Context: an optimization exercise on an open-source flow, tuned for small area. The choices shown serve that exercise and are no tape-out recipe. Where RTL was checked, it was by simulation tests only, not by an equivalence proof against the original. The series may have gaps, and a smaller design here may also do less where the tests do not look. The RTL of run 6 was laid out without a check of its function.

Figure 1. Floorplan with the power grid (run 1).
Scale bar: 50 um. Pins as bars on the die edge.
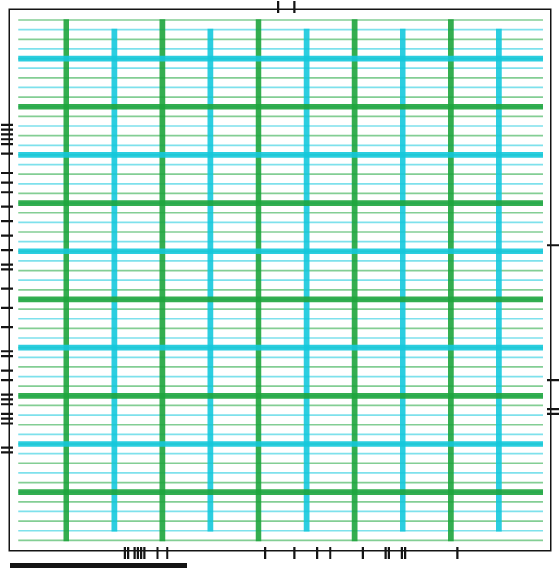
Figure 2. Cell classes on the final placement (run 1).
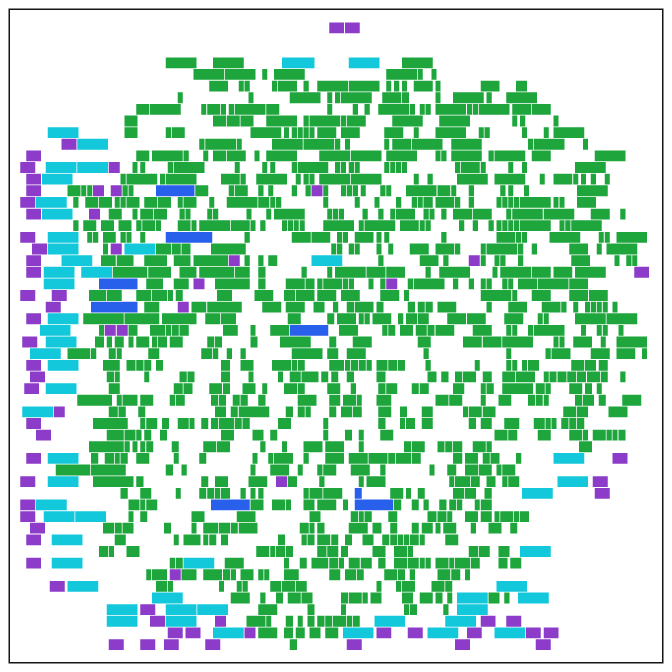
Figure 3. Routed clock nets over the placement (run 1).
Scale bar: 50 um.
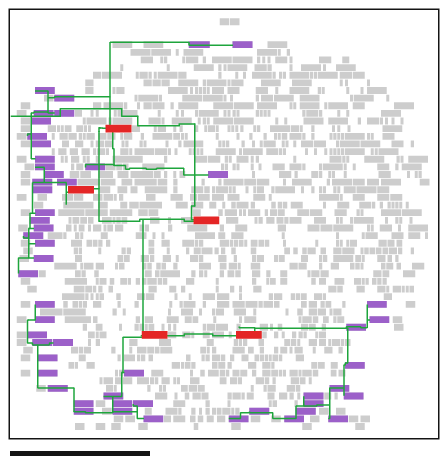
Figure 4. Metal layers overlaid (run 1).
Scale bar: 50 um. Two of the layers only.
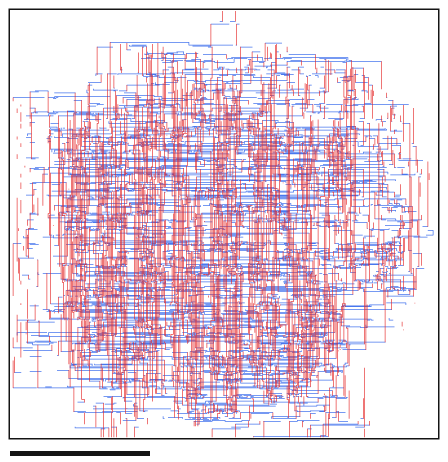
`design.v`:
```
`timescale 1ns / 1ns
module alu_top(clk, a, b, s, result, zero);
input clk;
input [15:0] a, b;
input [3:0] s;
output reg [15:0] result;
output reg zero;
reg [15:0] a_q, b_q;
reg [3:0] s_q;
wire [15:0] alu_result;
wire alu_zero;
always @(posedge clk) begin
    a_q <= a;
    b_q <= b;
    s_q <= s;
    result <= alu_result;
    zero <= alu_zero;
end
alu u_alu(.a(a_q), .b(b_q), .s(s_q), .result(alu_result), .zero_detection(alu_zero));
endmodule

`timescale 1ns / 1ns
module three_to_one_mux(d0,d1,d2,s,y);
input [15:0] d0, d1, d2;
input [1:0] s;
output [15:0] y;
reg [15:0] y;
always@(d0 or d1 or d2 or s)
begin
case(s)
      2'b00  : y = d0;
      2'b01  : y = d1;
      2'b10  : y = d2;
      default : y = d0; 
endcase
end
endmodule
module rotate_right(n, value, result);
	input [15:0] n, value;
	output reg [15:0] result;
	reg [15:0] temp, temp2;
	always@(*)
	begin
		temp = 16'd0;
		temp2 = 16'd0;
		case(n[3:0])
			0:
				begin
				result = value;
				end
			1:
				begin
				temp = { {15 - 1 + 1{1'b0}}, value[1 - 1: 0] };
				temp2 = value >> 1;
				result = {temp[1 - 1: 0] , temp2[15 - 1: 0]};
				end
			2:
				begin
				temp = { {15 - 2 + 1{1'b0}}, value[2 - 1: 0] };
				temp2 = value >> 2;
				result = {temp[2 - 1: 0] , temp2[15 - 2: 0]};
				end
			3:
				begin
				temp = { {15 - 3 + 1{1'b0}}, value[3 - 1: 0] };
				temp2 = value >> 3;
				result = {temp[3 - 1: 0] , temp2[15 - 3: 0]};
				end
			4:
				begin
				temp = { {15 - 4 + 1{1'b0}}, value[4 - 1: 0] };
				temp2 = value >> 4;
				result = {temp[4 - 1: 0] , temp2[15 - 4: 0]};
				end
			5:
				begin
				temp = { {15 - 5 + 1{1'b0}}, value[5 - 1: 0] };
				temp2 = value >> 5;
				result = {temp[5 - 1: 0] , temp2[15 - 5: 0]};
				end
			6:
				begin
				temp = { {15 - 6 + 1{1'b0}}, value[6 - 1: 0] };
				temp2 = value >> 6;
				result = {temp[6 - 1: 0] , temp2[15 - 6: 0]};
				end
			7:
				begin
				temp = { {15 - 7 + 1{1'b0}}, value[7 - 1: 0] };
				temp2 = value >> 7;
				result = {temp[7 - 1: 0] , temp2[15 - 7: 0]};
				end
			8:
				begin
				temp = { {15 - 8 + 1{1'b0}}, value[8 - 1: 0] };
				temp2 = value >> 8;
				result = {temp[8 - 1: 0] , temp2[15 - 8: 0]};
				end
			9:
				begin
				temp = { {15 - 9 + 1{1'b0}}, value[9 - 1: 0] };
				temp2 = value >> 9;
				result = {temp[9 - 1: 0] , temp2[15 - 9: 0]};
				end
			10:
				begin
				temp = { {15 - 10 + 1{1'b0}}, value[10 - 1: 0] };
				temp2 = value >> 10;
				result = {temp[10 - 1: 0] , temp2[15 - 10: 0]};
				end
			11:
				begin
				temp = { {15 - 11 + 1{1'b0}}, value[11 - 1: 0] };
				temp2 = value >> 11;
				result = {temp[11 - 1: 0] , temp2[15 - 11: 0]};
				end
			12:
				begin
				temp = { {15 - 12 + 1{1'b0}}, value[12 - 1: 0] };
				temp2 = value >> 12;
				result = {temp[12 - 1: 0] , temp2[15 - 12: 0]};
				end
			13:
				begin
				temp = { {15 - 13 + 1{1'b0}}, value[13 - 1: 0] };
				temp2 = value >> 13;
				result = {temp[13 - 1: 0] , temp2[15 - 13: 0]};
				end
			14:
				begin
				temp = { {15 - 14 + 1{1'b0}}, value[14 - 1: 0] };
				temp2 = value >> 14;
				result = {temp[14 - 1: 0] , temp2[15 - 14: 0]};
				end
			15:
				begin
				temp = { {15 - 15 + 1{1'b0}}, value[15 - 1: 0] };
				temp2 = value >> 15;
				result = {temp[15 - 1: 0] , temp2[15 - 15: 0]};
				end
		endcase
	end
endmodule
module rotate_left(n, value, result);
	input [15:0] n, value;
	output reg [15:0] result;
	reg [15:0] temp, temp2;
	always@(*)
	begin
		temp = 16'd0;
		temp2 = 16'd0;
		case(n[3:0])
			0:
				begin
				result = value;
				end
			1:
				begin
				temp = { {15 - 1 + 1{1'b0}}, value[15:15 - 1 + 1] };
				temp2 = value << 1;
				result = {temp2[15:1] , temp[1 - 1:0]};
				end
			2:
				begin
				temp = { {15 - 2 + 1{1'b0}}, value[15:15 - 2 + 1] };
				temp2 = value << 2;
				result = {temp2[15:2] , temp[2 - 1:0]};
				end
			3:
				begin
				temp = { {15 - 3 + 1{1'b0}}, value[15:15 - 3 + 1] };
				temp2 = value << 3;
				result = {temp2[15:3] , temp[3 - 1:0]};
				end
			4:
				begin
				temp = { {15 - 4 + 1{1'b0}}, value[15:15 - 4 + 1] };
				temp2 = value << 4;
				result = {temp2[15:4] , temp[4 - 1:0]};
				end
			5:
				begin
				temp = { {15 - 5 + 1{1'b0}}, value[15:15 - 5 + 1] };
				temp2 = value << 5;
				result = {temp2[15:5] , temp[5 - 1:0]};
				end
			6:
				begin
				temp = { {15 - 6 + 1{1'b0}}, value[15:15 - 6 + 1] };
				temp2 = value << 6;
				result = {temp2[15:6] , temp[6 - 1:0]};
				end
			7:
				begin
				temp = { {15 - 7 + 1{1'b0}}, value[15:15 - 7 + 1] };
				temp2 = value << 7;
				result = {temp2[15:7] , temp[7 - 1:0]};
				end
			8:
				begin
				temp = { {15 - 8 + 1{1'b0}}, value[15:15 - 8 + 1] };
				temp2 = value << 8;
				result = {temp2[15:8] , temp[8 - 1:0]};
				end
			9:
				begin
				temp = { {15 - 9 + 1{1'b0}}, value[15:15 - 9 + 1] };
				temp2 = value << 9;
				result = {temp2[15:9] , temp[9 - 1:0]};
				end
			10:
				begin
				temp = { {15 - 10 + 1{1'b0}}, value[15:15 - 10 + 1] };
				temp2 = value << 10;
				result = {temp2[15:10] , temp[10 - 1:0]};
				end
			11:
				begin
				temp = { {15 - 11 + 1{1'b0}}, value[15:15 - 11 + 1] };
				temp2 = value << 11;
				result = {temp2[15:11] , temp[11 - 1:0]};
				end
			12:
				begin
				temp = { {15 - 12 + 1{1'b0}}, value[15:15 - 12 + 1] };
				temp2 = value << 12;
				result = {temp2[15:12] , temp[12 - 1:0]};
				end
			13:
				begin
				temp = { {15 - 13 + 1{1'b0}}, value[15:15 - 13 + 1] };
				temp2 = value << 13;
				result = {temp2[15:13] , temp[13 - 1:0]};
				end
			14:
				begin
				temp = { {15 - 14 + 1{1'b0}}, value[15:15 - 14 + 1] };
				temp2 = value << 14;
				result = {temp2[15:14] , temp[14 - 1:0]};
				end
			15:
				begin
				temp = { {15 - 15 + 1{1'b0}}, value[15:15 - 15 + 1] };
				temp2 = value << 15;
				result = {temp2[15:15] , temp[15 - 1:0]};
				end
		endcase
	end
endmodule
`timescale 1ns / 1ns
module alu(a,b,s,result,zero_detection);
input [15:0] a, b;
input [3:0] s;
output [15:0] result;
output reg zero_detection;
wire [15:0] rol_result, ror_result;
reg [15:0] other_result;
reg [1:0] mux_select;
wire [15:0] temp_result;
rotate_left rl1(.n(a), .value(b), .result(rol_result));
rotate_right rr1(.n(a), .value(b), .result(ror_result));
three_to_one_mux mux_1(.d0(rol_result),.d1(ror_result),.d2(other_result),.s(mux_select),.y(temp_result));
always@(*)
begin
 other_result = 16'd0;
 mux_select = 2'h2;
 case(s)
      4'b1111: begin other_result = a + b; mux_select = 3'h2;end   
      4'b1110: begin other_result = a - b; mux_select = 3'h2;end  
      4'b1101: begin other_result = a & b; mux_select = 3'h2;end 
      4'b1100: begin other_result = a | b; mux_select = 3'h2;end 
      4'b0001: begin other_result = a * b; mux_select = 3'h2;end
      4'b1100: begin other_result = a / b; mux_select = 3'h2;end
      4'b1010: begin other_result = a<<b; mux_select = 3'h2;end
      4'b1011: begin other_result = a>>b; mux_select = 3'h2;end
      4'b1000:    begin 
                  if (a < b) 
                        begin 
                              other_result = 16'd1; 
                              mux_select = 3'h2; 
                        end
                  else
                        begin
                              other_result = 0;
                              mux_select = 3'h2; 
                        end
                  end 
      4'b1001:    begin 
                  if(a > b) 
                        begin
                              other_result = 16'd1; 
                              mux_select = 3'h2;
                        end
                  else
                        begin
                              other_result = 0;
                              mux_select = 3'h2; 
                        end
                  end
      4'b1001: begin mux_select = 3'h0;end
      4'b1010: begin mux_select = 3'h1; end
      default: ;
endcase      
end 
always@(*)
begin
if(result == 0)
      zero_detection = 1;
else
      zero_detection = 0;
end 
assign result = temp_result;
endmodule
```
`run.sh`:
```
#!/bin/bash
# synth_recipe.tcl (not shown) runs the flow's synth.tcl, then flattens the netlist and writes it again
# the make line also repeats each setting of config.mk as NAME=value (left out here)
make -C /OpenROAD-flow-scripts/flow DESIGN_CONFIG=/design/flow/config.mk WORK_HOME=/design/flow/orfs CLKGATE_MAP_FILE= SYNTH_SCRIPT=/design/flow/synth_recipe.tcl finish
```
`config.mk`:
```
export PLATFORM = sky130hd
export DESIGN_NAME = alu_top
export DESIGN_NICKNAME = alu_top
export VERILOG_FILES = /design/flow/design.v
export SDC_FILE = /design/flow/constraint.sdc
export NUM_CORES = 4
export LEC_CHECK = 0
export CAP_MARGIN = 20
export CORE_MARGIN = 2
export CORE_UTILIZATION = 40
export SLEW_MARGIN = 20
```
`constraint.sdc`:
```
create_clock -name core_clock -period 8.0 [get_ports {clk}]
set_input_delay 1.6000 -clock core_clock [delete_from_list [all_inputs] [get_ports {clk}]]
set_output_delay 1.6000 -clock core_clock [all_outputs]
set_load 0.01 [all_outputs]
```
==> qor.txt, run 1 <==
=================================================================================
Number of CTS-inserted buffers .....................................            5
Sink count of the clock tree .......................................           53
Commonest non-fill, non-tap cell in the layout .....................        inv_1
Register clock-pin slew on the reported worst setup and hold paths .      0.07 ns
Unrepaired setup endpoints after global routing ....................           no
Slew at the pin with the worst max-slew slack ......................    0.7414 ns
PortBufs ...........................................................           53
Mean Syn Cell Area .................................................  8.070 sq um
Initial standard-cell utilization of the core ......................       0.4050
Max-cap viol count .................................................            0
Worst Setup Slack post-DPL .........................................    0.8790 ns
Yosys warning count ................................................            5
Wire length of the first global-routing pass .......................     48.38 mm
Post-CTS setup repair buffer count .................................            0
Simple-gate area share of the yosys netlist ........................       0.1761
Portion of netlist area occupied by mux cells ......................      0.07270
Via count ..........................................................         8270
Final-report hold violation count ..................................            0
Hold Crit Endpoint .................................................    result[0]
HP Class ........................................................... flip-flop to flip-flop
Worst-case reg-to-reg path depth ...................................           21
Maximum clock frequency ............................................    140.0 MHz
Register-to-register setup slack ...................................      0.85 ns
Drt drc ............................................................            0
Setup violation total in the final timing report ...................            0
Launch instance of the worst min-delay path ........................       s_q[3]
Outcome ............................................................  timing/DRC/antenna clean
=================================================================================
## Picture notes: Figure 1
net	color
VDD	cyan
VSS	green
met4 straps	10
met5 straps	10

## Picture notes: Figure 2
class	color	cells	share of their area
clock drivers and dummy loads	blue	8	2.0%
all other logic	green	976	80%
flops	cyan	53	11%
other buffers and delay cells	purple	71	7.1%
Core Rows: 54
Seq/total area: 0.1092
Final Core Density: 0.4471
area inside the core boundary: 21760 sq um

## Picture notes: Figure 3
[cells driving clock nets] red | count: 5
[flip-flops] purple | count: 53
[clock wires] green | length: 864 um
routed clock nets	6
flops lie	all over the die
worst skew pair latency: 0.31 ns
skew final: 0.01073 ns

## Picture notes: Figure 4
layer	color	wire length
met1	blue	13100 um
met2	red	14500 um

run 1: per-layer routing:
metal	vias up	share of wire	global-route usage
met1	4021	0.41	0.3608
met2	458	0.46	0.4303
li1	3709	-	-
met5	-	0	0
met4	0	0.042	0.1036
met3	82	0.088	0.05603
run 1: flip-flops by register name (all words and copies together), names as in the netlist:
name and cells:
a_q 16, b_q 16, result 16, s_q 4
zero 1
run 1: layout make-up:
cell class / count / area (sq um) / area share
flip-flops and latches: 53 / 1062 / 0.1092
clock buffers: 5 / 125.1 / 0.01286
repair buffers: 71 / 665.6 / 0.06843
clock inverters: 3 / 65.06 / 0.006689
well taps: 280 / 350.3 / 0.03602
multi-input cells: 817 / 6862 / 0.7054
inverters: 159 / 596.8 / 0.06136
run 1: critical path, stage by stage, from the launching register on:
cell and delay, ns:
dfxtp_1 0.79, clkinv_1 0.57, nor2_1 0.28, fa_1 0.46
fa_1 0.44, ha_1 0.20, fa_1 0.48, inv_1 0.05
fa_1 0.50, fa_1 0.49, inv_1 0.04, ha_1 0.32
o21a_1 0.12, o21a_1 0.17, a21oi_1 0.16, xor2_1 0.21
nor2_1 0.08, nor4_1 0.42, o311ai_0 0.27, or4_1 0.52
or4_1 0.40, nor2_1 0.09
run 1: cell usage after synthesis, types with 16 or more instances:
library cell | instances | area (sq um)
a21oi_1 | 59 | 295.3
fa_1 | 81 | 1622
dfxtp_1 | 53 | 1061
nand2_1 | 111 | 416.7
nor2_1 | 119 | 446.7
xnor2_1 | 34 | 297.8
ha_1 | 99 | 1239
mux2i_1 | 16 | 160.2
o21ai_0 | 37 | 185.2
inv_1 | 155 | 581.8
nor3_1 | 19 | 95.09
clkbuf_1 | 47 | 176.4
run 1: stage by stage:
stage	hold slack, ns	cell area (sq um)	util	std cells
2_1_floorplan	0.5635	8812	-	1092
3_3_place_gp	0.7934	9537	0.4383	1380
3_5_place_dp	0.7999	9537	0.4383	1380
4_1_cts	0.8083	9727	0.4471	1388
5_1_grt	0.8641	9727	0.4471	1388
6_report	0.8228	9727	0.4471	1388
Figure 5. Top view of the die (run 1).
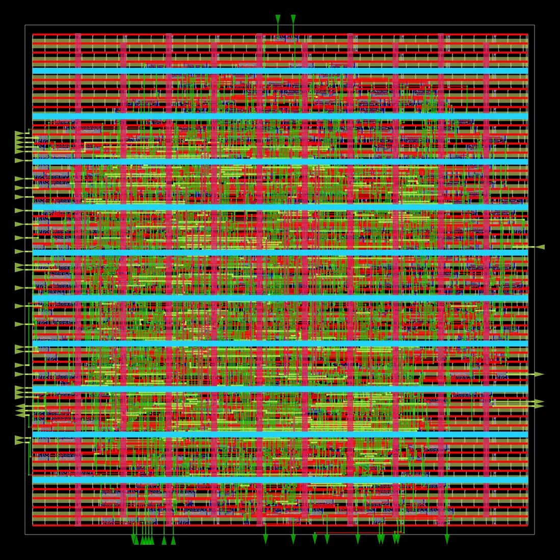

--- run 2 (changed files replaced; the others as in run 1) ---
==> design.v <==
`timescale 1ns / 1ns
module alu_top(clk, a, b, s, result, zero);
input clk;
input [15:0] a, b;
input [3:0] s;
output reg [15:0] result;
output reg zero;
reg [15:0] a_q, b_q;
reg [3:0] s_q;
wire [15:0] alu_result;
wire alu_zero;
always @(posedge clk) begin
    a_q <= a;
    b_q <= b;
    s_q <= s;
    result <= alu_result;
    zero <= alu_zero;
end
alu u_alu(.a(a_q), .b(b_q), .s(s_q), .result(alu_result), .zero_detection(alu_zero));
endmodule

`timescale 1ns / 1ns
module three_to_one_mux(d0,d1,d2,s,y);
input [15:0] d0, d1, d2;
input [1:0] s;
output [15:0] y;
reg [15:0] y;
always@(d0 or d1 or d2 or s)
begin
case(s)
      2'b00  : y = d0;
      2'b01  : y = d1;
      2'b10  : y = d2;
      default : y = d0; 
endcase
end
endmodule
module rotate_right(n, value, result);
	input [15:0] n, value;
	output reg [15:0] result;
	reg [15:0] temp, temp2;
	always@(*)
	begin
		temp = 16'd0;
		temp2 = 16'd0;
		case(n[3:0])
			0:
				begin
				result = value;
				end
			1:
				begin
				temp = { {15 - 1 + 1{1'b0}}, value[1 - 1: 0] };
				temp2 = value >> 1;
				result = {temp[1 - 1: 0] , temp2[15 - 1: 0]};
				end
			2:
				begin
				temp = { {15 - 2 + 1{1'b0}}, value[2 - 1: 0] };
				temp2 = value >> 2;
				result = {temp[2 - 1: 0] , temp2[15 - 2: 0]};
				end
			3:
				begin
				temp = { {15 - 3 + 1{1'b0}}, value[3 - 1: 0] };
				temp2 = value >> 3;
				result = {temp[3 - 1: 0] , temp2[15 - 3: 0]};
				end
			4:
				begin
				temp = { {15 - 4 + 1{1'b0}}, value[4 - 1: 0] };
				temp2 = value >> 4;
				result = {temp[4 - 1: 0] , temp2[15 - 4: 0]};
				end
			5:
				begin
				temp = { {15 - 5 + 1{1'b0}}, value[5 - 1: 0] };
				temp2 = value >> 5;
				result = {temp[5 - 1: 0] , temp2[15 - 5: 0]};
				end
			6:
				begin
				temp = { {15 - 6 + 1{1'b0}}, value[6 - 1: 0] };
				temp2 = value >> 6;
				result = {temp[6 - 1: 0] , temp2[15 - 6: 0]};
				end
			7:
				begin
				temp = { {15 - 7 + 1{1'b0}}, value[7 - 1: 0] };
				temp2 = value >> 7;
				result = {temp[7 - 1: 0] , temp2[15 - 7: 0]};
				end
			8:
				begin
				temp = { {15 - 8 + 1{1'b0}}, value[8 - 1: 0] };
				temp2 = value >> 8;
				result = {temp[8 - 1: 0] , temp2[15 - 8: 0]};
				end
			9:
				begin
				temp = { {15 - 9 + 1{1'b0}}, value[9 - 1: 0] };
				temp2 = value >> 9;
				result = {temp[9 - 1: 0] , temp2[15 - 9: 0]};
				end
			10:
				begin
				temp = { {15 - 10 + 1{1'b0}}, value[10 - 1: 0] };
				temp2 = value >> 10;
				result = {temp[10 - 1: 0] , temp2[15 - 10: 0]};
				end
			11:
				begin
				temp = { {15 - 11 + 1{1'b0}}, value[11 - 1: 0] };
				temp2 = value >> 11;
				result = {temp[11 - 1: 0] , temp2[15 - 11: 0]};
				end
			12:
				begin
				temp = { {15 - 12 + 1{1'b0}}, value[12 - 1: 0] };
				temp2 = value >> 12;
				result = {temp[12 - 1: 0] , temp2[15 - 12: 0]};
				end
			13:
				begin
				temp = { {15 - 13 + 1{1'b0}}, value[13 - 1: 0] };
				temp2 = value >> 13;
				result = {temp[13 - 1: 0] , temp2[15 - 13: 0]};
				end
			14:
				begin
				temp = { {15 - 14 + 1{1'b0}}, value[14 - 1: 0] };
				temp2 = value >> 14;
				result = {temp[14 - 1: 0] , temp2[15 - 14: 0]};
				end
			15:
				begin
				temp = { {15 - 15 + 1{1'b0}}, value[15 - 1: 0] };
				temp2 = value >> 15;
				result = {temp[15 - 1: 0] , temp2[15 - 15: 0]};
				end
		endcase
	end
endmodule
module rotate_left(n, value, result);
	input [15:0] n, value;
	output reg [15:0] result;
	reg [15:0] temp, temp2;
	always@(*)
	begin
		temp = 16'd0;
		temp2 = 16'd0;
		case(n[3:0])
			0:
				begin
				result = value;
				end
			1:
				begin
				temp = { {15 - 1 + 1{1'b0}}, value[15:15 - 1 + 1] };
				temp2 = value << 1;
				result = {temp2[15:1] , temp[1 - 1:0]};
				end
			2:
				begin
				temp = { {15 - 2 + 1{1'b0}}, value[15:15 - 2 + 1] };
				temp2 = value << 2;
				result = {temp2[15:2] , temp[2 - 1:0]};
				end
			3:
				begin
				temp = { {15 - 3 + 1{1'b0}}, value[15:15 - 3 + 1] };
				temp2 = value << 3;
				result = {temp2[15:3] , temp[3 - 1:0]};
				end
			4:
				begin
				temp = { {15 - 4 + 1{1'b0}}, value[15:15 - 4 + 1] };
				temp2 = value << 4;
				result = {temp2[15:4] , temp[4 - 1:0]};
				end
			5:
				begin
				temp = { {15 - 5 + 1{1'b0}}, value[15:15 - 5 + 1] };
				temp2 = value << 5;
				result = {temp2[15:5] , temp[5 - 1:0]};
				end
			6:
				begin
				temp = { {15 - 6 + 1{1'b0}}, value[15:15 - 6 + 1] };
				temp2 = value << 6;
				result = {temp2[15:6] , temp[6 - 1:0]};
				end
			7:
				begin
				temp = { {15 - 7 + 1{1'b0}}, value[15:15 - 7 + 1] };
				temp2 = value << 7;
				result = {temp2[15:7] , temp[7 - 1:0]};
				end
			8:
				begin
				temp = { {15 - 8 + 1{1'b0}}, value[15:15 - 8 + 1] };
				temp2 = value << 8;
				result = {temp2[15:8] , temp[8 - 1:0]};
				end
			9:
				begin
				temp = { {15 - 9 + 1{1'b0}}, value[15:15 - 9 + 1] };
				temp2 = value << 9;
				result = {temp2[15:9] , temp[9 - 1:0]};
				end
			10:
				begin
				temp = { {15 - 10 + 1{1'b0}}, value[15:15 - 10 + 1] };
				temp2 = value << 10;
				result = {temp2[15:10] , temp[10 - 1:0]};
				end
			11:
				begin
				temp = { {15 - 11 + 1{1'b0}}, value[15:15 - 11 + 1] };
				temp2 = value << 11;
				result = {temp2[15:11] , temp[11 - 1:0]};
				end
			12:
				begin
				temp = { {15 - 12 + 1{1'b0}}, value[15:15 - 12 + 1] };
				temp2 = value << 12;
				result = {temp2[15:12] , temp[12 - 1:0]};
				end
			13:
				begin
				temp = { {15 - 13 + 1{1'b0}}, value[15:15 - 13 + 1] };
				temp2 = value << 13;
				result = {temp2[15:13] , temp[13 - 1:0]};
				end
			14:
				begin
				temp = { {15 - 14 + 1{1'b0}}, value[15:15 - 14 + 1] };
				temp2 = value << 14;
				result = {temp2[15:14] , temp[14 - 1:0]};
				end
			15:
				begin
				temp = { {15 - 15 + 1{1'b0}}, value[15:15 - 15 + 1] };
				temp2 = value << 15;
				result = {temp2[15:15] , temp[15 - 1:0]};
				end
		endcase
	end
endmodule
`timescale 1ns / 1ns
module alu(a, b, s, result, zero_detection);
  input [15:0] a, b;
  input [3:0] s;
  output [15:0] result;
  output zero_detection;
  wire op_add = (s == 4'b1111);
  wire op_sub = (s == 4'b1110);
  wire op_and = (s == 4'b1101);
  wire op_or  = (s == 4'b1100);
  wire op_mul = (s == 4'b0001);
  wire op_shl = (s == 4'b1010);
  wire op_shr = (s == 4'b1011);
  wire op_lt  = (s == 4'b1000);
  wire op_gt  = (s == 4'b1001);
  wire [15:0] a_rev = {a[0], a[1], a[2], a[3], a[4], a[5], a[6], a[7],
                       a[8], a[9], a[10], a[11], a[12], a[13], a[14], a[15]};
  wire [15:0] x = op_shr ? a_rev : op_and ? (a & b) : op_or ? (a | b) : a;
  wire b_small = (b[15:4] == 12'd0);
  wire [15:0] onehot = (op_shl | op_shr) & b_small ? (16'd1 << b[3:0]) : 16'd0;
  wire [15:0] y = op_mul ? b : (onehot | {15'd0, op_and | op_or});
  wire [255:0] pp;
  genvar gi, gj;
  generate
    for (gi = 0; gi < 16; gi = gi + 1) begin : g_pp_i
      for (gj = 0; gj < 16; gj = gj + 1) begin : g_pp_j
        assign pp[gi*16+gj] = x[gi] & y[gj];
      end
    end
  endgenerate
  wire hs0, hc1;
  alu_ha u_hs0(.a(pp[16]), .b(pp[1]), .s(hs0), .co(hc1));
  wire fs2, fc3;
  alu_fa u_fs2(.a(pp[17]), .b(pp[2]), .c(pp[32]), .s(fs2), .co(fc3));
  wire hs4, hc5;
  alu_ha u_hs4(.a(hc1), .b(fs2), .s(hs4), .co(hc5));
  wire fs6, fc7;
  alu_fa u_fs6(.a(pp[18]), .b(pp[33]), .c(pp[3]), .s(fs6), .co(fc7));
  wire fs8, fc9;
  alu_fa u_fs8(.a(pp[48]), .b(fc3), .c(fs6), .s(fs8), .co(fc9));
  wire hs10, hc11;
  alu_ha u_hs10(.a(hc5), .b(fs8), .s(hs10), .co(hc11));
  wire fs12, fc13;
  alu_fa u_fs12(.a(pp[19]), .b(pp[34]), .c(pp[49]), .s(fs12), .co(fc13));
  wire fs14, fc15;
  alu_fa u_fs14(.a(pp[4]), .b(pp[64]), .c(fc7), .s(fs14), .co(fc15));
  wire fs16, fc17;
  alu_fa u_fs16(.a(fs12), .b(fc9), .c(fs14), .s(fs16), .co(fc17));
  wire hs18, hc19;
  alu_ha u_hs18(.a(hc11), .b(fs16), .s(hs18), .co(hc19));
  wire fs20, fc21;
  alu_fa u_fs20(.a(pp[20]), .b(pp[35]), .c(pp[50]), .s(fs20), .co(fc21));
  wire fs22, fc23;
  alu_fa u_fs22(.a(pp[5]), .b(pp[65]), .c(pp[80]), .s(fs22), .co(fc23));
  wire fs24, fc25;
  alu_fa u_fs24(.a(fc13), .b(fs20), .c(fs22), .s(fs24), .co(fc25));
  wire fs26, fc27;
  alu_fa u_fs26(.a(fc15), .b(fs24), .c(fc17), .s(fs26), .co(fc27));
  wire hs28, hc29;
  alu_ha u_hs28(.a(hc19), .b(fs26), .s(hs28), .co(hc29));
  wire fs30, fc31;
  alu_fa u_fs30(.a(pp[21]), .b(pp[36]), .c(pp[51]), .s(fs30), .co(fc31));
  wire fs32, fc33;
  alu_fa u_fs32(.a(pp[66]), .b(pp[6]), .c(pp[81]), .s(fs32), .co(fc33));
  wire fs34, fc35;
  alu_fa u_fs34(.a(pp[96]), .b(fc21), .c(fc23), .s(fs34), .co(fc35));
  wire fs36, fc37;
  alu_fa u_fs36(.a(fs30), .b(fs32), .c(fc25), .s(fs36), .co(fc37));
  wire fs38, fc39;
  alu_fa u_fs38(.a(fs34), .b(fs36), .c(fc27), .s(fs38), .co(fc39));
  wire hs40, hc41;
  alu_ha u_hs40(.a(hc29), .b(fs38), .s(hs40), .co(hc41));
  wire fs42, fc43;
  alu_fa u_fs42(.a(pp[112]), .b(pp[22]), .c(pp[37]), .s(fs42), .co(fc43));
  wire fs44, fc45;
  alu_fa u_fs44(.a(pp[52]), .b(pp[67]), .c(pp[7]), .s(fs44), .co(fc45));
  wire fs46, fc47;
  alu_fa u_fs46(.a(pp[82]), .b(pp[97]), .c(fc31), .s(fs46), .co(fc47));
  wire fs48, fc49;
  alu_fa u_fs48(.a(fc33), .b(fs42), .c(fs44), .s(fs48), .co(fc49));
  wire fs50, fc51;
  alu_fa u_fs50(.a(fc35), .b(fs46), .c(fs48), .s(fs50), .co(fc51));
  wire fs52, fc53;
  alu_fa u_fs52(.a(fc37), .b(fs50), .c(fc39), .s(fs52), .co(fc53));
  wire hs54, hc55;
  alu_ha u_hs54(.a(hc41), .b(fs52), .s(hs54), .co(hc55));
  wire fs56, fc57;
  alu_fa u_fs56(.a(pp[113]), .b(pp[128]), .c(pp[23]), .s(fs56), .co(fc57));
  wire fs58, fc59;
  alu_fa u_fs58(.a(pp[38]), .b(pp[53]), .c(pp[68]), .s(fs58), .co(fc59));
  wire fs60, fc61;
  alu_fa u_fs60(.a(pp[83]), .b(pp[8]), .c(pp[98]), .s(fs60), .co(fc61));
  wire fs62, fc63;
  alu_fa u_fs62(.a(fc43), .b(fc45), .c(fs56), .s(fs62), .co(fc63));
  wire fs64, fc65;
  alu_fa u_fs64(.a(fs58), .b(fs60), .c(fc47), .s(fs64), .co(fc65));
  wire fs66, fc67;
  alu_fa u_fs66(.a(fc49), .b(fs62), .c(fs64), .s(fs66), .co(fc67));
  wire fs68, fc69;
  alu_fa u_fs68(.a(fc51), .b(fs66), .c(fc53), .s(fs68), .co(fc69));
  wire hs70, hc71;
  alu_ha u_hs70(.a(hc55), .b(fs68), .s(hs70), .co(hc71));
  wire fs72, fc73;
  alu_fa u_fs72(.a(pp[114]), .b(pp[129]), .c(pp[144]), .s(fs72), .co(fc73));
  wire fs74, fc75;
  alu_fa u_fs74(.a(pp[24]), .b(pp[39]), .c(pp[54]), .s(fs74), .co(fc75));
  wire fs76, fc77;
  alu_fa u_fs76(.a(pp[69]), .b(pp[84]), .c(pp[99]), .s(fs76), .co(fc77));
  wire fs78, fc79;
  alu_fa u_fs78(.a(pp[9]), .b(fc57), .c(fc59), .s(fs78), .co(fc79));
  wire fs80, fc81;
  alu_fa u_fs80(.a(fc61), .b(fs72), .c(fs74), .s(fs80), .co(fc81));
  wire fs82, fc83;
  alu_fa u_fs82(.a(fs76), .b(fc63), .c(fs78), .s(fs82), .co(fc83));
  wire fs84, fc85;
  alu_fa u_fs84(.a(fs80), .b(fc65), .c(fs82), .s(fs84), .co(fc85));
  wire fs86, fc87;
  alu_fa u_fs86(.a(fc67), .b(fs84), .c(fc69), .s(fs86), .co(fc87));
  wire hs88, hc89;
  alu_ha u_hs88(.a(hc71), .b(fs86), .s(hs88), .co(hc89));
  wire fs90, fc91;
  alu_fa u_fs90(.a(pp[100]), .b(pp[10]), .c(pp[115]), .s(fs90), .co(fc91));
  wire fs92, fc93;
  alu_fa u_fs92(.a(pp[130]), .b(pp[145]), .c(pp[160]), .s(fs92), .co(fc93));
  wire fs94, fc95;
  alu_fa u_fs94(.a(pp[25]), .b(pp[40]), .c(pp[55]), .s(fs94), .co(fc95));
  wire fs96, fc97;
  alu_fa u_fs96(.a(pp[70]), .b(pp[85]), .c(fc73), .s(fs96), .co(fc97));
  wire fs98, fc99;
  alu_fa u_fs98(.a(fc75), .b(fc77), .c(fs90), .s(fs98), .co(fc99));
  wire fs100, fc101;
  alu_fa u_fs100(.a(fs92), .b(fs94), .c(fc79), .s(fs100), .co(fc101));
  wire fs102, fc103;
  alu_fa u_fs102(.a(fc81), .b(fs96), .c(fs98), .s(fs102), .co(fc103));
  wire fs104, fc105;
  alu_fa u_fs104(.a(fc83), .b(fs100), .c(fs102), .s(fs104), .co(fc105));
  wire fs106, fc107;
  alu_fa u_fs106(.a(fc85), .b(fs104), .c(fc87), .s(fs106), .co(fc107));
  wire hs108, hc109;
  alu_ha u_hs108(.a(hc89), .b(fs106), .s(hs108), .co(hc109));
  wire fs110, fc111;
  alu_fa u_fs110(.a(pp[101]), .b(pp[116]), .c(pp[11]), .s(fs110), .co(fc111));
  wire fs112, fc113;
  alu_fa u_fs112(.a(pp[131]), .b(pp[146]), .c(pp[161]), .s(fs112), .co(fc113));
  wire fs114, fc115;
  alu_fa u_fs114(.a(pp[176]), .b(pp[26]), .c(pp[41]), .s(fs114), .co(fc115));
  wire fs116, fc117;
  alu_fa u_fs116(.a(pp[56]), .b(pp[71]), .c(pp[86]), .s(fs116), .co(fc117));
  wire fs118, fc119;
  alu_fa u_fs118(.a(fc91), .b(fc93), .c(fc95), .s(fs118), .co(fc119));
  wire fs120, fc121;
  alu_fa u_fs120(.a(fs110), .b(fs112), .c(fs114), .s(fs120), .co(fc121));
  wire fs122, fc123;
  alu_fa u_fs122(.a(fs116), .b(fc97), .c(fc99), .s(fs122), .co(fc123));
  wire fs124, fc125;
  alu_fa u_fs124(.a(fs118), .b(fs120), .c(fc101), .s(fs124), .co(fc125));
  wire fs126, fc127;
  alu_fa u_fs126(.a(fc103), .b(fs122), .c(fs124), .s(fs126), .co(fc127));
  wire fs128, fc129;
  alu_fa u_fs128(.a(fc105), .b(fs126), .c(fc107), .s(fs128), .co(fc129));
  wire hs130, hc131;
  alu_ha u_hs130(.a(hc109), .b(fs128), .s(hs130), .co(hc131));
  wire fs132, fc133;
  alu_fa u_fs132(.a(pp[102]), .b(pp[117]), .c(pp[12]), .s(fs132), .co(fc133));
  wire fs134, fc135;
  alu_fa u_fs134(.a(pp[132]), .b(pp[147]), .c(pp[162]), .s(fs134), .co(fc135));
  wire fs136, fc137;
  alu_fa u_fs136(.a(pp[177]), .b(pp[192]), .c(pp[27]), .s(fs136), .co(fc137));
  wire fs138, fc139;
  alu_fa u_fs138(.a(pp[42]), .b(pp[57]), .c(pp[72]), .s(fs138), .co(fc139));
  wire fs140, fc141;
  alu_fa u_fs140(.a(pp[87]), .b(fc111), .c(fc113), .s(fs140), .co(fc141));
  wire fs142, fc143;
  alu_fa u_fs142(.a(fc115), .b(fc117), .c(fs132), .s(fs142), .co(fc143));
  wire fs144, fc145;
  alu_fa u_fs144(.a(fs134), .b(fs136), .c(fs138), .s(fs144), .co(fc145));
  wire fs146, fc147;
  alu_fa u_fs146(.a(fc119), .b(fc121), .c(fs140), .s(fs146), .co(fc147));
  wire fs148, fc149;
  alu_fa u_fs148(.a(fs142), .b(fs144), .c(fc123), .s(fs148), .co(fc149));
  wire fs150, fc151;
  alu_fa u_fs150(.a(fs146), .b(fc125), .c(fs148), .s(fs150), .co(fc151));
  wire fs152, fc153;
  alu_fa u_fs152(.a(fc127), .b(fs150), .c(fc129), .s(fs152), .co(fc153));
  wire hs154, hc155;
  alu_ha u_hs154(.a(hc131), .b(fs152), .s(hs154), .co(hc155));
  wire fs156, fc157;
  alu_fa u_fs156(.a(pp[103]), .b(pp[118]), .c(pp[133]), .s(fs156), .co(fc157));
  wire fs158, fc159;
  alu_fa u_fs158(.a(pp[13]), .b(pp[148]), .c(pp[163]), .s(fs158), .co(fc159));
  wire fs160, fc161;
  alu_fa u_fs160(.a(pp[178]), .b(pp[193]), .c(pp[208]), .s(fs160), .co(fc161));
  wire fs162, fc163;
  alu_fa u_fs162(.a(pp[28]), .b(pp[43]), .c(pp[58]), .s(fs162), .co(fc163));
  wire fs164, fc165;
  alu_fa u_fs164(.a(pp[73]), .b(pp[88]), .c(fc133), .s(fs164), .co(fc165));
  wire fs166, fc167;
  alu_fa u_fs166(.a(fc135), .b(fc137), .c(fc139), .s(fs166), .co(fc167));
  wire fs168, fc169;
  alu_fa u_fs168(.a(fs156), .b(fs158), .c(fs160), .s(fs168), .co(fc169));
  wire fs170, fc171;
  alu_fa u_fs170(.a(fs162), .b(fc141), .c(fc143), .s(fs170), .co(fc171));
  wire fs172, fc173;
  alu_fa u_fs172(.a(fc145), .b(fs164), .c(fs166), .s(fs172), .co(fc173));
  wire fs174, fc175;
  alu_fa u_fs174(.a(fs168), .b(fc147), .c(fs170), .s(fs174), .co(fc175));
  wire fs176, fc177;
  alu_fa u_fs176(.a(fs172), .b(fc149), .c(fs174), .s(fs176), .co(fc177));
  wire fs178, fc179;
  alu_fa u_fs178(.a(fc151), .b(fs176), .c(fc153), .s(fs178), .co(fc179));
  wire hs180, hc181;
  alu_ha u_hs180(.a(hc155), .b(fs178), .s(hs180), .co(hc181));
  wire fs182, fc183;
  alu_fa u_fs182(.a(pp[104]), .b(pp[119]), .c(pp[134]), .s(fs182), .co(fc183));
  wire fs184, fc185;
  alu_fa u_fs184(.a(pp[149]), .b(pp[14]), .c(pp[164]), .s(fs184), .co(fc185));
  wire fs186, fc187;
  alu_fa u_fs186(.a(pp[179]), .b(pp[194]), .c(pp[209]), .s(fs186), .co(fc187));
  wire fs188, fc189;
  alu_fa u_fs188(.a(pp[224]), .b(pp[29]), .c(pp[44]), .s(fs188), .co(fc189));
  wire fs190, fc191;
  alu_fa u_fs190(.a(pp[59]), .b(pp[74]), .c(pp[89]), .s(fs190), .co(fc191));
  wire fs192, fc193;
  alu_fa u_fs192(.a(fc157), .b(fc159), .c(fc161), .s(fs192), .co(fc193));
  wire fs194, fc195;
  alu_fa u_fs194(.a(fc163), .b(fs182), .c(fs184), .s(fs194), .co(fc195));
  wire fs196, fc197;
  alu_fa u_fs196(.a(fs186), .b(fs188), .c(fs190), .s(fs196), .co(fc197));
  wire fs198, fc199;
  alu_fa u_fs198(.a(fc165), .b(fc167), .c(fc169), .s(fs198), .co(fc199));
  wire fs200, fc201;
  alu_fa u_fs200(.a(fs192), .b(fs194), .c(fs196), .s(fs200), .co(fc201));
  wire fs202, fc203;
  alu_fa u_fs202(.a(fc171), .b(fc173), .c(fs198), .s(fs202), .co(fc203));
  wire fs204, fc205;
  alu_fa u_fs204(.a(fs200), .b(fc175), .c(fs202), .s(fs204), .co(fc205));
  wire fs206, fc207;
  alu_fa u_fs206(.a(fc177), .b(fs204), .c(fc179), .s(fs206), .co(fc207));
  wire hs208, hc209;
  alu_ha u_hs208(.a(hc181), .b(fs206), .s(hs208), .co(hc209));
  wire xs210;
  assign xs210 = pp[105] ^ pp[120];
  wire xs211;
  assign xs211 = pp[135] ^ pp[150];
  wire xs212;
  assign xs212 = pp[15] ^ pp[165];
  wire xs213;
  assign xs213 = pp[180] ^ pp[195];
  wire xs214;
  assign xs214 = pp[210] ^ pp[225];
  wire xs215;
  assign xs215 = pp[240] ^ pp[30];
  wire xs216;
  assign xs216 = pp[45] ^ pp[60];
  wire xs217;
  assign xs217 = pp[75] ^ pp[90];
  wire xs218;
  assign xs218 = xs210 ^ xs211;
  wire xs219;
  assign xs219 = xs212 ^ xs213;
  wire xs220;
  assign xs220 = xs214 ^ xs215;
  wire xs221;
  assign xs221 = xs216 ^ xs217;
  wire xs222;
  assign xs222 = fc183 ^ fc185;
  wire xs223;
  assign xs223 = fc187 ^ fc189;
  wire xs224;
  assign xs224 = fc191 ^ xs218;
  wire xs225;
  assign xs225 = xs219 ^ xs220;
  wire xs226;
  assign xs226 = xs221 ^ xs222;
  wire xs227;
  assign xs227 = xs223 ^ xs224;
  wire xs228;
  assign xs228 = xs225 ^ fc193;
  wire xs229;
  assign xs229 = xs226 ^ fc195;
  wire xs230;
  assign xs230 = fc197 ^ xs227;
  wire xs231;
  assign xs231 = xs228 ^ xs229;
  wire xs232;
  assign xs232 = xs230 ^ fc199;
  wire xs233;
  assign xs233 = xs231 ^ fc201;
  wire xs234;
  assign xs234 = xs232 ^ xs233;
  wire xs235;
  assign xs235 = fc203 ^ xs234;
  wire xs236;
  assign xs236 = xs235 ^ fc205;
  wire xs237;
  assign xs237 = xs236 ^ fc207;
  wire xs238;
  assign xs238 = xs237 ^ hc209;
  wire [15:0] p = {xs238, hs208, hs180, hs154, hs130, hs108, hs88, hs70, hs54, hs40, hs28, hs18, hs10, hs4, hs0, pp[0]};
  wire [15:0] p_rev = {p[0], p[1], p[2], p[3], p[4], p[5], p[6], p[7],
                       p[8], p[9], p[10], p[11], p[12], p[13], p[14], p[15]};
  wire inv = op_sub | op_lt | op_gt;
  wire [15:0] bb = b ^ {16{inv}};
  wire [16:0] c;
  wire [15:0] sum;
  assign c[0] = op_sub | op_lt;
  generate
    for (gi = 0; gi < 16; gi = gi + 1) begin : g_add
      alu_fa u_fa(.a(a[gi]), .b(bb[gi]), .c(c[gi]), .s(sum[gi]), .co(c[gi+1]));
    end
  endgenerate
  wire cmp = c[16] ^ op_lt;
  wire sel_p = op_mul | op_shl | op_and | op_or;
  assign result = ({16{sel_p}} & p) | ({16{op_shr}} & p_rev) |
                  ({16{op_add | op_sub}} & sum) | {15'd0, (op_lt | op_gt) & cmp};
  assign zero_detection = (result == 16'd0);
endmodule
module alu_fa(a, b, c, s, co);
  input a, b, c;
  output s, co;
  assign s = a ^ b ^ c;
  assign co = (a & b) | (a & c) | (b & c);
endmodule
module alu_ha(a, b, s, co);
  input a, b;
  output s, co;
  assign s = a ^ b;
  assign co = a & b;
endmodule
==> config.mk <==
export PLATFORM = sky130hd
export DESIGN_NAME = alu_top
export DESIGN_NICKNAME = alu_top
export VERILOG_FILES = /design/flow/design.v
export SDC_FILE = /design/flow/constraint.sdc
export NUM_CORES = 4
export LEC_CHECK = 0
export CAP_MARGIN = 20
export CORE_MARGIN = 2
export CORE_UTILIZATION = 40
export SLEW_MARGIN = 20
export SYNTH_HIERARCHICAL = 1
export SYNTH_MINIMUM_KEEP_SIZE = 0
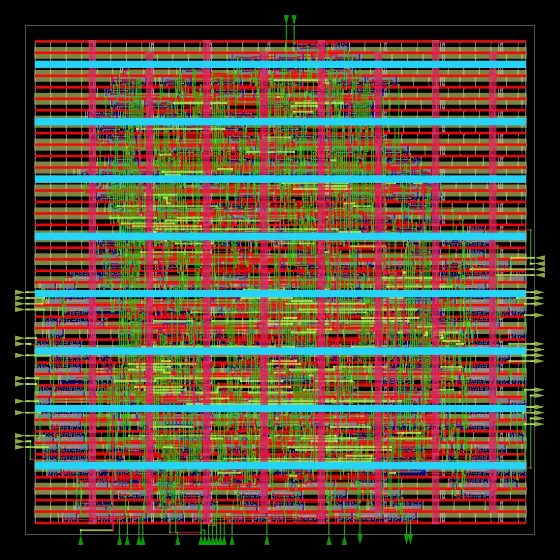
Figure 6: run 2, top view of the die.
Chip Height: 120.7 um
WL final: 16.73 mm
area enclosed by the die boundary: 14580 sq um
Core Rows: 42
I/O Pins: 54

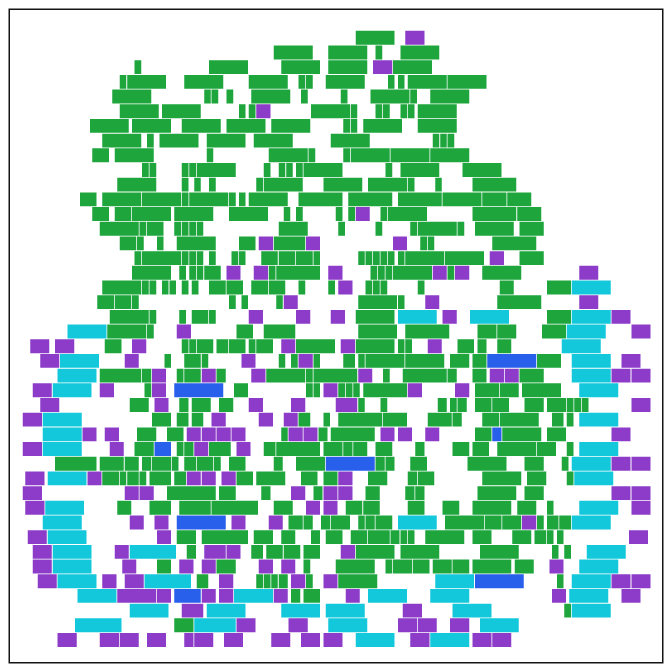
Figure 7: run 2, cell classes on the final placement.
class	color	cells	share of their area
other buffers and delay cells	purple	152	19%
clock drivers and dummy loads	blue	8	2.2%
all other logic	green	445	64%
flops	cyan	53	16%

==> qor.txt, run 2 <==
=================================================================================
Outcome ............................................................ finished with violations
Layout violations .................................................. setup timing
Met3 layer wire length in the routed design ........................     1.296 mm
Slowest stage cell, crit path ......................................         fa_1
Worst-case reg-to-reg path depth ...................................           29
Path length in cells of the critical path ..........................           29
Biggest cell delay along the critical path .........................      0.46 ns
Synth top area share ...............................................       0.3929
Registers with the most flip-flops ................................. a_q (16), b_q (16), result (16)
Commonest non-fill, non-tap cell in the layout .....................       nor2_1
Unrepaired setup endpoints after global routing ....................          yes
Final-report hold violation count ..................................            0
Register clock-pin slew on the reported worst setup and hold paths .      0.07 ns
Combined buffer and inverter count along the critical path .........            2
Crit path setup slack, layout ......................................   -0.2475 ns
Highest signal layer in the routed design ..........................         met4
Busiest layer in global routing ....................................         met2
HP Class ........................................................... flip-flop to flip-flop
Setup violation total in the final timing report ...................            3
Mean Syn Cell Area .................................................  10.23 sq um
Number of CTS-inserted buffers .....................................            5
Kind of cell with the highest combined delay on the critical path ..  adder cells
Drt drc ............................................................            0
Maximum clock frequency ............................................    121.2 MHz
PortBufs ...........................................................           53
Worst Setup Slack post-DPL .........................................   -0.3951 ns
Met1 demand-to-capacity share in global routing ....................       0.3283
CP dominant cell by count ..........................................         fa_2
Yosys warning count ................................................            7
Initial standard-cell utilization of the core ......................       0.4100
Max-cap viol count .................................................            0
Top-count cell post-synth ..........................................       nor2_1
Met2 wire length ...................................................     7.927 mm
Met3 Use GR ........................................................      0.04387
Register-to-register setup slack ...................................     -0.25 ns
=================================================================================
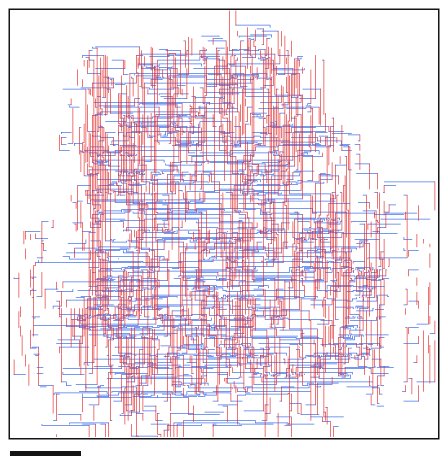
Figure 8: run 2, metal layers overlaid.
Scale bar: 20 um. Two of the layers only.
layer	color	wire length
met2	red	7930 um
met1	blue	6980 um
all-layer global routing usage: 0.2424
routed wirelength normalized by instance count: 20.05 um
via count: 4650

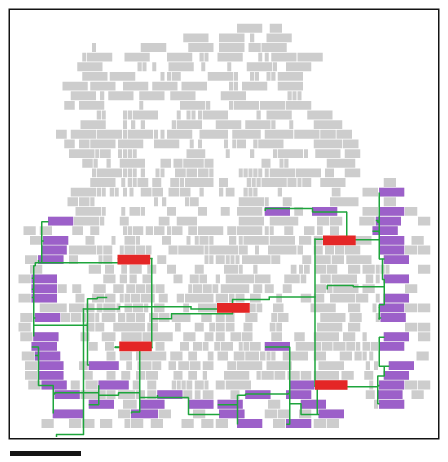
Figure 9: run 2, routed clock nets over the placement.
Scale bar: 20 um.
[cells driving clock nets] red | count: 5
[flip-flops] purple | count: 53
[clock wires] green | length: 673 um
routed clock nets	6

==> run 2: worst register-to-register path: cells and delay by family (launching register included) <==
family                     cells  cell delay [ns]
buffers and inverters          2             0.35
xor gates and xnor gates       8             1.39
adders and majority gates     14             5.00
and+or+nand+nor                2             0.16
AOI/OAI and AO/OA              3             0.86
DFF                            1             0.38
==> run 2: cells by family (layout without fill, tap and decap cells) <==
group / count (synthesis) / count (layout) / share of synthesized area
AND/OR/NAND/NOR: 183 / 183 / 0.1515
adder cells (fa/ha/maj): 121 / 121 / 0.4251
AO/OA/AOI/OAI: 78 / 78 / 0.1134
flip-flops: 53 / 53 / 0.1946
buffers and inverters: 51 / 176 / 0.03718
XOR/XNOR: 46 / 46 / 0.07643
multiplexers: 1 / 1 / 0.001836
==> run 2: cell type report <==
class / instances / area, sq um
inverters: 16 / 60.06
multi-input cells: 429 / 4332
repair buffers: 152 / 1295
clock buffers: 6 / 138.9
fillers: 1124 / 6162
flip-flops and latches: 53 / 1074
well taps: 176 / 220.2
clock inverters: 2 / 13.76
==> run 2: stage by stage <==
stage | hold slack [ns] | cell area, sq um | utilization | cells
finish | 0.7786 | 7133 | 0.5365 | 834
floorplan | 0.6362 | 5562 | - | 533
CTS | 0.7630 | 7094 | 0.5336 | 833
global route | 0.8193 | 7133 | 0.5365 | 834
global placement | 0.7655 | 6883 | 0.5177 | 822
detailed placement | 0.7732 | 6883 | 0.5177 | 822
==> run 2: timing repair <==
action,in CTS,in global routing
hold buffers,0,0
resized for setup,13,7
pin swaps,7,5
setup buffers,4,1
endpoints found under the setup margin,3,3
==> run 2: how the worst max path moves through the flow <==
stage	endpoint	startpoint	slack [ns]
after floorplan	zero	s_q[0]	-0.20
after global placement	zero	s_q[2]	-0.30
after detailed placement	zero	s_q[2]	-0.40
after CTS	zero	s_q[3]	-0.27
after global routing	zero	s_q[3]	-0.54
final	zero	s_q[3]	-0.25
==> run 2: modules after synthesis (local to each module, per instance) <==
module / flip-flops and latches / cells / cell area, sq um / copies in the design
alu_fa: 0 / 1 / 20.02 / 107
alu: 0 / 359 / 2073 / 1
alu_top: 53 / 53 / 1061 / 1
alu_ha: 0 / 1 / 12.51 / 14
Figure 10. Routing view (run 2).
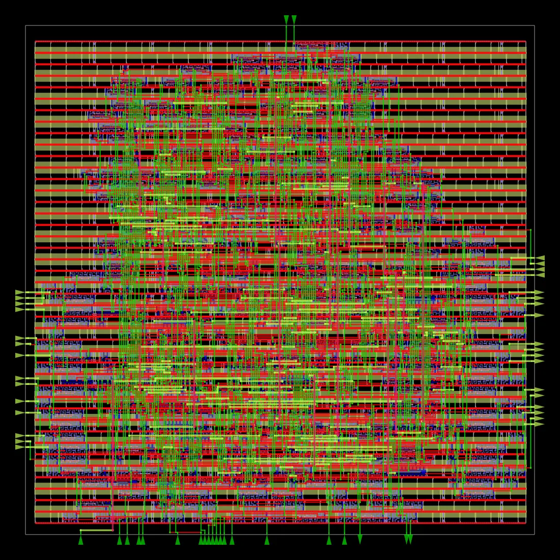

## Run 3: files that changed since run 2, shown whole
==> design.v <==
`timescale 1ns / 1ns
module alu_top(clk, a, b, s, result, zero);
input clk;
input [15:0] a, b;
input [3:0] s;
output reg [15:0] result;
output reg zero;
reg [15:0] a_q, b_q;
reg [3:0] s_q;
wire [15:0] alu_result;
wire alu_zero;
always @(posedge clk) begin
    a_q <= a;
    b_q <= b;
    s_q <= s;
    result <= alu_result;
    zero <= alu_zero;
end
alu u_alu(.a(a_q), .b(b_q), .s(s_q), .result(alu_result), .zero_detection(alu_zero));
endmodule

`timescale 1ns / 1ns
module three_to_one_mux(d0,d1,d2,s,y);
input [15:0] d0, d1, d2;
input [1:0] s;
output [15:0] y;
reg [15:0] y;
always@(d0 or d1 or d2 or s)
begin
case(s)
      2'b00  : y = d0;
      2'b01  : y = d1;
      2'b10  : y = d2;
      default : y = d0; 
endcase
end
endmodule
module rotate_right(n, value, result);
	input [15:0] n, value;
	output reg [15:0] result;
	reg [15:0] temp, temp2;
	always@(*)
	begin
		temp = 16'd0;
		temp2 = 16'd0;
		case(n[3:0])
			0:
				begin
				result = value;
				end
			1:
				begin
				temp = { {15 - 1 + 1{1'b0}}, value[1 - 1: 0] };
				temp2 = value >> 1;
				result = {temp[1 - 1: 0] , temp2[15 - 1: 0]};
				end
			2:
				begin
				temp = { {15 - 2 + 1{1'b0}}, value[2 - 1: 0] };
				temp2 = value >> 2;
				result = {temp[2 - 1: 0] , temp2[15 - 2: 0]};
				end
			3:
				begin
				temp = { {15 - 3 + 1{1'b0}}, value[3 - 1: 0] };
				temp2 = value >> 3;
				result = {temp[3 - 1: 0] , temp2[15 - 3: 0]};
				end
			4:
				begin
				temp = { {15 - 4 + 1{1'b0}}, value[4 - 1: 0] };
				temp2 = value >> 4;
				result = {temp[4 - 1: 0] , temp2[15 - 4: 0]};
				end
			5:
				begin
				temp = { {15 - 5 + 1{1'b0}}, value[5 - 1: 0] };
				temp2 = value >> 5;
				result = {temp[5 - 1: 0] , temp2[15 - 5: 0]};
				end
			6:
				begin
				temp = { {15 - 6 + 1{1'b0}}, value[6 - 1: 0] };
				temp2 = value >> 6;
				result = {temp[6 - 1: 0] , temp2[15 - 6: 0]};
				end
			7:
				begin
				temp = { {15 - 7 + 1{1'b0}}, value[7 - 1: 0] };
				temp2 = value >> 7;
				result = {temp[7 - 1: 0] , temp2[15 - 7: 0]};
				end
			8:
				begin
				temp = { {15 - 8 + 1{1'b0}}, value[8 - 1: 0] };
				temp2 = value >> 8;
				result = {temp[8 - 1: 0] , temp2[15 - 8: 0]};
				end
			9:
				begin
				temp = { {15 - 9 + 1{1'b0}}, value[9 - 1: 0] };
				temp2 = value >> 9;
				result = {temp[9 - 1: 0] , temp2[15 - 9: 0]};
				end
			10:
				begin
				temp = { {15 - 10 + 1{1'b0}}, value[10 - 1: 0] };
				temp2 = value >> 10;
				result = {temp[10 - 1: 0] , temp2[15 - 10: 0]};
				end
			11:
				begin
				temp = { {15 - 11 + 1{1'b0}}, value[11 - 1: 0] };
				temp2 = value >> 11;
				result = {temp[11 - 1: 0] , temp2[15 - 11: 0]};
				end
			12:
				begin
				temp = { {15 - 12 + 1{1'b0}}, value[12 - 1: 0] };
				temp2 = value >> 12;
				result = {temp[12 - 1: 0] , temp2[15 - 12: 0]};
				end
			13:
				begin
				temp = { {15 - 13 + 1{1'b0}}, value[13 - 1: 0] };
				temp2 = value >> 13;
				result = {temp[13 - 1: 0] , temp2[15 - 13: 0]};
				end
			14:
				begin
				temp = { {15 - 14 + 1{1'b0}}, value[14 - 1: 0] };
				temp2 = value >> 14;
				result = {temp[14 - 1: 0] , temp2[15 - 14: 0]};
				end
			15:
				begin
				temp = { {15 - 15 + 1{1'b0}}, value[15 - 1: 0] };
				temp2 = value >> 15;
				result = {temp[15 - 1: 0] , temp2[15 - 15: 0]};
				end
		endcase
	end
endmodule
module rotate_left(n, value, result);
	input [15:0] n, value;
	output reg [15:0] result;
	reg [15:0] temp, temp2;
	always@(*)
	begin
		temp = 16'd0;
		temp2 = 16'd0;
		case(n[3:0])
			0:
				begin
				result = value;
				end
			1:
				begin
				temp = { {15 - 1 + 1{1'b0}}, value[15:15 - 1 + 1] };
				temp2 = value << 1;
				result = {temp2[15:1] , temp[1 - 1:0]};
				end
			2:
				begin
				temp = { {15 - 2 + 1{1'b0}}, value[15:15 - 2 + 1] };
				temp2 = value << 2;
				result = {temp2[15:2] , temp[2 - 1:0]};
				end
			3:
				begin
				temp = { {15 - 3 + 1{1'b0}}, value[15:15 - 3 + 1] };
				temp2 = value << 3;
				result = {temp2[15:3] , temp[3 - 1:0]};
				end
			4:
				begin
				temp = { {15 - 4 + 1{1'b0}}, value[15:15 - 4 + 1] };
				temp2 = value << 4;
				result = {temp2[15:4] , temp[4 - 1:0]};
				end
			5:
				begin
				temp = { {15 - 5 + 1{1'b0}}, value[15:15 - 5 + 1] };
				temp2 = value << 5;
				result = {temp2[15:5] , temp[5 - 1:0]};
				end
			6:
				begin
				temp = { {15 - 6 + 1{1'b0}}, value[15:15 - 6 + 1] };
				temp2 = value << 6;
				result = {temp2[15:6] , temp[6 - 1:0]};
				end
			7:
				begin
				temp = { {15 - 7 + 1{1'b0}}, value[15:15 - 7 + 1] };
				temp2 = value << 7;
				result = {temp2[15:7] , temp[7 - 1:0]};
				end
			8:
				begin
				temp = { {15 - 8 + 1{1'b0}}, value[15:15 - 8 + 1] };
				temp2 = value << 8;
				result = {temp2[15:8] , temp[8 - 1:0]};
				end
			9:
				begin
				temp = { {15 - 9 + 1{1'b0}}, value[15:15 - 9 + 1] };
				temp2 = value << 9;
				result = {temp2[15:9] , temp[9 - 1:0]};
				end
			10:
				begin
				temp = { {15 - 10 + 1{1'b0}}, value[15:15 - 10 + 1] };
				temp2 = value << 10;
				result = {temp2[15:10] , temp[10 - 1:0]};
				end
			11:
				begin
				temp = { {15 - 11 + 1{1'b0}}, value[15:15 - 11 + 1] };
				temp2 = value << 11;
				result = {temp2[15:11] , temp[11 - 1:0]};
				end
			12:
				begin
				temp = { {15 - 12 + 1{1'b0}}, value[15:15 - 12 + 1] };
				temp2 = value << 12;
				result = {temp2[15:12] , temp[12 - 1:0]};
				end
			13:
				begin
				temp = { {15 - 13 + 1{1'b0}}, value[15:15 - 13 + 1] };
				temp2 = value << 13;
				result = {temp2[15:13] , temp[13 - 1:0]};
				end
			14:
				begin
				temp = { {15 - 14 + 1{1'b0}}, value[15:15 - 14 + 1] };
				temp2 = value << 14;
				result = {temp2[15:14] , temp[14 - 1:0]};
				end
			15:
				begin
				temp = { {15 - 15 + 1{1'b0}}, value[15:15 - 15 + 1] };
				temp2 = value << 15;
				result = {temp2[15:15] , temp[15 - 1:0]};
				end
		endcase
	end
endmodule
`timescale 1ns / 1ns
module alu(a, b, s, result, zero_detection);
  input [15:0] a, b;
  input [3:0] s;
  output [15:0] result;
  output zero_detection;
  wire c_shr   = s[3] & ~s[2] & s[1] & s[0];           
  wire c_andor = s[3] & s[2] & ~s[1];                  
  wire c_shift = s[3] & ~s[2] & s[1];                  
  wire c_arith = s[3] & (s[2] ~^ s[1]);                
  wire c_cmp   = s[3] & ~s[2] & ~s[1];                 
  wire b_small = (b[15:4] == 12'd0);
  wire keep    = s[3] ? (s[2] | s[1] & b_small) : (s[2:0] == 3'b001);
  wire [15:0] a_rev = {a[0], a[1], a[2], a[3], a[4], a[5], a[6], a[7],
                       a[8], a[9], a[10], a[11], a[12], a[13], a[14], a[15]};
  wire [15:0] x = c_shr ? a_rev : c_andor ? (s[0] ? (a & b) : (a | b)) : a;
  wire [15:0] onehot = 16'd1 << b[3:0];
  wire [15:0] y = ~s[3] ? b : c_shift ? onehot : 16'd1;
  wire inv = ~(s[0] & s[1] & s[2]);
  wire [15:0] e = {16{c_arith}} & (b ^ {16{inv}});
  wire cin = c_arith & ~s[0];
  wire [255:0] pp;
  genvar gi, gj;
  generate
    for (gi = 0; gi < 16; gi = gi + 1) begin : g_pp_i
      for (gj = 0; gj < 16; gj = gj + 1) begin : g_pp_j
        assign pp[gi*16+gj] = x[gi] & y[gj];
      end
    end
  endgenerate
  wire fs0, fc1;
  alu_fa u_fs0(.a(cin), .b(e[0]), .c(pp[0]), .s(fs0), .co(fc1));
  wire fs2, fc3;
  alu_fa u_fs2(.a(e[1]), .b(pp[16]), .c(pp[1]), .s(fs2), .co(fc3));
  wire hs4, hc5;
  alu_ha u_hs4(.a(fc1), .b(fs2), .s(hs4), .co(hc5));
  wire fs6, fc7;
  alu_fa u_fs6(.a(e[2]), .b(pp[17]), .c(pp[2]), .s(fs6), .co(fc7));
  wire fs8, fc9;
  alu_fa u_fs8(.a(pp[32]), .b(fc3), .c(fs6), .s(fs8), .co(fc9));
  wire hs10, hc11;
  alu_ha u_hs10(.a(hc5), .b(fs8), .s(hs10), .co(hc11));
  wire fs12, fc13;
  alu_fa u_fs12(.a(e[3]), .b(pp[18]), .c(pp[33]), .s(fs12), .co(fc13));
  wire fs14, fc15;
  alu_fa u_fs14(.a(pp[3]), .b(pp[48]), .c(fc7), .s(fs14), .co(fc15));
  wire fs16, fc17;
  alu_fa u_fs16(.a(fs12), .b(fc9), .c(fs14), .s(fs16), .co(fc17));
  wire hs18, hc19;
  alu_ha u_hs18(.a(hc11), .b(fs16), .s(hs18), .co(hc19));
  wire fs20, fc21;
  alu_fa u_fs20(.a(e[4]), .b(pp[19]), .c(pp[34]), .s(fs20), .co(fc21));
  wire fs22, fc23;
  alu_fa u_fs22(.a(pp[49]), .b(pp[4]), .c(pp[64]), .s(fs22), .co(fc23));
  wire fs24, fc25;
  alu_fa u_fs24(.a(fc13), .b(fs20), .c(fs22), .s(fs24), .co(fc25));
  wire fs26, fc27;
  alu_fa u_fs26(.a(fc15), .b(fs24), .c(fc17), .s(fs26), .co(fc27));
  wire hs28, hc29;
  alu_ha u_hs28(.a(hc19), .b(fs26), .s(hs28), .co(hc29));
  wire fs30, fc31;
  alu_fa u_fs30(.a(e[5]), .b(pp[20]), .c(pp[35]), .s(fs30), .co(fc31));
  wire fs32, fc33;
  alu_fa u_fs32(.a(pp[50]), .b(pp[5]), .c(pp[65]), .s(fs32), .co(fc33));
  wire fs34, fc35;
  alu_fa u_fs34(.a(pp[80]), .b(fc21), .c(fc23), .s(fs34), .co(fc35));
  wire fs36, fc37;
  alu_fa u_fs36(.a(fs30), .b(fs32), .c(fc25), .s(fs36), .co(fc37));
  wire fs38, fc39;
  alu_fa u_fs38(.a(fs34), .b(fs36), .c(fc27), .s(fs38), .co(fc39));
  wire hs40, hc41;
  alu_ha u_hs40(.a(hc29), .b(fs38), .s(hs40), .co(hc41));
  wire fs42, fc43;
  alu_fa u_fs42(.a(e[6]), .b(pp[21]), .c(pp[36]), .s(fs42), .co(fc43));
  wire fs44, fc45;
  alu_fa u_fs44(.a(pp[51]), .b(pp[66]), .c(pp[6]), .s(fs44), .co(fc45));
  wire fs46, fc47;
  alu_fa u_fs46(.a(pp[81]), .b(pp[96]), .c(fc31), .s(fs46), .co(fc47));
  wire fs48, fc49;
  alu_fa u_fs48(.a(fc33), .b(fs42), .c(fs44), .s(fs48), .co(fc49));
  wire fs50, fc51;
  alu_fa u_fs50(.a(fc35), .b(fs46), .c(fs48), .s(fs50), .co(fc51));
  wire fs52, fc53;
  alu_fa u_fs52(.a(fc37), .b(fs50), .c(fc39), .s(fs52), .co(fc53));
  wire hs54, hc55;
  alu_ha u_hs54(.a(hc41), .b(fs52), .s(hs54), .co(hc55));
  wire fs56, fc57;
  alu_fa u_fs56(.a(e[7]), .b(pp[112]), .c(pp[22]), .s(fs56), .co(fc57));
  wire fs58, fc59;
  alu_fa u_fs58(.a(pp[37]), .b(pp[52]), .c(pp[67]), .s(fs58), .co(fc59));
  wire fs60, fc61;
  alu_fa u_fs60(.a(pp[7]), .b(pp[82]), .c(pp[97]), .s(fs60), .co(fc61));
  wire fs62, fc63;
  alu_fa u_fs62(.a(fc43), .b(fc45), .c(fs56), .s(fs62), .co(fc63));
  wire fs64, fc65;
  alu_fa u_fs64(.a(fs58), .b(fs60), .c(fc47), .s(fs64), .co(fc65));
  wire fs66, fc67;
  alu_fa u_fs66(.a(fc49), .b(fs62), .c(fs64), .s(fs66), .co(fc67));
  wire fs68, fc69;
  alu_fa u_fs68(.a(fc51), .b(fs66), .c(fc53), .s(fs68), .co(fc69));
  wire hs70, hc71;
  alu_ha u_hs70(.a(hc55), .b(fs68), .s(hs70), .co(hc71));
  wire fs72, fc73;
  alu_fa u_fs72(.a(e[8]), .b(pp[113]), .c(pp[128]), .s(fs72), .co(fc73));
  wire fs74, fc75;
  alu_fa u_fs74(.a(pp[23]), .b(pp[38]), .c(pp[53]), .s(fs74), .co(fc75));
  wire fs76, fc77;
  alu_fa u_fs76(.a(pp[68]), .b(pp[83]), .c(pp[8]), .s(fs76), .co(fc77));
  wire fs78, fc79;
  alu_fa u_fs78(.a(pp[98]), .b(fc57), .c(fc59), .s(fs78), .co(fc79));
  wire fs80, fc81;
  alu_fa u_fs80(.a(fc61), .b(fs72), .c(fs74), .s(fs80), .co(fc81));
  wire fs82, fc83;
  alu_fa u_fs82(.a(fs76), .b(fc63), .c(fs78), .s(fs82), .co(fc83));
  wire fs84, fc85;
  alu_fa u_fs84(.a(fs80), .b(fc65), .c(fs82), .s(fs84), .co(fc85));
  wire fs86, fc87;
  alu_fa u_fs86(.a(fc67), .b(fs84), .c(fc69), .s(fs86), .co(fc87));
  wire hs88, hc89;
  alu_ha u_hs88(.a(hc71), .b(fs86), .s(hs88), .co(hc89));
  wire fs90, fc91;
  alu_fa u_fs90(.a(e[9]), .b(pp[114]), .c(pp[129]), .s(fs90), .co(fc91));
  wire fs92, fc93;
  alu_fa u_fs92(.a(pp[144]), .b(pp[24]), .c(pp[39]), .s(fs92), .co(fc93));
  wire fs94, fc95;
  alu_fa u_fs94(.a(pp[54]), .b(pp[69]), .c(pp[84]), .s(fs94), .co(fc95));
  wire fs96, fc97;
  alu_fa u_fs96(.a(pp[99]), .b(pp[9]), .c(fc73), .s(fs96), .co(fc97));
  wire fs98, fc99;
  alu_fa u_fs98(.a(fc75), .b(fc77), .c(fs90), .s(fs98), .co(fc99));
  wire fs100, fc101;
  alu_fa u_fs100(.a(fs92), .b(fs94), .c(fc79), .s(fs100), .co(fc101));
  wire fs102, fc103;
  alu_fa u_fs102(.a(fs96), .b(fc81), .c(fs98), .s(fs102), .co(fc103));
  wire fs104, fc105;
  alu_fa u_fs104(.a(fc83), .b(fs100), .c(fs102), .s(fs104), .co(fc105));
  wire fs106, fc107;
  alu_fa u_fs106(.a(fc85), .b(fs104), .c(fc87), .s(fs106), .co(fc107));
  wire hs108, hc109;
  alu_ha u_hs108(.a(hc89), .b(fs106), .s(hs108), .co(hc109));
  wire fs110, fc111;
  alu_fa u_fs110(.a(e[10]), .b(pp[100]), .c(pp[10]), .s(fs110), .co(fc111));
  wire fs112, fc113;
  alu_fa u_fs112(.a(pp[115]), .b(pp[130]), .c(pp[145]), .s(fs112), .co(fc113));
  wire fs114, fc115;
  alu_fa u_fs114(.a(pp[160]), .b(pp[25]), .c(pp[40]), .s(fs114), .co(fc115));
  wire fs116, fc117;
  alu_fa u_fs116(.a(pp[55]), .b(pp[70]), .c(pp[85]), .s(fs116), .co(fc117));
  wire fs118, fc119;
  alu_fa u_fs118(.a(fc91), .b(fc93), .c(fc95), .s(fs118), .co(fc119));
  wire fs120, fc121;
  alu_fa u_fs120(.a(fs110), .b(fs112), .c(fs114), .s(fs120), .co(fc121));
  wire fs122, fc123;
  alu_fa u_fs122(.a(fs116), .b(fc97), .c(fc99), .s(fs122), .co(fc123));
  wire fs124, fc125;
  alu_fa u_fs124(.a(fs118), .b(fs120), .c(fc101), .s(fs124), .co(fc125));
  wire fs126, fc127;
  alu_fa u_fs126(.a(fs122), .b(fc103), .c(fs124), .s(fs126), .co(fc127));
  wire fs128, fc129;
  alu_fa u_fs128(.a(fc105), .b(fs126), .c(fc107), .s(fs128), .co(fc129));
  wire hs130, hc131;
  alu_ha u_hs130(.a(hc109), .b(fs128), .s(hs130), .co(hc131));
  wire fs132, fc133;
  alu_fa u_fs132(.a(e[11]), .b(pp[101]), .c(pp[116]), .s(fs132), .co(fc133));
  wire fs134, fc135;
  alu_fa u_fs134(.a(pp[11]), .b(pp[131]), .c(pp[146]), .s(fs134), .co(fc135));
  wire fs136, fc137;
  alu_fa u_fs136(.a(pp[161]), .b(pp[176]), .c(pp[26]), .s(fs136), .co(fc137));
  wire fs138, fc139;
  alu_fa u_fs138(.a(pp[41]), .b(pp[56]), .c(pp[71]), .s(fs138), .co(fc139));
  wire fs140, fc141;
  alu_fa u_fs140(.a(pp[86]), .b(fc111), .c(fc113), .s(fs140), .co(fc141));
  wire fs142, fc143;
  alu_fa u_fs142(.a(fc115), .b(fc117), .c(fs132), .s(fs142), .co(fc143));
  wire fs144, fc145;
  alu_fa u_fs144(.a(fs134), .b(fs136), .c(fs138), .s(fs144), .co(fc145));
  wire fs146, fc147;
  alu_fa u_fs146(.a(fc119), .b(fc121), .c(fs140), .s(fs146), .co(fc147));
  wire fs148, fc149;
  alu_fa u_fs148(.a(fs142), .b(fs144), .c(fc123), .s(fs148), .co(fc149));
  wire fs150, fc151;
  alu_fa u_fs150(.a(fs146), .b(fc125), .c(fs148), .s(fs150), .co(fc151));
  wire fs152, fc153;
  alu_fa u_fs152(.a(fc127), .b(fs150), .c(fc129), .s(fs152), .co(fc153));
  wire hs154, hc155;
  alu_ha u_hs154(.a(hc131), .b(fs152), .s(hs154), .co(hc155));
  wire fs156, fc157;
  alu_fa u_fs156(.a(e[12]), .b(pp[102]), .c(pp[117]), .s(fs156), .co(fc157));
  wire fs158, fc159;
  alu_fa u_fs158(.a(pp[12]), .b(pp[132]), .c(pp[147]), .s(fs158), .co(fc159));
  wire fs160, fc161;
  alu_fa u_fs160(.a(pp[162]), .b(pp[177]), .c(pp[192]), .s(fs160), .co(fc161));
  wire fs162, fc163;
  alu_fa u_fs162(.a(pp[27]), .b(pp[42]), .c(pp[57]), .s(fs162), .co(fc163));
  wire fs164, fc165;
  alu_fa u_fs164(.a(pp[72]), .b(pp[87]), .c(fc133), .s(fs164), .co(fc165));
  wire fs166, fc167;
  alu_fa u_fs166(.a(fc135), .b(fc137), .c(fc139), .s(fs166), .co(fc167));
  wire fs168, fc169;
  alu_fa u_fs168(.a(fs156), .b(fs158), .c(fs160), .s(fs168), .co(fc169));
  wire fs170, fc171;
  alu_fa u_fs170(.a(fs162), .b(fc141), .c(fc143), .s(fs170), .co(fc171));
  wire fs172, fc173;
  alu_fa u_fs172(.a(fs164), .b(fc145), .c(fs166), .s(fs172), .co(fc173));
  wire fs174, fc175;
  alu_fa u_fs174(.a(fs168), .b(fc147), .c(fs170), .s(fs174), .co(fc175));
  wire fs176, fc177;
  alu_fa u_fs176(.a(fs172), .b(fc149), .c(fs174), .s(fs176), .co(fc177));
  wire fs178, fc179;
  alu_fa u_fs178(.a(fc151), .b(fs176), .c(fc153), .s(fs178), .co(fc179));
  wire hs180, hc181;
  alu_ha u_hs180(.a(hc155), .b(fs178), .s(hs180), .co(hc181));
  wire fs182, fc183;
  alu_fa u_fs182(.a(e[13]), .b(pp[103]), .c(pp[118]), .s(fs182), .co(fc183));
  wire fs184, fc185;
  alu_fa u_fs184(.a(pp[133]), .b(pp[13]), .c(pp[148]), .s(fs184), .co(fc185));
  wire fs186, fc187;
  alu_fa u_fs186(.a(pp[163]), .b(pp[178]), .c(pp[193]), .s(fs186), .co(fc187));
  wire fs188, fc189;
  alu_fa u_fs188(.a(pp[208]), .b(pp[28]), .c(pp[43]), .s(fs188), .co(fc189));
  wire fs190, fc191;
  alu_fa u_fs190(.a(pp[58]), .b(pp[73]), .c(pp[88]), .s(fs190), .co(fc191));
  wire fs192, fc193;
  alu_fa u_fs192(.a(fc157), .b(fc159), .c(fc161), .s(fs192), .co(fc193));
  wire fs194, fc195;
  alu_fa u_fs194(.a(fc163), .b(fs182), .c(fs184), .s(fs194), .co(fc195));
  wire fs196, fc197;
  alu_fa u_fs196(.a(fs186), .b(fs188), .c(fs190), .s(fs196), .co(fc197));
  wire fs198, fc199;
  alu_fa u_fs198(.a(fc165), .b(fc167), .c(fc169), .s(fs198), .co(fc199));
  wire fs200, fc201;
  alu_fa u_fs200(.a(fs192), .b(fs194), .c(fs196), .s(fs200), .co(fc201));
  wire fs202, fc203;
  alu_fa u_fs202(.a(fc171), .b(fc173), .c(fs198), .s(fs202), .co(fc203));
  wire fs204, fc205;
  alu_fa u_fs204(.a(fs200), .b(fc175), .c(fs202), .s(fs204), .co(fc205));
  wire fs206, fc207;
  alu_fa u_fs206(.a(fc177), .b(fs204), .c(fc179), .s(fs206), .co(fc207));
  wire hs208, hc209;
  alu_ha u_hs208(.a(hc181), .b(fs206), .s(hs208), .co(hc209));
  wire fs210, fc211;
  alu_fa u_fs210(.a(e[14]), .b(pp[104]), .c(pp[119]), .s(fs210), .co(fc211));
  wire fs212, fc213;
  alu_fa u_fs212(.a(pp[134]), .b(pp[149]), .c(pp[14]), .s(fs212), .co(fc213));
  wire fs214, fc215;
  alu_fa u_fs214(.a(pp[164]), .b(pp[179]), .c(pp[194]), .s(fs214), .co(fc215));
  wire fs216, fc217;
  alu_fa u_fs216(.a(pp[209]), .b(pp[224]), .c(pp[29]), .s(fs216), .co(fc217));
  wire fs218, fc219;
  alu_fa u_fs218(.a(pp[44]), .b(pp[59]), .c(pp[74]), .s(fs218), .co(fc219));
  wire fs220, fc221;
  alu_fa u_fs220(.a(pp[89]), .b(fc183), .c(fc185), .s(fs220), .co(fc221));
  wire fs222, fc223;
  alu_fa u_fs222(.a(fc187), .b(fc189), .c(fc191), .s(fs222), .co(fc223));
  wire fs224, fc225;
  alu_fa u_fs224(.a(fs210), .b(fs212), .c(fs214), .s(fs224), .co(fc225));
  wire fs226, fc227;
  alu_fa u_fs226(.a(fs216), .b(fs218), .c(fc193), .s(fs226), .co(fc227));
  wire fs228, fc229;
  alu_fa u_fs228(.a(fc195), .b(fc197), .c(fs220), .s(fs228), .co(fc229));
  wire fs230, fc231;
  alu_fa u_fs230(.a(fs222), .b(fs224), .c(fc199), .s(fs230), .co(fc231));
  wire fs232, fc233;
  alu_fa u_fs232(.a(fs226), .b(fc201), .c(fs228), .s(fs232), .co(fc233));
  wire fs234, fc235;
  alu_fa u_fs234(.a(fs230), .b(fc203), .c(fs232), .s(fs234), .co(fc235));
  wire fs236, fc237;
  alu_fa u_fs236(.a(fc205), .b(fs234), .c(fc207), .s(fs236), .co(fc237));
  wire hs238, hc239;
  alu_ha u_hs238(.a(hc209), .b(fs236), .s(hs238), .co(hc239));
  wire xs240;
  alu_xor u_xs240(.a(e[15]), .b(pp[105]), .y(xs240));
  wire xs241;
  alu_xor u_xs241(.a(pp[120]), .b(pp[135]), .y(xs241));
  wire xs242;
  alu_xor u_xs242(.a(pp[150]), .b(pp[15]), .y(xs242));
  wire xs243;
  alu_xor u_xs243(.a(pp[165]), .b(pp[180]), .y(xs243));
  wire xs244;
  alu_xor u_xs244(.a(pp[195]), .b(pp[210]), .y(xs244));
  wire xs245;
  alu_xor u_xs245(.a(pp[225]), .b(pp[240]), .y(xs245));
  wire xs246;
  alu_xor u_xs246(.a(pp[30]), .b(pp[45]), .y(xs246));
  wire xs247;
  alu_xor u_xs247(.a(pp[60]), .b(pp[75]), .y(xs247));
  wire xs248;
  alu_xor u_xs248(.a(pp[90]), .b(xs240), .y(xs248));
  wire xs249;
  alu_xor u_xs249(.a(xs241), .b(xs242), .y(xs249));
  wire xs250;
  alu_xor u_xs250(.a(xs243), .b(xs244), .y(xs250));
  wire xs251;
  alu_xor u_xs251(.a(xs245), .b(xs246), .y(xs251));
  wire xs252;
  alu_xor u_xs252(.a(xs247), .b(xs248), .y(xs252));
  wire xs253;
  alu_xor u_xs253(.a(xs249), .b(xs250), .y(xs253));
  wire xs254;
  alu_xor u_xs254(.a(xs251), .b(fc211), .y(xs254));
  wire xs255;
  alu_xor u_xs255(.a(fc213), .b(fc215), .y(xs255));
  wire xs256;
  alu_xor u_xs256(.a(fc217), .b(fc219), .y(xs256));
  wire xs257;
  alu_xor u_xs257(.a(xs252), .b(xs253), .y(xs257));
  wire xs258;
  alu_xor u_xs258(.a(xs254), .b(xs255), .y(xs258));
  wire xs259;
  alu_xor u_xs259(.a(xs256), .b(xs257), .y(xs259));
  wire xs260;
  alu_xor u_xs260(.a(xs258), .b(fc221), .y(xs260));
  wire xs261;
  alu_xor u_xs261(.a(fc223), .b(fc225), .y(xs261));
  wire xs262;
  alu_xor u_xs262(.a(xs259), .b(xs260), .y(xs262));
  wire xs263;
  alu_xor u_xs263(.a(xs261), .b(fc227), .y(xs263));
  wire xs264;
  alu_xor u_xs264(.a(xs262), .b(fc229), .y(xs264));
  wire xs265;
  alu_xor u_xs265(.a(xs263), .b(xs264), .y(xs265));
  wire xs266;
  alu_xor u_xs266(.a(fc231), .b(xs265), .y(xs266));
  wire xs267;
  alu_xor u_xs267(.a(fc233), .b(xs266), .y(xs267));
  wire xs268;
  alu_xor u_xs268(.a(xs267), .b(fc235), .y(xs268));
  wire xs269;
  alu_xor u_xs269(.a(xs268), .b(fc237), .y(xs269));
  wire xs270;
  alu_xor u_xs270(.a(xs269), .b(hc239), .y(xs270));
  wire [15:0] p = {xs270, hs238, hs208, hs180, hs154, hs130, hs108, hs88, hs70, hs54, hs40, hs28, hs18, hs10, hs4, fs0};
  wire [15:0] p_rev = {p[0], p[1], p[2], p[3], p[4], p[5], p[6], p[7],
                       p[8], p[9], p[10], p[11], p[12], p[13], p[14], p[15]};
  wire cmp = (a[15] ^ b[15]) ? (a[15] ^ ~s[0]) : (p[15] ^ s[0]);
  assign result = ({16{keep & ~c_cmp}} & (c_shr ? p_rev : p)) | {15'd0, c_cmp & cmp};
  assign zero_detection = (result == 16'd0);
endmodule
module alu_fa(a, b, c, s, co);
  input a, b, c;
  output s, co;
  assign s = a ^ b ^ c;
  assign co = (a & b) | (a & c) | (b & c);
endmodule
module alu_ha(a, b, s, co);
  input a, b;
  output s, co;
  assign s = a ^ b;
  assign co = a & b;
endmodule
module alu_xor(a, b, y);
  input a, b;
  output y;
  assign y = a ^ b;
endmodule
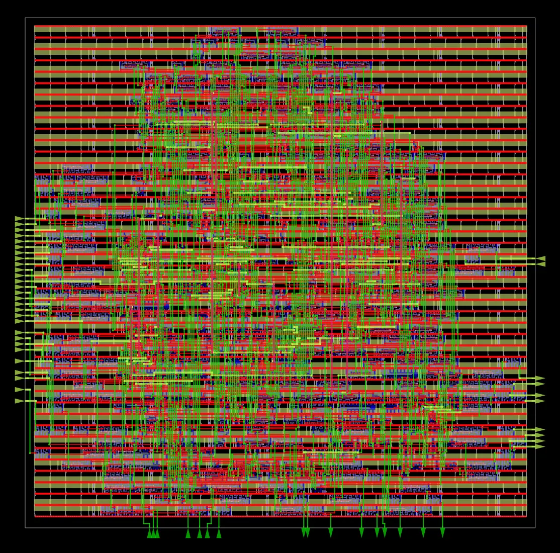
Figure 11: run 3, routing view.
all-layer global routing usage: 0.2119
met2 wire length: 7.593 mm

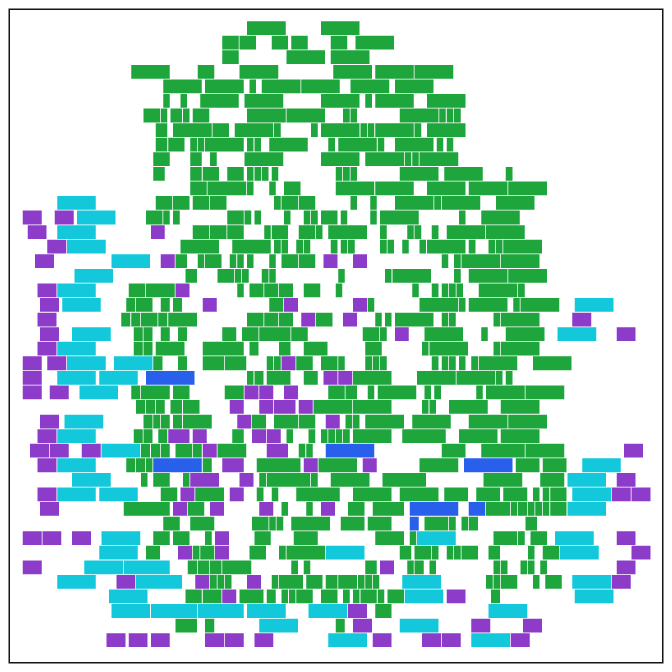
Figure 12: run 3, cell classes on the final placement.
class	color	cells	share of their area
clock drivers and dummy loads	blue	7	2.1%
other buffers and delay cells	purple	100	14%
all other logic	green	479	68%
flops	cyan	53	16%

==> qor.txt, run 3 <==
=================================================================================
Worst-case reg-to-reg path depth ...................................           25
Yosys warning count ................................................            7
Synth top area share ...............................................       0.3830
Max-cap viol count .................................................            0
Portion of netlist area occupied by mux cells ......................     0.001807
Slew at the pin with the worst max-slew slack ......................    0.8303 ns
Worst Setup Slack post-DPL .........................................  -0.06754 ns
Worst-path fanout max ..............................................           11
Setup violation total in the final timing report ...................            0
Crit path launch ...................................................       s_q[2]
Most common flop cell mapped by yosys ..............................      dfxtp_1
Kind of cell with the highest combined delay on the critical path ..  adder cells
WHS ................................................................    0.7602 ns
Chip Height ........................................................     121.7 um
Outcome ............................................................  timing/DRC/antenna clean
I/O Pins ...........................................................           54
Maximum clock frequency ............................................    129.5 MHz
Most area-consuming cells after synthesis .......................... fa_1 (38%), dfxtp_1 (19%), nor2_1 (10%), xor2_1 (4.9%), ha_1 (3.6%)
Worst skew pair latency ............................................      0.29 ns
Register-to-register setup slack ...................................      0.28 ns
Final std cells w/o fill ...........................................          819
Skew final .........................................................  0.005404 ns
Wire length of the first global-routing pass .......................     24.08 mm
HP Class ........................................................... flip-flop to flip-flop
Biggest cell delay along the critical path .........................      0.50 ns
Compound-cell area share of the yosys netlist ......................       0.1075
Core Rows ..........................................................           43
Via count of the first global-routing pass .........................         4621
Crit path setup slack, layout ......................................    0.2804 ns
CP dominant cell by count ..........................................         fa_1
PortBufs ...........................................................           53
Simple-gate area share of the yosys netlist ........................       0.1737
Final Core Density .................................................       0.4938
Register clock-pin slew on the reported worst setup and hold paths .      0.07 ns
Maximum number of pins on one net before global-route repair .......           18
Path length in cells of the critical path ..........................           25
Mean Syn Cell Area .................................................  9.823 sq um
Crit path capture ..................................................         zero
Drt drc ............................................................            0
Commonest cells after routing, fill and taps aside ................. nor2_1 (147), fa_1 (100), clkdlybuf4s50_1 (53), dfxtp_1 (49), buf_4 (42)
Commonest non-fill, non-tap cell in the layout .....................       nor2_1
Number of CTS-inserted buffers .....................................            5
Post-Synth XOR/XNOR Area ...........................................      0.07588
Registers with the most flip-flops ................................. a_q (16), b_q (16), result (16)
Number of placed instances with taps included ......................          810
Post-Synth Adder-Cell Area .........................................       0.4192
Post-Layout Inst Area ..............................................   6775 sq um
Initial standard-cell utilization of the core ......................       0.4038
Standard cell area after detailed placement ........................   6490 sq um
Combined buffer and inverter count along the critical path .........            1
Slowest stage cell, crit path ......................................         fa_1
Final-report hold violation count ..................................            0
Sink count of the clock tree .......................................           53
Area enclosed by the die boundary ..................................  14810 sq um
Largest area contributor in the netlist ............................         fa_1
Area inside the core boundary ......................................  13720 sq um
Top-count cell post-synth ..........................................       nor2_1
=================================================================================
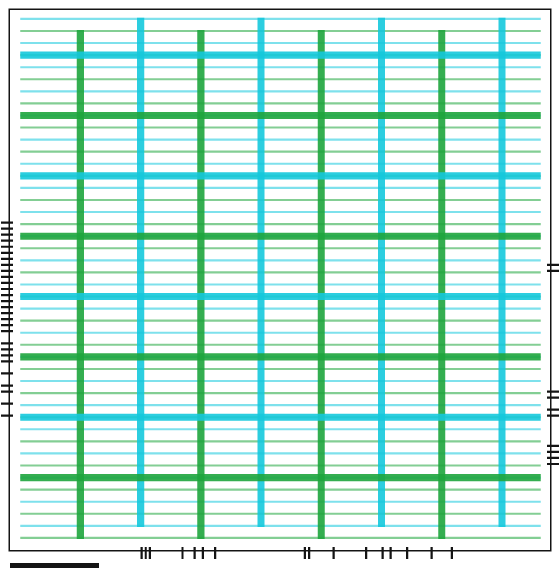
Figure 13: run 3, floorplan with the power grid.
Scale bar: 20 um. Pins as bars on the die edge.
net	color
VSS	green
VDD	cyan
met4 straps	8
met5 straps	8
rows	43

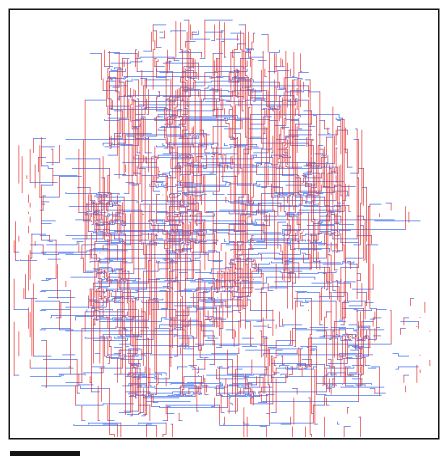
Figure 14: run 3, metal layers overlaid.
Scale bar: 20 um. Two of the layers only.
layer	color	wire length
met1	blue	6140 um
met2	red	7590 um
via count: 4385
routed wirelength normalized by instance count: 18.38 um
WL final: 15.05 mm

run 3: cell types whose count changed in the layout (fill, tap and decap cells not counted), sizes merged, moves of 10 or more:
cell,delta
xnor2,-25
buf,-52
a222oi,-22
inv,-11
nand2,+28
nor2b,+11
o21ai,+10
a21oi,+18
xor2,+28
run 3: what timing repair did:
action                                  in CTS  in global routing
gates resized for setup                      9                 30
endpoints found under the setup margin       2                  3
pin swaps                                    0                  6
setup buffers                                0                  2
run 3: worst min-delay path, cell delays in order, from the launching register on:
cell and delay (ns):
dfxtp_4 0.38, buf_4 0.16, nand2_1 0.09, o22ai_1 0.08
run 3: cells by family (layout without fill, tap and decap cells):
| kind of cell | count (synthesis) | in the layout |
|---|---|---|
| adders and majority gates | 122 | 122 |
| DFF | 53 | 53 |
| xor gates and xnor gates | 48 | 48 |
| AOI/OAI and AO/OA | 84 | 84 |
| muxes | 1 | 1 |
| buffers and inverters | 37 | 112 |
| and+or+nand+nor | 219 | 219 |
run 3: Yosys stat by module, one instance, submodules excluded:
module   cells  copies in the design
alu        360                     1
alu_top     53                     1
alu_fa       1                   106
alu_ha       1                    14
alu_xor      1                    31
run 3: worst min-delay path by stage:
stage / startpoint / to / slack [ns] / depth (start not counted)
CTS: s_q[3] / result[0] / 0.74 / 3
global route: s_q[3] / result[0] / 0.79 / 3
floorplan: s_q[3] / result[0] / 0.66 / 3
finish: s_q[3] / result[0] / 0.76 / 3
global placement: s_q[3] / result[0] / 0.76 / 3
detailed placement: s_q[3] / result[0] / 0.78 / 3
run 3: area by class of cell:
| class | count | area [sq um] |
|---|---|---|
| Fill cell | 1256 | 6944 |
| Multi-Input combinational cell | 474 | 4410 |
| Sequential cell | 53 | 1076 |
| Timing Repair Buffer | 100 | 905.9 |
| Tap cell | 180 | 225.2 |
| Clock buffer | 5 | 125.1 |
| Inverter | 5 | 18.77 |
| Clock inverter | 2 | 13.76 |
run 3: per-layer routing:
metal	GRT usage	routed length, um	vias up
li1	-	-	1981
met1	0.2745	6135	2181
met2	0.3662	7593	199
met3	0.03605	961	24
met4	0.06106	361	0
met5	0	0	-
Figure 15. Top view of the die (run 3).
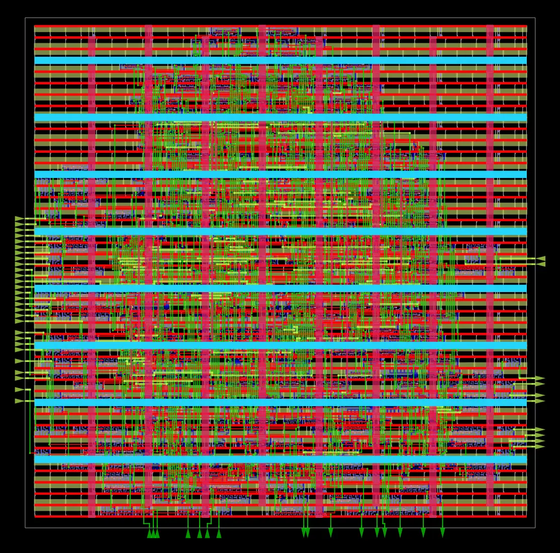

==> inputs of run 4 (changes only) <==
--- a/design.v
+++ b/design.v
@@ -255,18 +255,18 @@
   output zero_detection;
   wire c_shr   = s[3] & ~s[2] & s[1] & s[0];           
   wire c_andor = s[3] & s[2] & ~s[1];                  
-  wire c_shift = s[3] & ~s[2] & s[1];                  
   wire c_arith = s[3] & (s[2] ~^ s[1]);                
   wire c_cmp   = s[3] & ~s[2] & ~s[1];                 
   wire b_small = (b[15:4] == 12'd0);
   wire keep    = s[3] ? (s[2] | s[1] & b_small) : (s[2:0] == 3'b001);
   wire [15:0] a_rev = {a[0], a[1], a[2], a[3], a[4], a[5], a[6], a[7],
                        a[8], a[9], a[10], a[11], a[12], a[13], a[14], a[15]};
-  wire [15:0] x = c_shr ? a_rev : c_andor ? (s[0] ? (a & b) : (a | b)) : a;
+  wire [15:0] x = (s[1] & s[0] & ~s[2]) ? a_rev : a;
   wire [15:0] onehot = 16'd1 << b[3:0];
-  wire [15:0] y = ~s[3] ? b : c_shift ? onehot : 16'd1;
+  wire [15:0] y = ~s[3] ? b : (s[1] & ~s[2]) ? onehot : {15'd0, ~(s[2] & ~s[1])};
   wire inv = ~(s[0] & s[1] & s[2]);
-  wire [15:0] e = {16{c_arith}} & (b ^ {16{inv}});
+  wire [15:0] e = ({16{c_arith}} & (b ^ {16{inv}})) |
+                  ({16{c_andor}} & (s[0] ? (a & b) : (a | b)));
   wire cin = c_arith & ~s[0];
   wire [255:0] pp;
   genvar gi, gj;
--- a/config.mk
+++ b/config.mk
@@ -8,6 +8,7 @@
 export CAP_MARGIN = 20
 export CORE_MARGIN = 2
 export CORE_UTILIZATION = 40
+export GPL_TIMING_DRIVEN = 0
 export SLEW_MARGIN = 20
 export SYNTH_HIERARCHICAL = 1
 export SYNTH_MINIMUM_KEEP_SIZE = 0
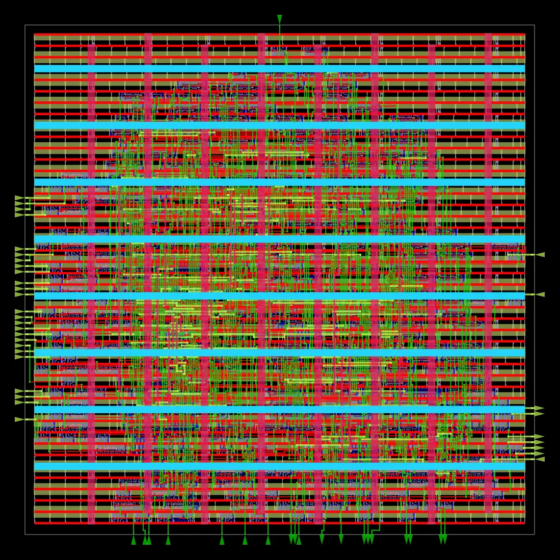
Figure 16: run 4, top view of the die.
WL final: 15.50 mm
area enclosed by the die boundary: 14870 sq um

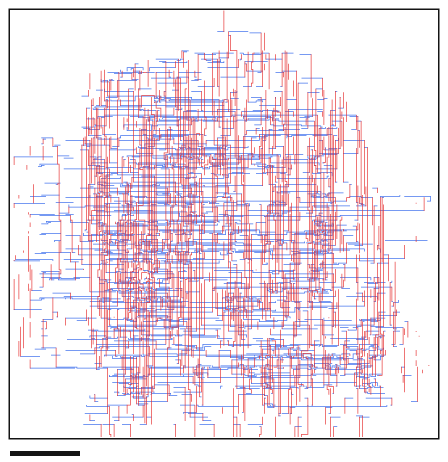
Figure 17: run 4, metal layers overlaid.
Scale bar: 20 um. Two of the layers only.
layer	color	wire length
met2	red	7520 um
met1	blue	6320 um
via count: 4333
all-layer global routing usage: 0.2200
routed wirelength normalized by instance count: 19.58 um

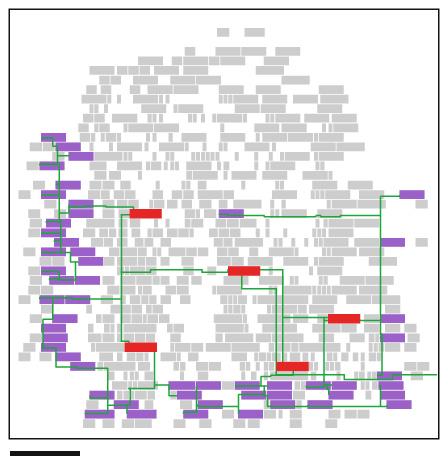
Figure 18: run 4, routed clock nets over the placement.
Scale bar: 20 um.
[clock wires] green | length: 753 um
[cells driving clock nets] red | count: 5
[flip-flops] purple | count: 53
routed clock nets	6

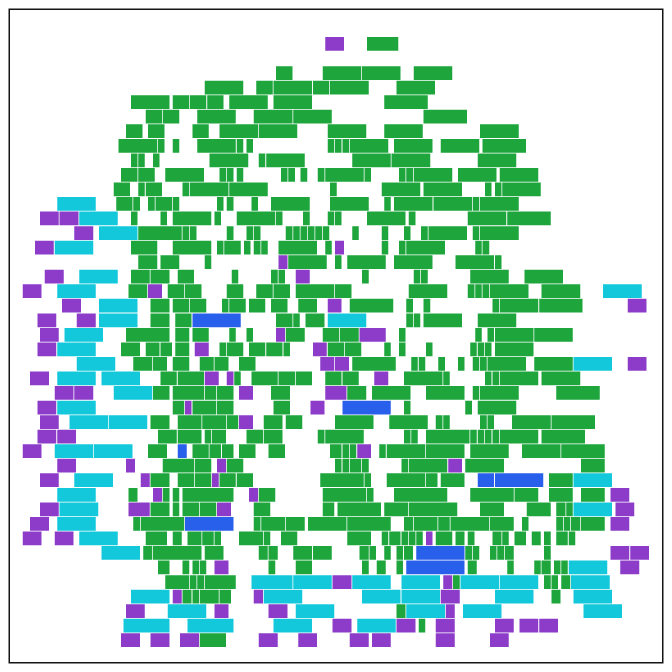
Figure 19: run 4, cell classes on the final placement.
class	color	cells	share of their area
flops	cyan	53	16%
other buffers and delay cells	purple	89	12%
clock drivers and dummy loads	blue	8	2.6%
all other logic	green	462	69%

==> qor.txt, run 4 <==
=================================================================================
Sink count of the clock tree .......................................           53
Number of placed instances with taps included ......................          775
Cell-by-cell listing of the critical path .......................... inv_1 -> ha_1 -> and2_2 -> a22o_1 -> fa_2 -> fa_1 -> fa_2 -> fa_2 -> fa_2 -> fa_2 -> fa_2 -> fa_2 -> fa_2 -> fa_2 -> fa_2 -> fa_2 -> fa_2 -> fa_2 -> xor2_2 -> xor2_4 -> mux2i_1 -> xnor2_1 -> o32a_1
Chip Height ........................................................     122.0 um
Registers with the most flip-flops ................................. a_q (16), b_q (16), result (16)
Most area-consuming cells after synthesis .......................... fa_1 (38%), dfxtp_1 (19%), nor2_1 (9.4%), xor2_1 (7.1%), ha_1 (4.0%)
Commonest non-fill, non-tap cell in the layout .....................       nor2_1
Maximum number of pins on one net before global-route repair .......           18
Setup violation total in the final timing report ...................            0
Final-report hold violation count ..................................            0
Crit path setup slack, layout ......................................    0.2001 ns
Worst Setup Slack post-DPL .........................................    -1.076 ns
Top-count cell post-synth ..........................................       nor2_1
Slowest stage cell, crit path ......................................         fa_1
Slew at the pin with the worst max-slew slack ......................     1.108 ns
Worst-path fanout max ..............................................            8
Maximum clock frequency ............................................    128.2 MHz
Biggest cell delay along the critical path .........................      0.51 ns
Area inside the core boundary ......................................  13720 sq um
Via count of the first global-routing pass .........................         4628
Wire length of the first global-routing pass .......................     24.58 mm
Skew final .........................................................  0.005716 ns
Commonest cells post-synth ......................................... nor2_1 (139), fa_1 (106), dfxtp_1 (53)
Number of CTS-inserted buffers .....................................            5
Mean Syn Cell Area .................................................  10.29 sq um
Via-per-instance ratio .............................................        5.471
Commonest cells after routing, fill and taps aside ................. nor2_1 (136), fa_1 (91), clkdlybuf4s50_1 (53), dfxtp_1 (50), xor2_1 (43)
Combined buffer and inverter count along the critical path .........            1
HP Class ........................................................... flip-flop to flip-flop
Kind of cell with the highest combined delay on the critical path ..  adder cells
Core Rows ..........................................................           43
Worst skew pair latency ............................................      0.30 ns
Initial standard-cell utilization of the core ......................       0.4057
Register clock-pin slew on the reported worst setup and hold paths .      0.07 ns
Unrepaired setup endpoints after global routing ....................           no
Final std cells w/o fill ...........................................          792
PortBufs ...........................................................           53
Outcome ............................................................  timing/DRC/antenna clean
Dpl hpwl ...........................................................     11.92 mm
I/O Pins ...........................................................           54
=================================================================================
[run 4: cell count changes after synthesis, sizes merged, moves of 15 or more]
| cell | before | now |
|---|---|---|
| maj3 | 0 | 15 |
| o21ai | 21 | 1 |
| mux2i | 1 | 17 |
| a21oi | 32 | 16 |
| a22o | 0 | 16 |
[run 4: final cells by class]
type | instances | area (sq um)
tap | 180 | 225.2
sequential | 53 | 1070
clock buffer | 5 | 125.1
timing repair buffer | 64 | 613.1
fill | 1234 | 6927
multi-input combinational | 455 | 4532
inverter | 7 | 27.53
buffer | 25 | 156.4
clock inverter | 3 | 43.79
[run 4: path summary, 6_finish.rpt]
check / startpoint / endpoint / slack, ns / cells after the start
min reg2reg: s_q[2] / result[0] / 0.66 / 2
max reg2reg: s_q[1] / zero / 0.20 / 23
max: s_q[1] / zero / 0.20 / 23
min: s_q[2] / result[0] / 0.66 / 2
[run 4: routing by layer]
layer / track usage / vias up / share of wire / routed length [um]
li1: - / 1906 / - / -
met1: 0.2909 / 2154 / 0.41 / 6315
met2: 0.3677 / 232 / 0.49 / 7522
met3: 0.02996 / 41 / 0.074 / 1142
met4: 0.08477 / 0 / 0.034 / 523
met5: 0 / - / 0 / 0
[run 4: metrics by stage]
step                      hold slack (ns)    util  setup TNS [ns]  area (sq um)
final                              0.6605  0.4951               0          6793
after global placement             0.5449  0.4623          -3.208          6342
after detailed placement           0.5480  0.4631          -3.393          6354
after global routing               0.6785  0.4951               0          6793
after CTS                          0.5646  0.4917               0          6746
after floorplan                    0.5115       -               0          5587
[run 4: logic make-up after synthesis]
kind of cell | after synthesis | share of synthesized area
flip-flops | 53 | 0.1906
adder cells (fa/ha/maj) | 139 | 0.4487
multiplexers | 17 | 0.03710
AND/OR/NAND/NOR | 199 | 0.1509
buffers and inverters | 33 | 0.02765
AO/OA/AOI/OAI | 52 | 0.06947
XOR/XNOR | 48 | 0.07554
[run 4: timing repair]
item                       4_1_cts  5_1_grt
setup buffers                    8        2
hold buffers                     0        0
pin swaps                        6        8
setup endpoints to repair        7        3
resized for setup               39       12
[run 4: worst min-delay path: stages, from the launching register on]
cell,delay [ns]
dfxtp_4,0.40
buf_4,0.13
o32ai_1,0.08
[run 4: modules after synthesis, one instance, submodules excluded]
module	flip-flops and latches	cells
alu	0	337
alu_ha	0	1
alu_xor	0	1
alu_fa	0	1
alu_top	53	53
Figure 20. Routing view (run 4).
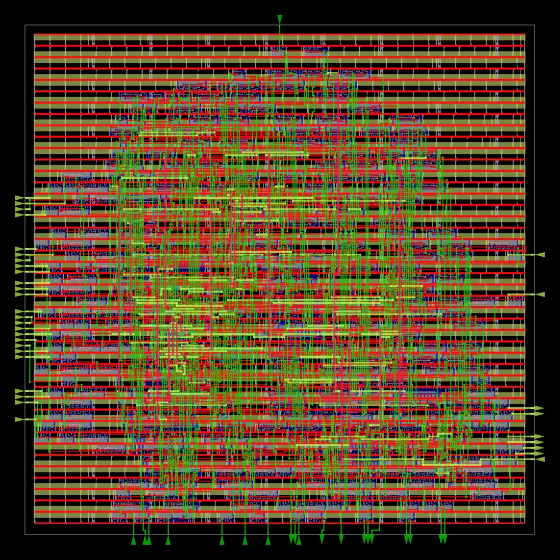

==> inputs of run 5 (changes only) <==
==> flow/run.sh (new file) <==
#!/bin/bash
# The standard layout (standard.sh: the standard synthesis, then ORFS to
# finish), with the smallest buffer, sky130_fd_sc_hd__buf_1, on every port.
set -euo pipefail
bash standard.sh "BUFFER_PORTS_ARGS=-buffer_cell sky130_fd_sc_hd__buf_1" finish > orfs_make.log 2>&1
==> standard.sh (new file) <==
#!/bin/bash
# synth_recipe.tcl (not shown) runs the flow's synth.tcl, then flattens the netlist and writes it again
# the make line also repeats each setting of config.mk as NAME=value (left out here)
make -C /OpenROAD-flow-scripts/flow DESIGN_CONFIG=/design/flow/config.mk WORK_HOME=/design/flow/orfs CLKGATE_MAP_FILE= SYNTH_SCRIPT=/design/flow/synth_recipe.tcl "${@:-finish}"
removed: run.sh
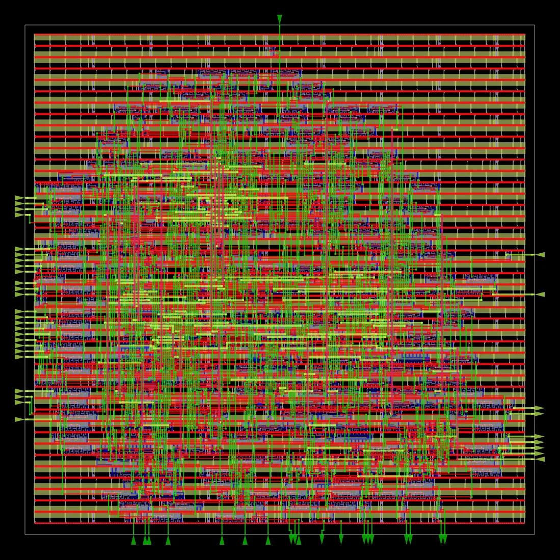
Figure 21: run 5, routing view.
via count: 4322
met3 layer wire length in the routed design: 1.184 mm
highest signal layer in the routed design: met4

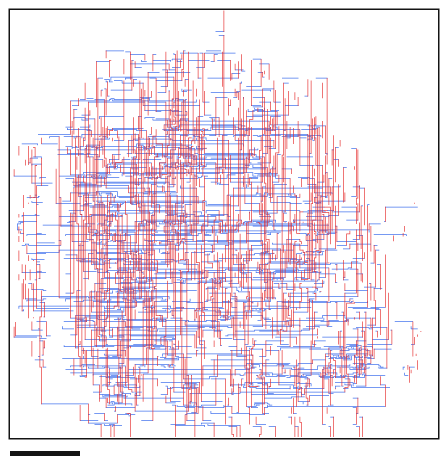
Figure 22: run 5, metal layers overlaid.
Scale bar: 20 um. Two of the layers only.
layer	color	wire length
met1	blue	6290 um
met2	red	7170 um
all-layer global routing usage: 0.2153
routed wirelength normalized by instance count: 19.12 um
WL final: 15.28 mm

==> qor.txt, run 5 <==
=================================================================================
Most common flop cell mapped by yosys ..............................      dfxtp_1
Top-count cell post-synth ..........................................       nor2_1
Register-to-register setup slack ...................................      0.18 ns
Outcome ............................................................  timing/DRC/antenna clean
Registers with the most flip-flops ................................. a_q (16), b_q (16), result (16)
Area inside the core boundary ......................................  13720 sq um
Maximum number of pins on one net before global-route repair .......           17
Commonest cells post-synth ......................................... nor2_1 (139), fa_1 (106), dfxtp_1 (53)
Slowest stage cell, crit path ......................................         fa_2
R2r endpoint .......................................................         zero
Max-cap viol count .................................................            0
Unrepaired setup endpoints after global routing ....................           no
Worst Setup Slack post-DPL .........................................    -1.048 ns
Worst skew pair latency ............................................      0.30 ns
Sink count of the clock tree .......................................           53
Initial standard-cell utilization of the core ......................       0.4057
Via count of the first global-routing pass .........................         4647
PortBufs ...........................................................           53
Number of CTS-inserted buffers .....................................            5
Drt drc ............................................................            0
Crit path setup slack, layout ......................................    0.1773 ns
Wire length of the first global-routing pass .......................     24.27 mm
Mean Syn Cell Area .................................................  10.29 sq um
Synth top area share ...............................................       0.3813
Slew at the pin with the worst max-slew slack ......................     1.117 ns
Largest area contributor in the netlist ............................         fa_1
Register clock-pin slew on the reported worst setup and hold paths .      0.07 ns
I/O Pins ...........................................................           54
Yosys warning count ................................................            7
Crit path capture ..................................................         zero
CP dominant cell by count ..........................................         fa_2
Commonest non-fill, non-tap cell in the layout .....................       nor2_1
Biggest cell delay along the critical path .........................      0.61 ns
Core Rows ..........................................................           43
=================================================================================
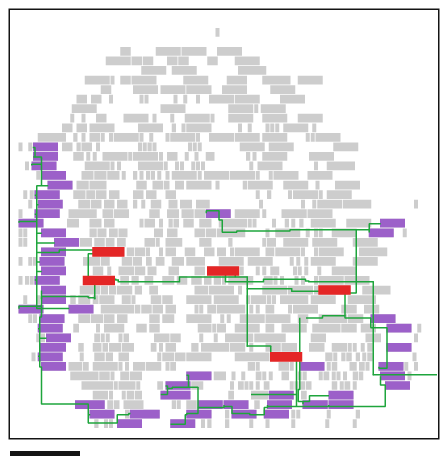
Figure 23: run 5, routed clock nets over the placement.
Scale bar: 20 um.
[flip-flops] purple | count: 53
[cells driving clock nets] red | count: 5
[clock wires] green | length: 708 um
routed clock nets	6

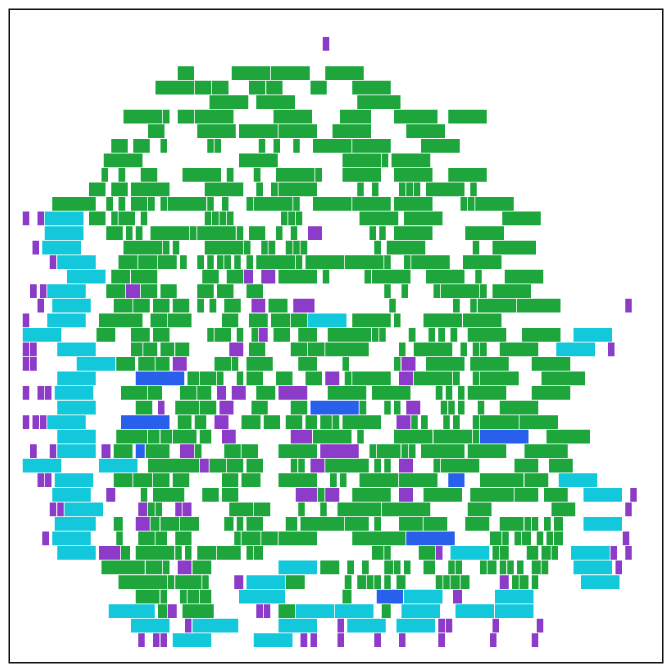
Figure 24: run 5, cell classes on the final placement.
class	color	cells	share of their area
flops	cyan	53	17%
all other logic	green	462	72%
other buffers and delay cells	purple	96	8.2%
clock drivers and dummy loads	blue	8	2.4%

[run 5: how the worst min path moves through the flow]
| stage | end | from |
|---|---|---|
| 2_1_floorplan | result[0] | s_q[2] |
| 3_3_place_gp | result[0] | s_q[2] |
| 3_5_place_dp | result[0] | s_q[2] |
| 4_1_cts | result[0] | s_q[2] |
| 5_1_grt | result[0] | s_q[2] |
| 6_report | result[0] | s_q[2] |
[run 5: stage by stage]
| stage | instance area [sq um] | std cells | utilization | TNS [ns] |
|---|---|---|---|---|
| after detailed placement | 6011 | 774 | 0.4381 | -3.241 |
| final | 6529 | 799 | 0.4759 | 0 |
| after floorplan | 5587 | 541 | - | 0 |
| after global routing | 6529 | 799 | 0.4759 | 0 |
| after CTS | 6392 | 790 | 0.4659 | 0 |
| after global placement | 6011 | 774 | 0.4381 | -3.140 |
[run 5: final cells by class]
type                       count  area [sq um]
inverter                       7         27.53
sequential                    53          1074
clock buffer                   6         138.9
timing repair buffer          73         361.6
tap                          180         225.2
buffer                        23         153.9
multi-input combinational    455          4534
clock inverter                 2         13.76
fill                        1295          7191
[run 5: logic make-up (layout without fill, tap and decap cells)]
group	after synthesis	after routing	share of synthesized area
AND/OR/NAND/NOR	199	199	0.1509
adder cells (fa/ha/maj)	139	139	0.4487
flip-flops	53	53	0.1906
XOR/XNOR	48	48	0.07554
AO/OA/AOI/OAI	52	52	0.06947
multiplexers	17	17	0.03710
buffers and inverters	33	111	0.02765
[run 5: repair_timing]
item                                    in CTS  in global routing
hold buffers                                 0                  0
pin swaps                                    5                  7
endpoints found under the setup margin       5                  2
resized for setup                           37                 18
setup buffers                                9                 10
[run 5: worst max-delay path: cells and delay by family (launching register included)]
kind / cells / cell delay [ns]
compound gates: 2 / 0.48
xor+xnor: 2 / 0.35
fa+ha+maj: 16 / 5.66
buf+inv: 2 / 0.24
flops: 1 / 0.38
mux: 1 / 0.11
simple gates: 3 / 0.46
[run 5: routing by layer]
metal  global-route usage  vias up  share of wire
met4              0.08908        0          0.041
li1                     -     1923              -
met2               0.3460      215           0.47
met5                    0        -              0
met3              0.04494       44          0.078
met1               0.2842     2140           0.41
[run 5: Yosys stat by module (local to each module, per instance)]
module / times used / cells inside / flip-flops and latches
alu: 1 / 337 / 0
alu_ha: 14 / 1 / 0
alu_top: 1 / 53 / 53
alu_xor: 31 / 1 / 0
alu_fa: 106 / 1 / 0
Figure 25. Floorplan with the power grid (run 5).
Scale bar: 20 um. Pins as bars on the die edge.
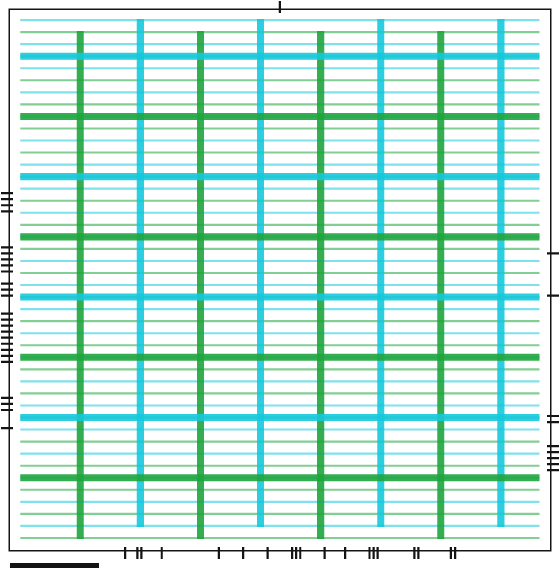

--- run 6: outline of the changes from run 5 ---
design.v: 605 -> 639 lines; modules unchanged: 7
  alu: edited, 338 -> 337 lines
  alu_nor2: new, 5 lines
  alu_oai21: new, 5 lines
  alu_mux2i: new, 5 lines
  alu_aoi22: new, 5 lines
  alu_aoi221: new, 5 lines
  alu_ao22: new, 5 lines
  alu_ao221: new, 5 lines
==> module alu_nor2 as of run 6 <==
module alu_nor2(a, b, y);
  input a, b;
  output y;
  assign y = ~(a | b);
endmodule
==> module alu_oai21 as of run 6 <==
module alu_oai21(a1, a2, b, y);
  input a1, a2, b;
  output y;
  assign y = ~((a1 | a2) & b);
endmodule
==> module alu_aoi221 as of run 6 <==
module alu_aoi221(a1, a2, b1, b2, c, y);
  input a1, a2, b1, b2, c;
  output y;
  assign y = ~((a1 & a2) | (b1 & b2) | c);
endmodule
==> module alu_ao22 as of run 6 <==
module alu_ao22(a1, a2, b1, b2, y);
  input a1, a2, b1, b2;
  output y;
  assign y = (a1 & a2) | (b1 & b2);
endmodule
==> module alu_ao221 as of run 6 <==
module alu_ao221(a1, a2, b1, b2, c, y);
  input a1, a2, b1, b2, c;
  output y;
  assign y = (a1 & a2) | (b1 & b2) | c;
endmodule
==> module alu_mux2i as of run 6 <==
module alu_mux2i(a, b, s, y);
  input a, b, s;
  output y;
  assign y = ~(s ? b : a);
endmodule
==> module alu_aoi22 as of run 6 <==
module alu_aoi22(a1, a2, b1, b2, y);
  input a1, a2, b1, b2;
  output y;
  assign y = ~((a1 & a2) | (b1 & b2));
endmodule
--- a/config.mk
+++ b/config.mk
@@ -8,6 +8,7 @@
 export CAP_MARGIN = 20
 export CORE_MARGIN = 2
-export CORE_UTILIZATION = 40
+export CORE_UTILIZATION = 65
 export GPL_TIMING_DRIVEN = 0
+export PLACE_DENSITY = 0.75
 export SLEW_MARGIN = 20
 export SYNTH_HIERARCHICAL = 1
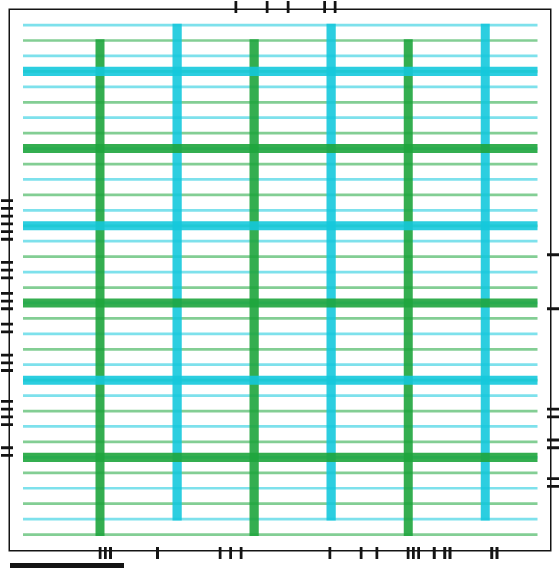
Figure 26: run 6, floorplan with the power grid.
Scale bar: 20 um. Pins as bars on the die edge.
net	color
VDD	cyan
VSS	green
signal pins	54
met4 straps	6
rows	33
met1 rails	34
die extent in x: 95.14 um
Chip Height: 95.14 um

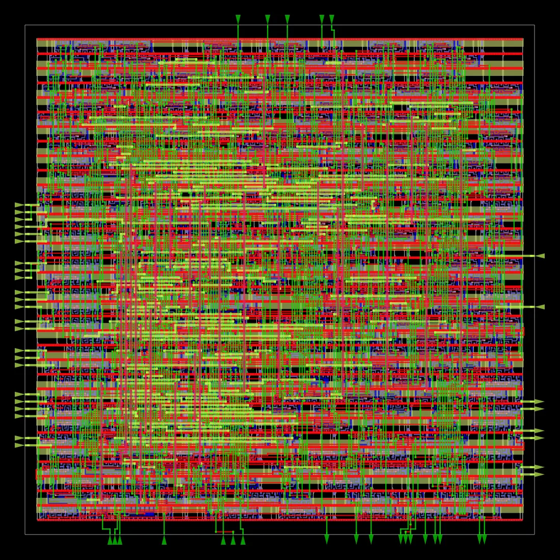
Figure 27: run 6, routing view.
via count: 4745
met3 layer wire length in the routed design: 1.677 mm
post-route met1 wirelength: 5.928 mm
all-layer global routing usage: 0.3616
routed wirelength normalized by instance count: 21.12 um

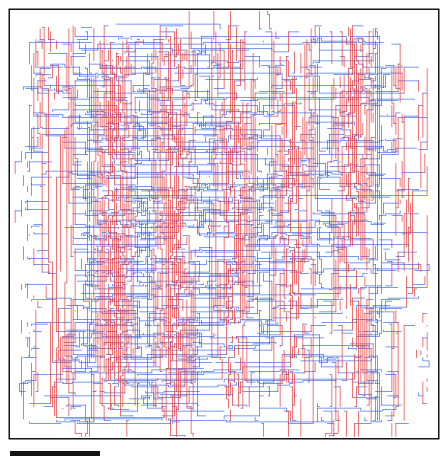
Figure 28: run 6, metal layers overlaid.
Scale bar: 20 um. Two of the layers only.
layer	color	wire length
met2	red	7240 um
met1	blue	5930 um
WL final: 15.63 mm

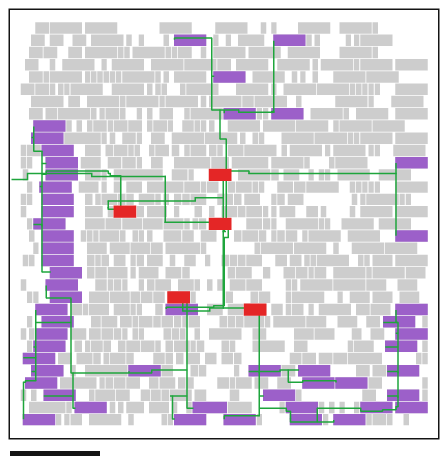
Figure 29: run 6, routed clock nets over the placement.
Scale bar: 20 um.
[clock wires] green | length: 665 um
[flip-flops] purple | count: 53
[cells driving clock nets] red | count: 5
flops lie	all over the die
worst skew pair latency: 0.33 ns
skew final: 0.01574 ns

==> qor.txt, run 6 <==
===========================================================================
Outcome ......................................................  timing/DRC/antenna clean
I/O Pins .....................................................           54
Top-count cell post-synth ....................................       nor2_1
Area inside the core boundary ................................   8134 sq um
Wire length of the first global-routing pass .................     24.35 mm
Yosys warning count ..........................................            7
Number of cells on the worst hold path .......................            3
Maximum clock frequency ......................................    127.9 MHz
Registers with the most flip-flops ........................... a_q (16), b_q (16), result (16)
Worst-path fanout max ........................................           11
Count of hold-fix buffers inserted at cts ....................            0
Setup violation total in the final timing report .............            0
Core Rows ....................................................           33
Cell-by-cell listing of the critical path .................... clkbuf_2 -> and3b_4 -> buf_12 -> mux2i_4 -> o21ai_1 -> fa_1 -> fa_1 -> fa_1 -> fa_1 -> fa_1 -> fa_1 -> fa_1 -> fa_1 -> fa_1 -> fa_1 -> fa_1 -> fa_1 -> fa_1 -> ha_1 -> xor2_1 -> a221o_1
Via-per-instance ratio .......................................        6.412
PortBufs .....................................................           53
WHS ..........................................................    0.8889 ns
Register-to-register setup slack .............................      0.18 ns
Slowest stage cell, crit path ................................         fa_1
Commonest cells post-synth ................................... nor2_1 (146), fa_1 (93), dfxtp_1 (53)
Drt drc ......................................................            0
Combined buffer and inverter count along the critical path ...            2
Initial standard-cell utilization of the core ................       0.6637
Resized cells post-CTS .......................................           12
Commonest cells after routing, fill and taps aside ........... nor2_1 (146), fa_1 (93), buf_1 (54), dfxtp_1 (52), buf_4 (31)
Worst-case reg-to-reg path depth .............................           21
Sink count of the clock tree .................................           53
Max-cap viol count ...........................................            0
Synth top area share .........................................       0.3448
Largest area contributor in the netlist ......................         fa_1
R2r endpoint .................................................    result[0]
Maximum number of pins on one net before global-route repair .           21
Launch instance of the worst min-delay path ..................      a_q[15]
Post-Layout Inst Area ........................................   6266 sq um
Hold Crit Endpoint ...........................................    result[0]
Final-report hold violation count ............................            0
Number of CTS-inserted buffers ...............................            5
===========================================================================
-- run 6: cell types whose count changed after synthesis, moves of 13 or more --
cell / before / now
nand2_1: 36 / 9
o21ai_1: 0 / 26
o21ai_0: 1 / 20
a21oi_1: 16 / 1
a221o_1: 0 / 15
a22oi_2: 0 / 15
xor2_1: 45 / 31
fa_1: 106 / 93
-- run 6: per-stage QoR --
| step | cells | utilization |
|---|---|---|
| after detailed placement | 699 | 0.7082 |
| after global routing | 740 | 0.7703 |
| after floorplan | 541 | - |
| after CTS | 731 | 0.7560 |
| final | 740 | 0.7703 |
| after global placement | 699 | 0.7059 |
-- run 6: how the worst max path moves through the flow --
stage / start / to / slack [ns] / depth (start not counted)
after floorplan: s_q[1] / result[0] / 0.18 / 21
after global placement: s_q[1] / zero / -0.89 / 23
after detailed placement: s_q[1] / zero / -0.95 / 23
after CTS: s_q[0] / result[0] / 0.01 / 20
after global routing: s_q[2] / result[0] / -0.03 / 21
final: s_q[2] / result[0] / 0.18 / 21
-- run 6: layout make-up --
type                            instances  area [sq um]
Clock buffer                            6         82.58
Buffer                                 14         66.31
Timing Repair inverter                  1         5.005
Clock inverter                          2         41.29
Tap cell                              105         131.4
Inverter                               20         82.58
Sequential cell                        53          1062
Fill cell                             574          1868
Timing Repair Buffer                   86         471.7
Multi-Input combinational cell        453          4323
-- run 6: per-module statistics from Yosys (local to each module, per instance), excerpt --
module	flip-flops and latches	copies in the design	cells inside	cell area (sq um)
alu_fa	0	93	1	20.02
alu_aoi221	0	2	1	15.01
alu_mux2i	0	16	1	10.01
alu_ao22	0	15	1	8.758
alu_xor	0	30	1	8.758
alu_oai21	0	15	1	5.005
alu_nor2	0	121	1	3.754
-- run 6: cells by family after synthesis --
logic type	after synthesis	share of synthesized area
adders and majority gates	123	0.4074
DFF	53	0.1965
AOI/OAI and AO/OA	100	0.1446
and+or+nand+nor	180	0.1414
muxes	17	0.03175
xor gates and xnor gates	32	0.05191
buffers and inverters	36	0.02642
-- run 6: metal layers --
layer,wire length [um],GRT usage
met3,1677,0.07115
met4,786,0.1486
met5,0,0
met1,5928,0.4901
met2,7236,0.5716
Figure 30. Top view of the die (run 6).
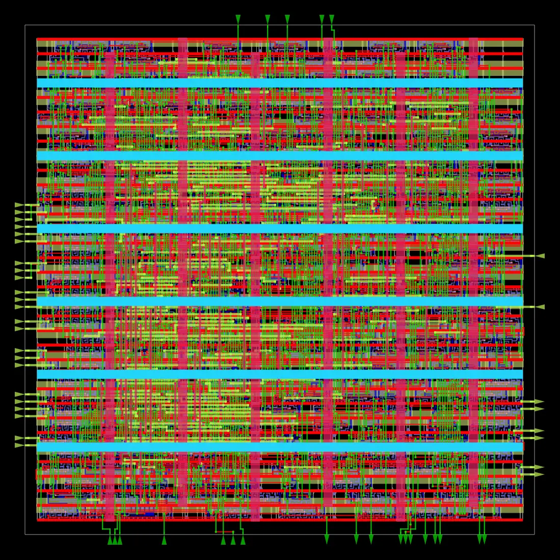

## Run 7: large edit since run 6, in outline
design.v: 639 -> 576 lines; modules unchanged: 7
  alu: edited, 337 -> 309 lines
  removed: alu_nor2, alu_oai21, alu_mux2i, alu_aoi22, alu_aoi221, alu_ao22, alu_ao221
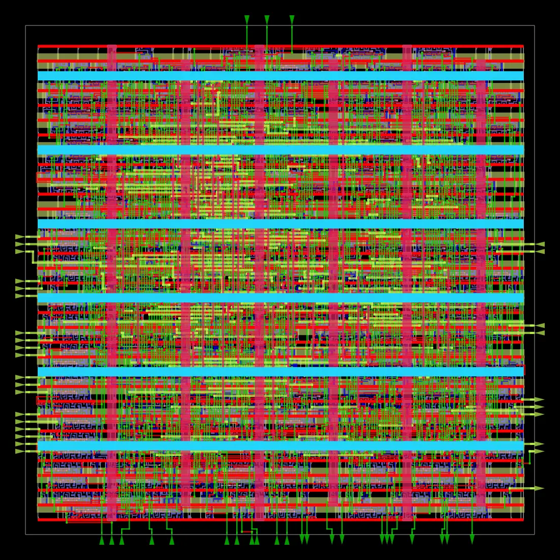
Figure 31: run 7, top view of the die.
Final Core Density: 0.7730
final std cells w/o fill: 699
WL final: 14.45 mm

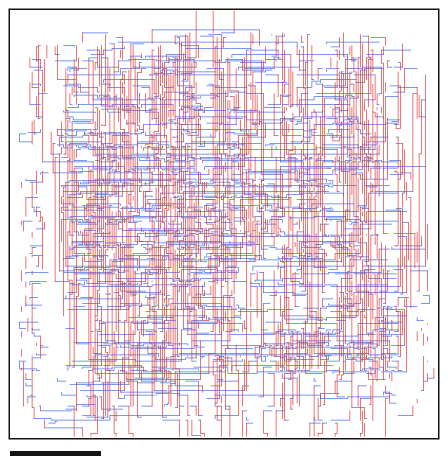
Figure 32: run 7, metal layers overlaid.
Scale bar: 20 um. Two of the layers only.
layer	color	wire length
met2	red	6980 um
met1	blue	5230 um

==> qor.txt, run 7 <==
=================================================================================
Via-per-instance ratio .............................................        6.342
Synth async-reset ratio ............................................            0
Sink count of the clock tree .......................................           53
Post-route met1 wirelength .........................................     5.233 mm
Initial standard-cell utilization of the core ......................       0.6716
Commonest non-fill, non-tap cell in the layout .....................       nor2_1
Kind of cell with the highest combined delay on the critical path ..  adder cells
Register clock-pin slew on the reported worst setup and hold paths .      0.10 ns
Final-layout fill cell count .......................................          554
Met3 layer wire length in the routed design ........................     1.587 mm
Area enclosed by the die boundary ..................................   8757 sq um
Biggest cell delay along the critical path .........................      0.59 ns
Commonest cells post-synth ......................................... nor2_1 (124), fa_1 (93), dfxtp_1 (53)
Cell-by-cell listing of the critical path .......................... and2b_1 -> nand2_4 -> mux2i_4 -> buf_2 -> nor2_1 -> fa_2 -> fa_2 -> fa_2 -> fa_2 -> fa_2 -> fa_2 -> fa_2 -> fa_1 -> fa_1 -> fa_1 -> fa_1 -> fa_2 -> fa_2 -> ha_4 -> xor2_4 -> mux2i_2 -> xnor2_1 -> o32a_1
Final-report hold violation count ..................................            0
Yosys warning count ................................................            8
Top-count cell post-synth ..........................................       nor2_1
Maximum number of pins on one net before global-route repair .......           19
Wire length of the first global-routing pass .......................     22.76 mm
Commonest cells after routing, fill and taps aside ................. nor2_1 (121), fa_1 (83), buf_1 (53), dfxtp_1 (50), xor2_1 (41)
I/O Pins ...........................................................           54
Met2 wire length ...................................................     6.984 mm
Via count of the first global-routing pass .........................         4499
Crit path setup slack, layout ......................................    0.1414 ns
PortBufs ...........................................................           53
Outcome ............................................................  timing/DRC/antenna clean
Setup violation total in the final timing report ...................            0
Synth top area share ...............................................       0.3569
Largest area contributor in the netlist ............................         fa_1
HP Class ........................................................... flip-flop to flip-flop
Most common flop cell mapped by yosys ..............................      dfxtp_1
Highest signal layer in the routed design ..........................         met4
Max-cap viol count .................................................            0
All-layer global routing usage .....................................       0.3437
Core Rows ..........................................................           32
Worst-path fanout max ..............................................           10
Slowest stage cell, crit path ......................................         fa_2
Dpl hpwl ...........................................................     10.63 mm
Most area-consuming cells after synthesis .......................... fa_1 (36%), dfxtp_1 (20%), nor2_1 (8.9%), xor2_1 (7.2%), ha_1 (4.1%)
Worst Setup Slack post-DPL .........................................   -0.9277 ns
Combined buffer and inverter count along the critical path .........            1
Maximum clock frequency ............................................    127.2 MHz
CP dominant cell by count ..........................................         fa_2
Number of CTS-inserted buffers .....................................            5
=================================================================================
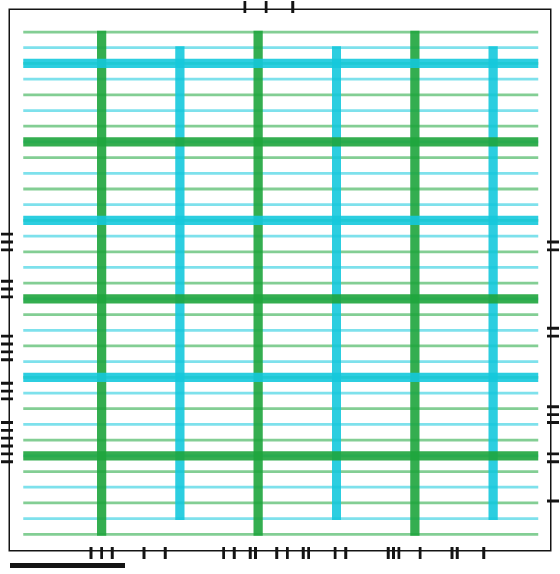
Figure 33: run 7, floorplan with the power grid.
Scale bar: 20 um. Pins as bars on the die edge.
net	color
VDD	cyan
VSS	green
rows	32
met4 straps	6
signal pins	54
met5 straps	6
area inside the core boundary: 7767 sq um
Chip Height: 93.58 um
die extent in x: 93.58 um

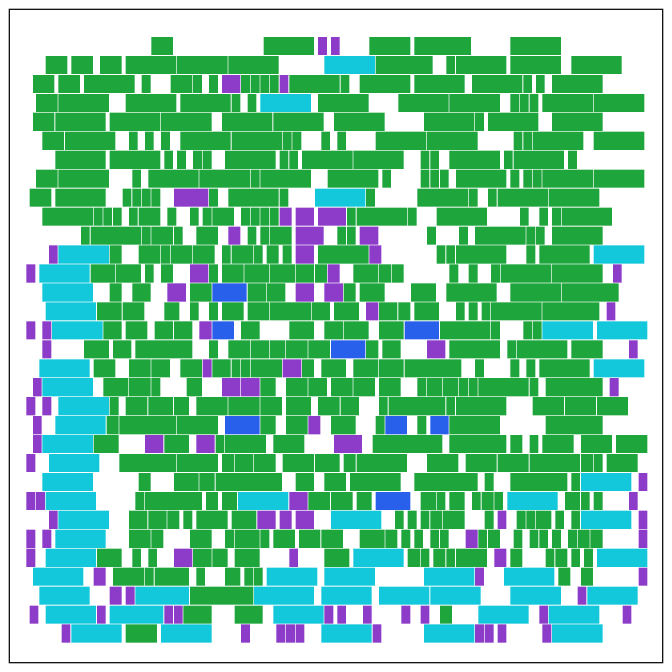
Figure 34: run 7, cell classes on the final placement.
class	color	cells	share of their area
all other logic	green	446	73%
flops	cyan	53	18%
clock drivers and dummy loads	blue	8	1.6%
other buffers and delay cells	purple	90	7.7%
Post-Layout Inst Area: 6005 sq um
Seq/total area: 0.1777

[run 7: per-stage QoR]
step | cells | setup TNS [ns]
finish | 699 | 0
global route | 699 | -0.01245
CTS | 697 | 0
detailed placement | 680 | -2.444
global placement | 680 | -2.016
floorplan | 525 | 0
[run 7: path summary, 6_finish.rpt]
kind,start,cells past startpoint,slack (ns),endpoint
worst max register to register,s_q[2],23,0.14,zero
worst max-delay path,s_q[2],23,0.14,zero
worst min register to register,s_q[2],1,0.56,result[0]
worst min-delay path,s_q[2],1,0.56,result[0]
[run 7: kinds of logic after synthesis]
family,after synthesis,share of synthesized area
XOR/XNOR,46,0.07724
AO/OA/AOI/OAI,67,0.08491
AND/OR/NAND/NOR,184,0.1454
flip-flops,53,0.2034
multiplexers,17,0.03262
adder cells (fa/ha/maj),125,0.4265
buffers and inverters,33,0.02998
[run 7: area by class of cell]
type                       instances  area [sq um]  share of cell area
multi-input combinational        439          4233              0.7049
sequential                        53          1067              0.1777
timing repair buffer              66         296.5             0.04939
buffer                            24         156.4             0.02605
tap                              102         127.6             0.02125
clock buffer                       5         68.82             0.01146
inverter                           7         30.03            0.005001
clock inverter                     3         25.02            0.004168
[run 7: repair_timing]
item                       in CTS  in global routing
pin swaps                       7                  4
setup buffers                  10                  3
resized for setup              51                 23
hold endpoints to repair        0                  0
setup endpoints to repair       5                  2
[run 7: routing by layer]
layer / GRT usage / vias to the layer above
met5: 0 / -
met3: 0.05641 / 74
met4: 0.1159 / 0
met1: 0.4441 / 2168
li1: - / 1878
met2: 0.5911 / 313
[run 7: Yosys stat by module, one instance, submodules excluded]
module / cells / times used
alu_ha: 1 / 13
alu_top: 53 / 1
alu: 337 / 1
alu_xor: 1 / 29
alu_fa: 1 / 93

static timing again, ports no longer ideal:
The flow's constraints put no driver on any port. The routed layouts listed below were extracted and timed again, unchanged, in two steps.
Step 1 (the two cells are an assumption about what drives the block):
set clk [get_ports {clk}]
set_driving_cell -lib_cell sky130_fd_sc_hd__clkbuf_16 $clk
set_driving_cell -lib_cell sky130_fd_sc_hd__buf_2 [delete_from_list [all_inputs] $clk]
Step 2, shift: input delay + t, output delay - t, t = (earliest + latest rising clock arrival at the registers) / 2. This alone moves slack from input paths to output paths.
Slacks: ideal ports / drivers / drivers and shift; pairs: ideal ports / drivers.
run | t, ns | setup WS [ns] | clock arrival spread, ns | slew at the worst register clock pin (ns)
run 1 | 0.351 | 0.855 / 0.855 / 0.855 | 0.016 / 0.015 | 0.08 / 0.08
run 2 | 0.338 | -0.248 / -0.248 / -0.248 | 0.003 / 0.003 | 0.07 / 0.07
run 3 | 0.324 | 0.280 / 0.280 / 0.280 | 0.006 / 0.005 | 0.07 / 0.07
run 4 | 0.338 | 0.200 / 0.200 / 0.200 | 0.006 / 0.006 | 0.07 / 0.07
run 5 | 0.333 | 0.177 / 0.177 / 0.177 | 0.008 / 0.008 | 0.07 / 0.07
run 6 | 0.345 | 0.182 / 0.182 / 0.182 | 0.026 / 0.025 | 0.12 / 0.12
run 7 | 0.348 | 0.141 / 0.141 / 0.141 | 0.015 / 0.015 | 0.11 / 0.11
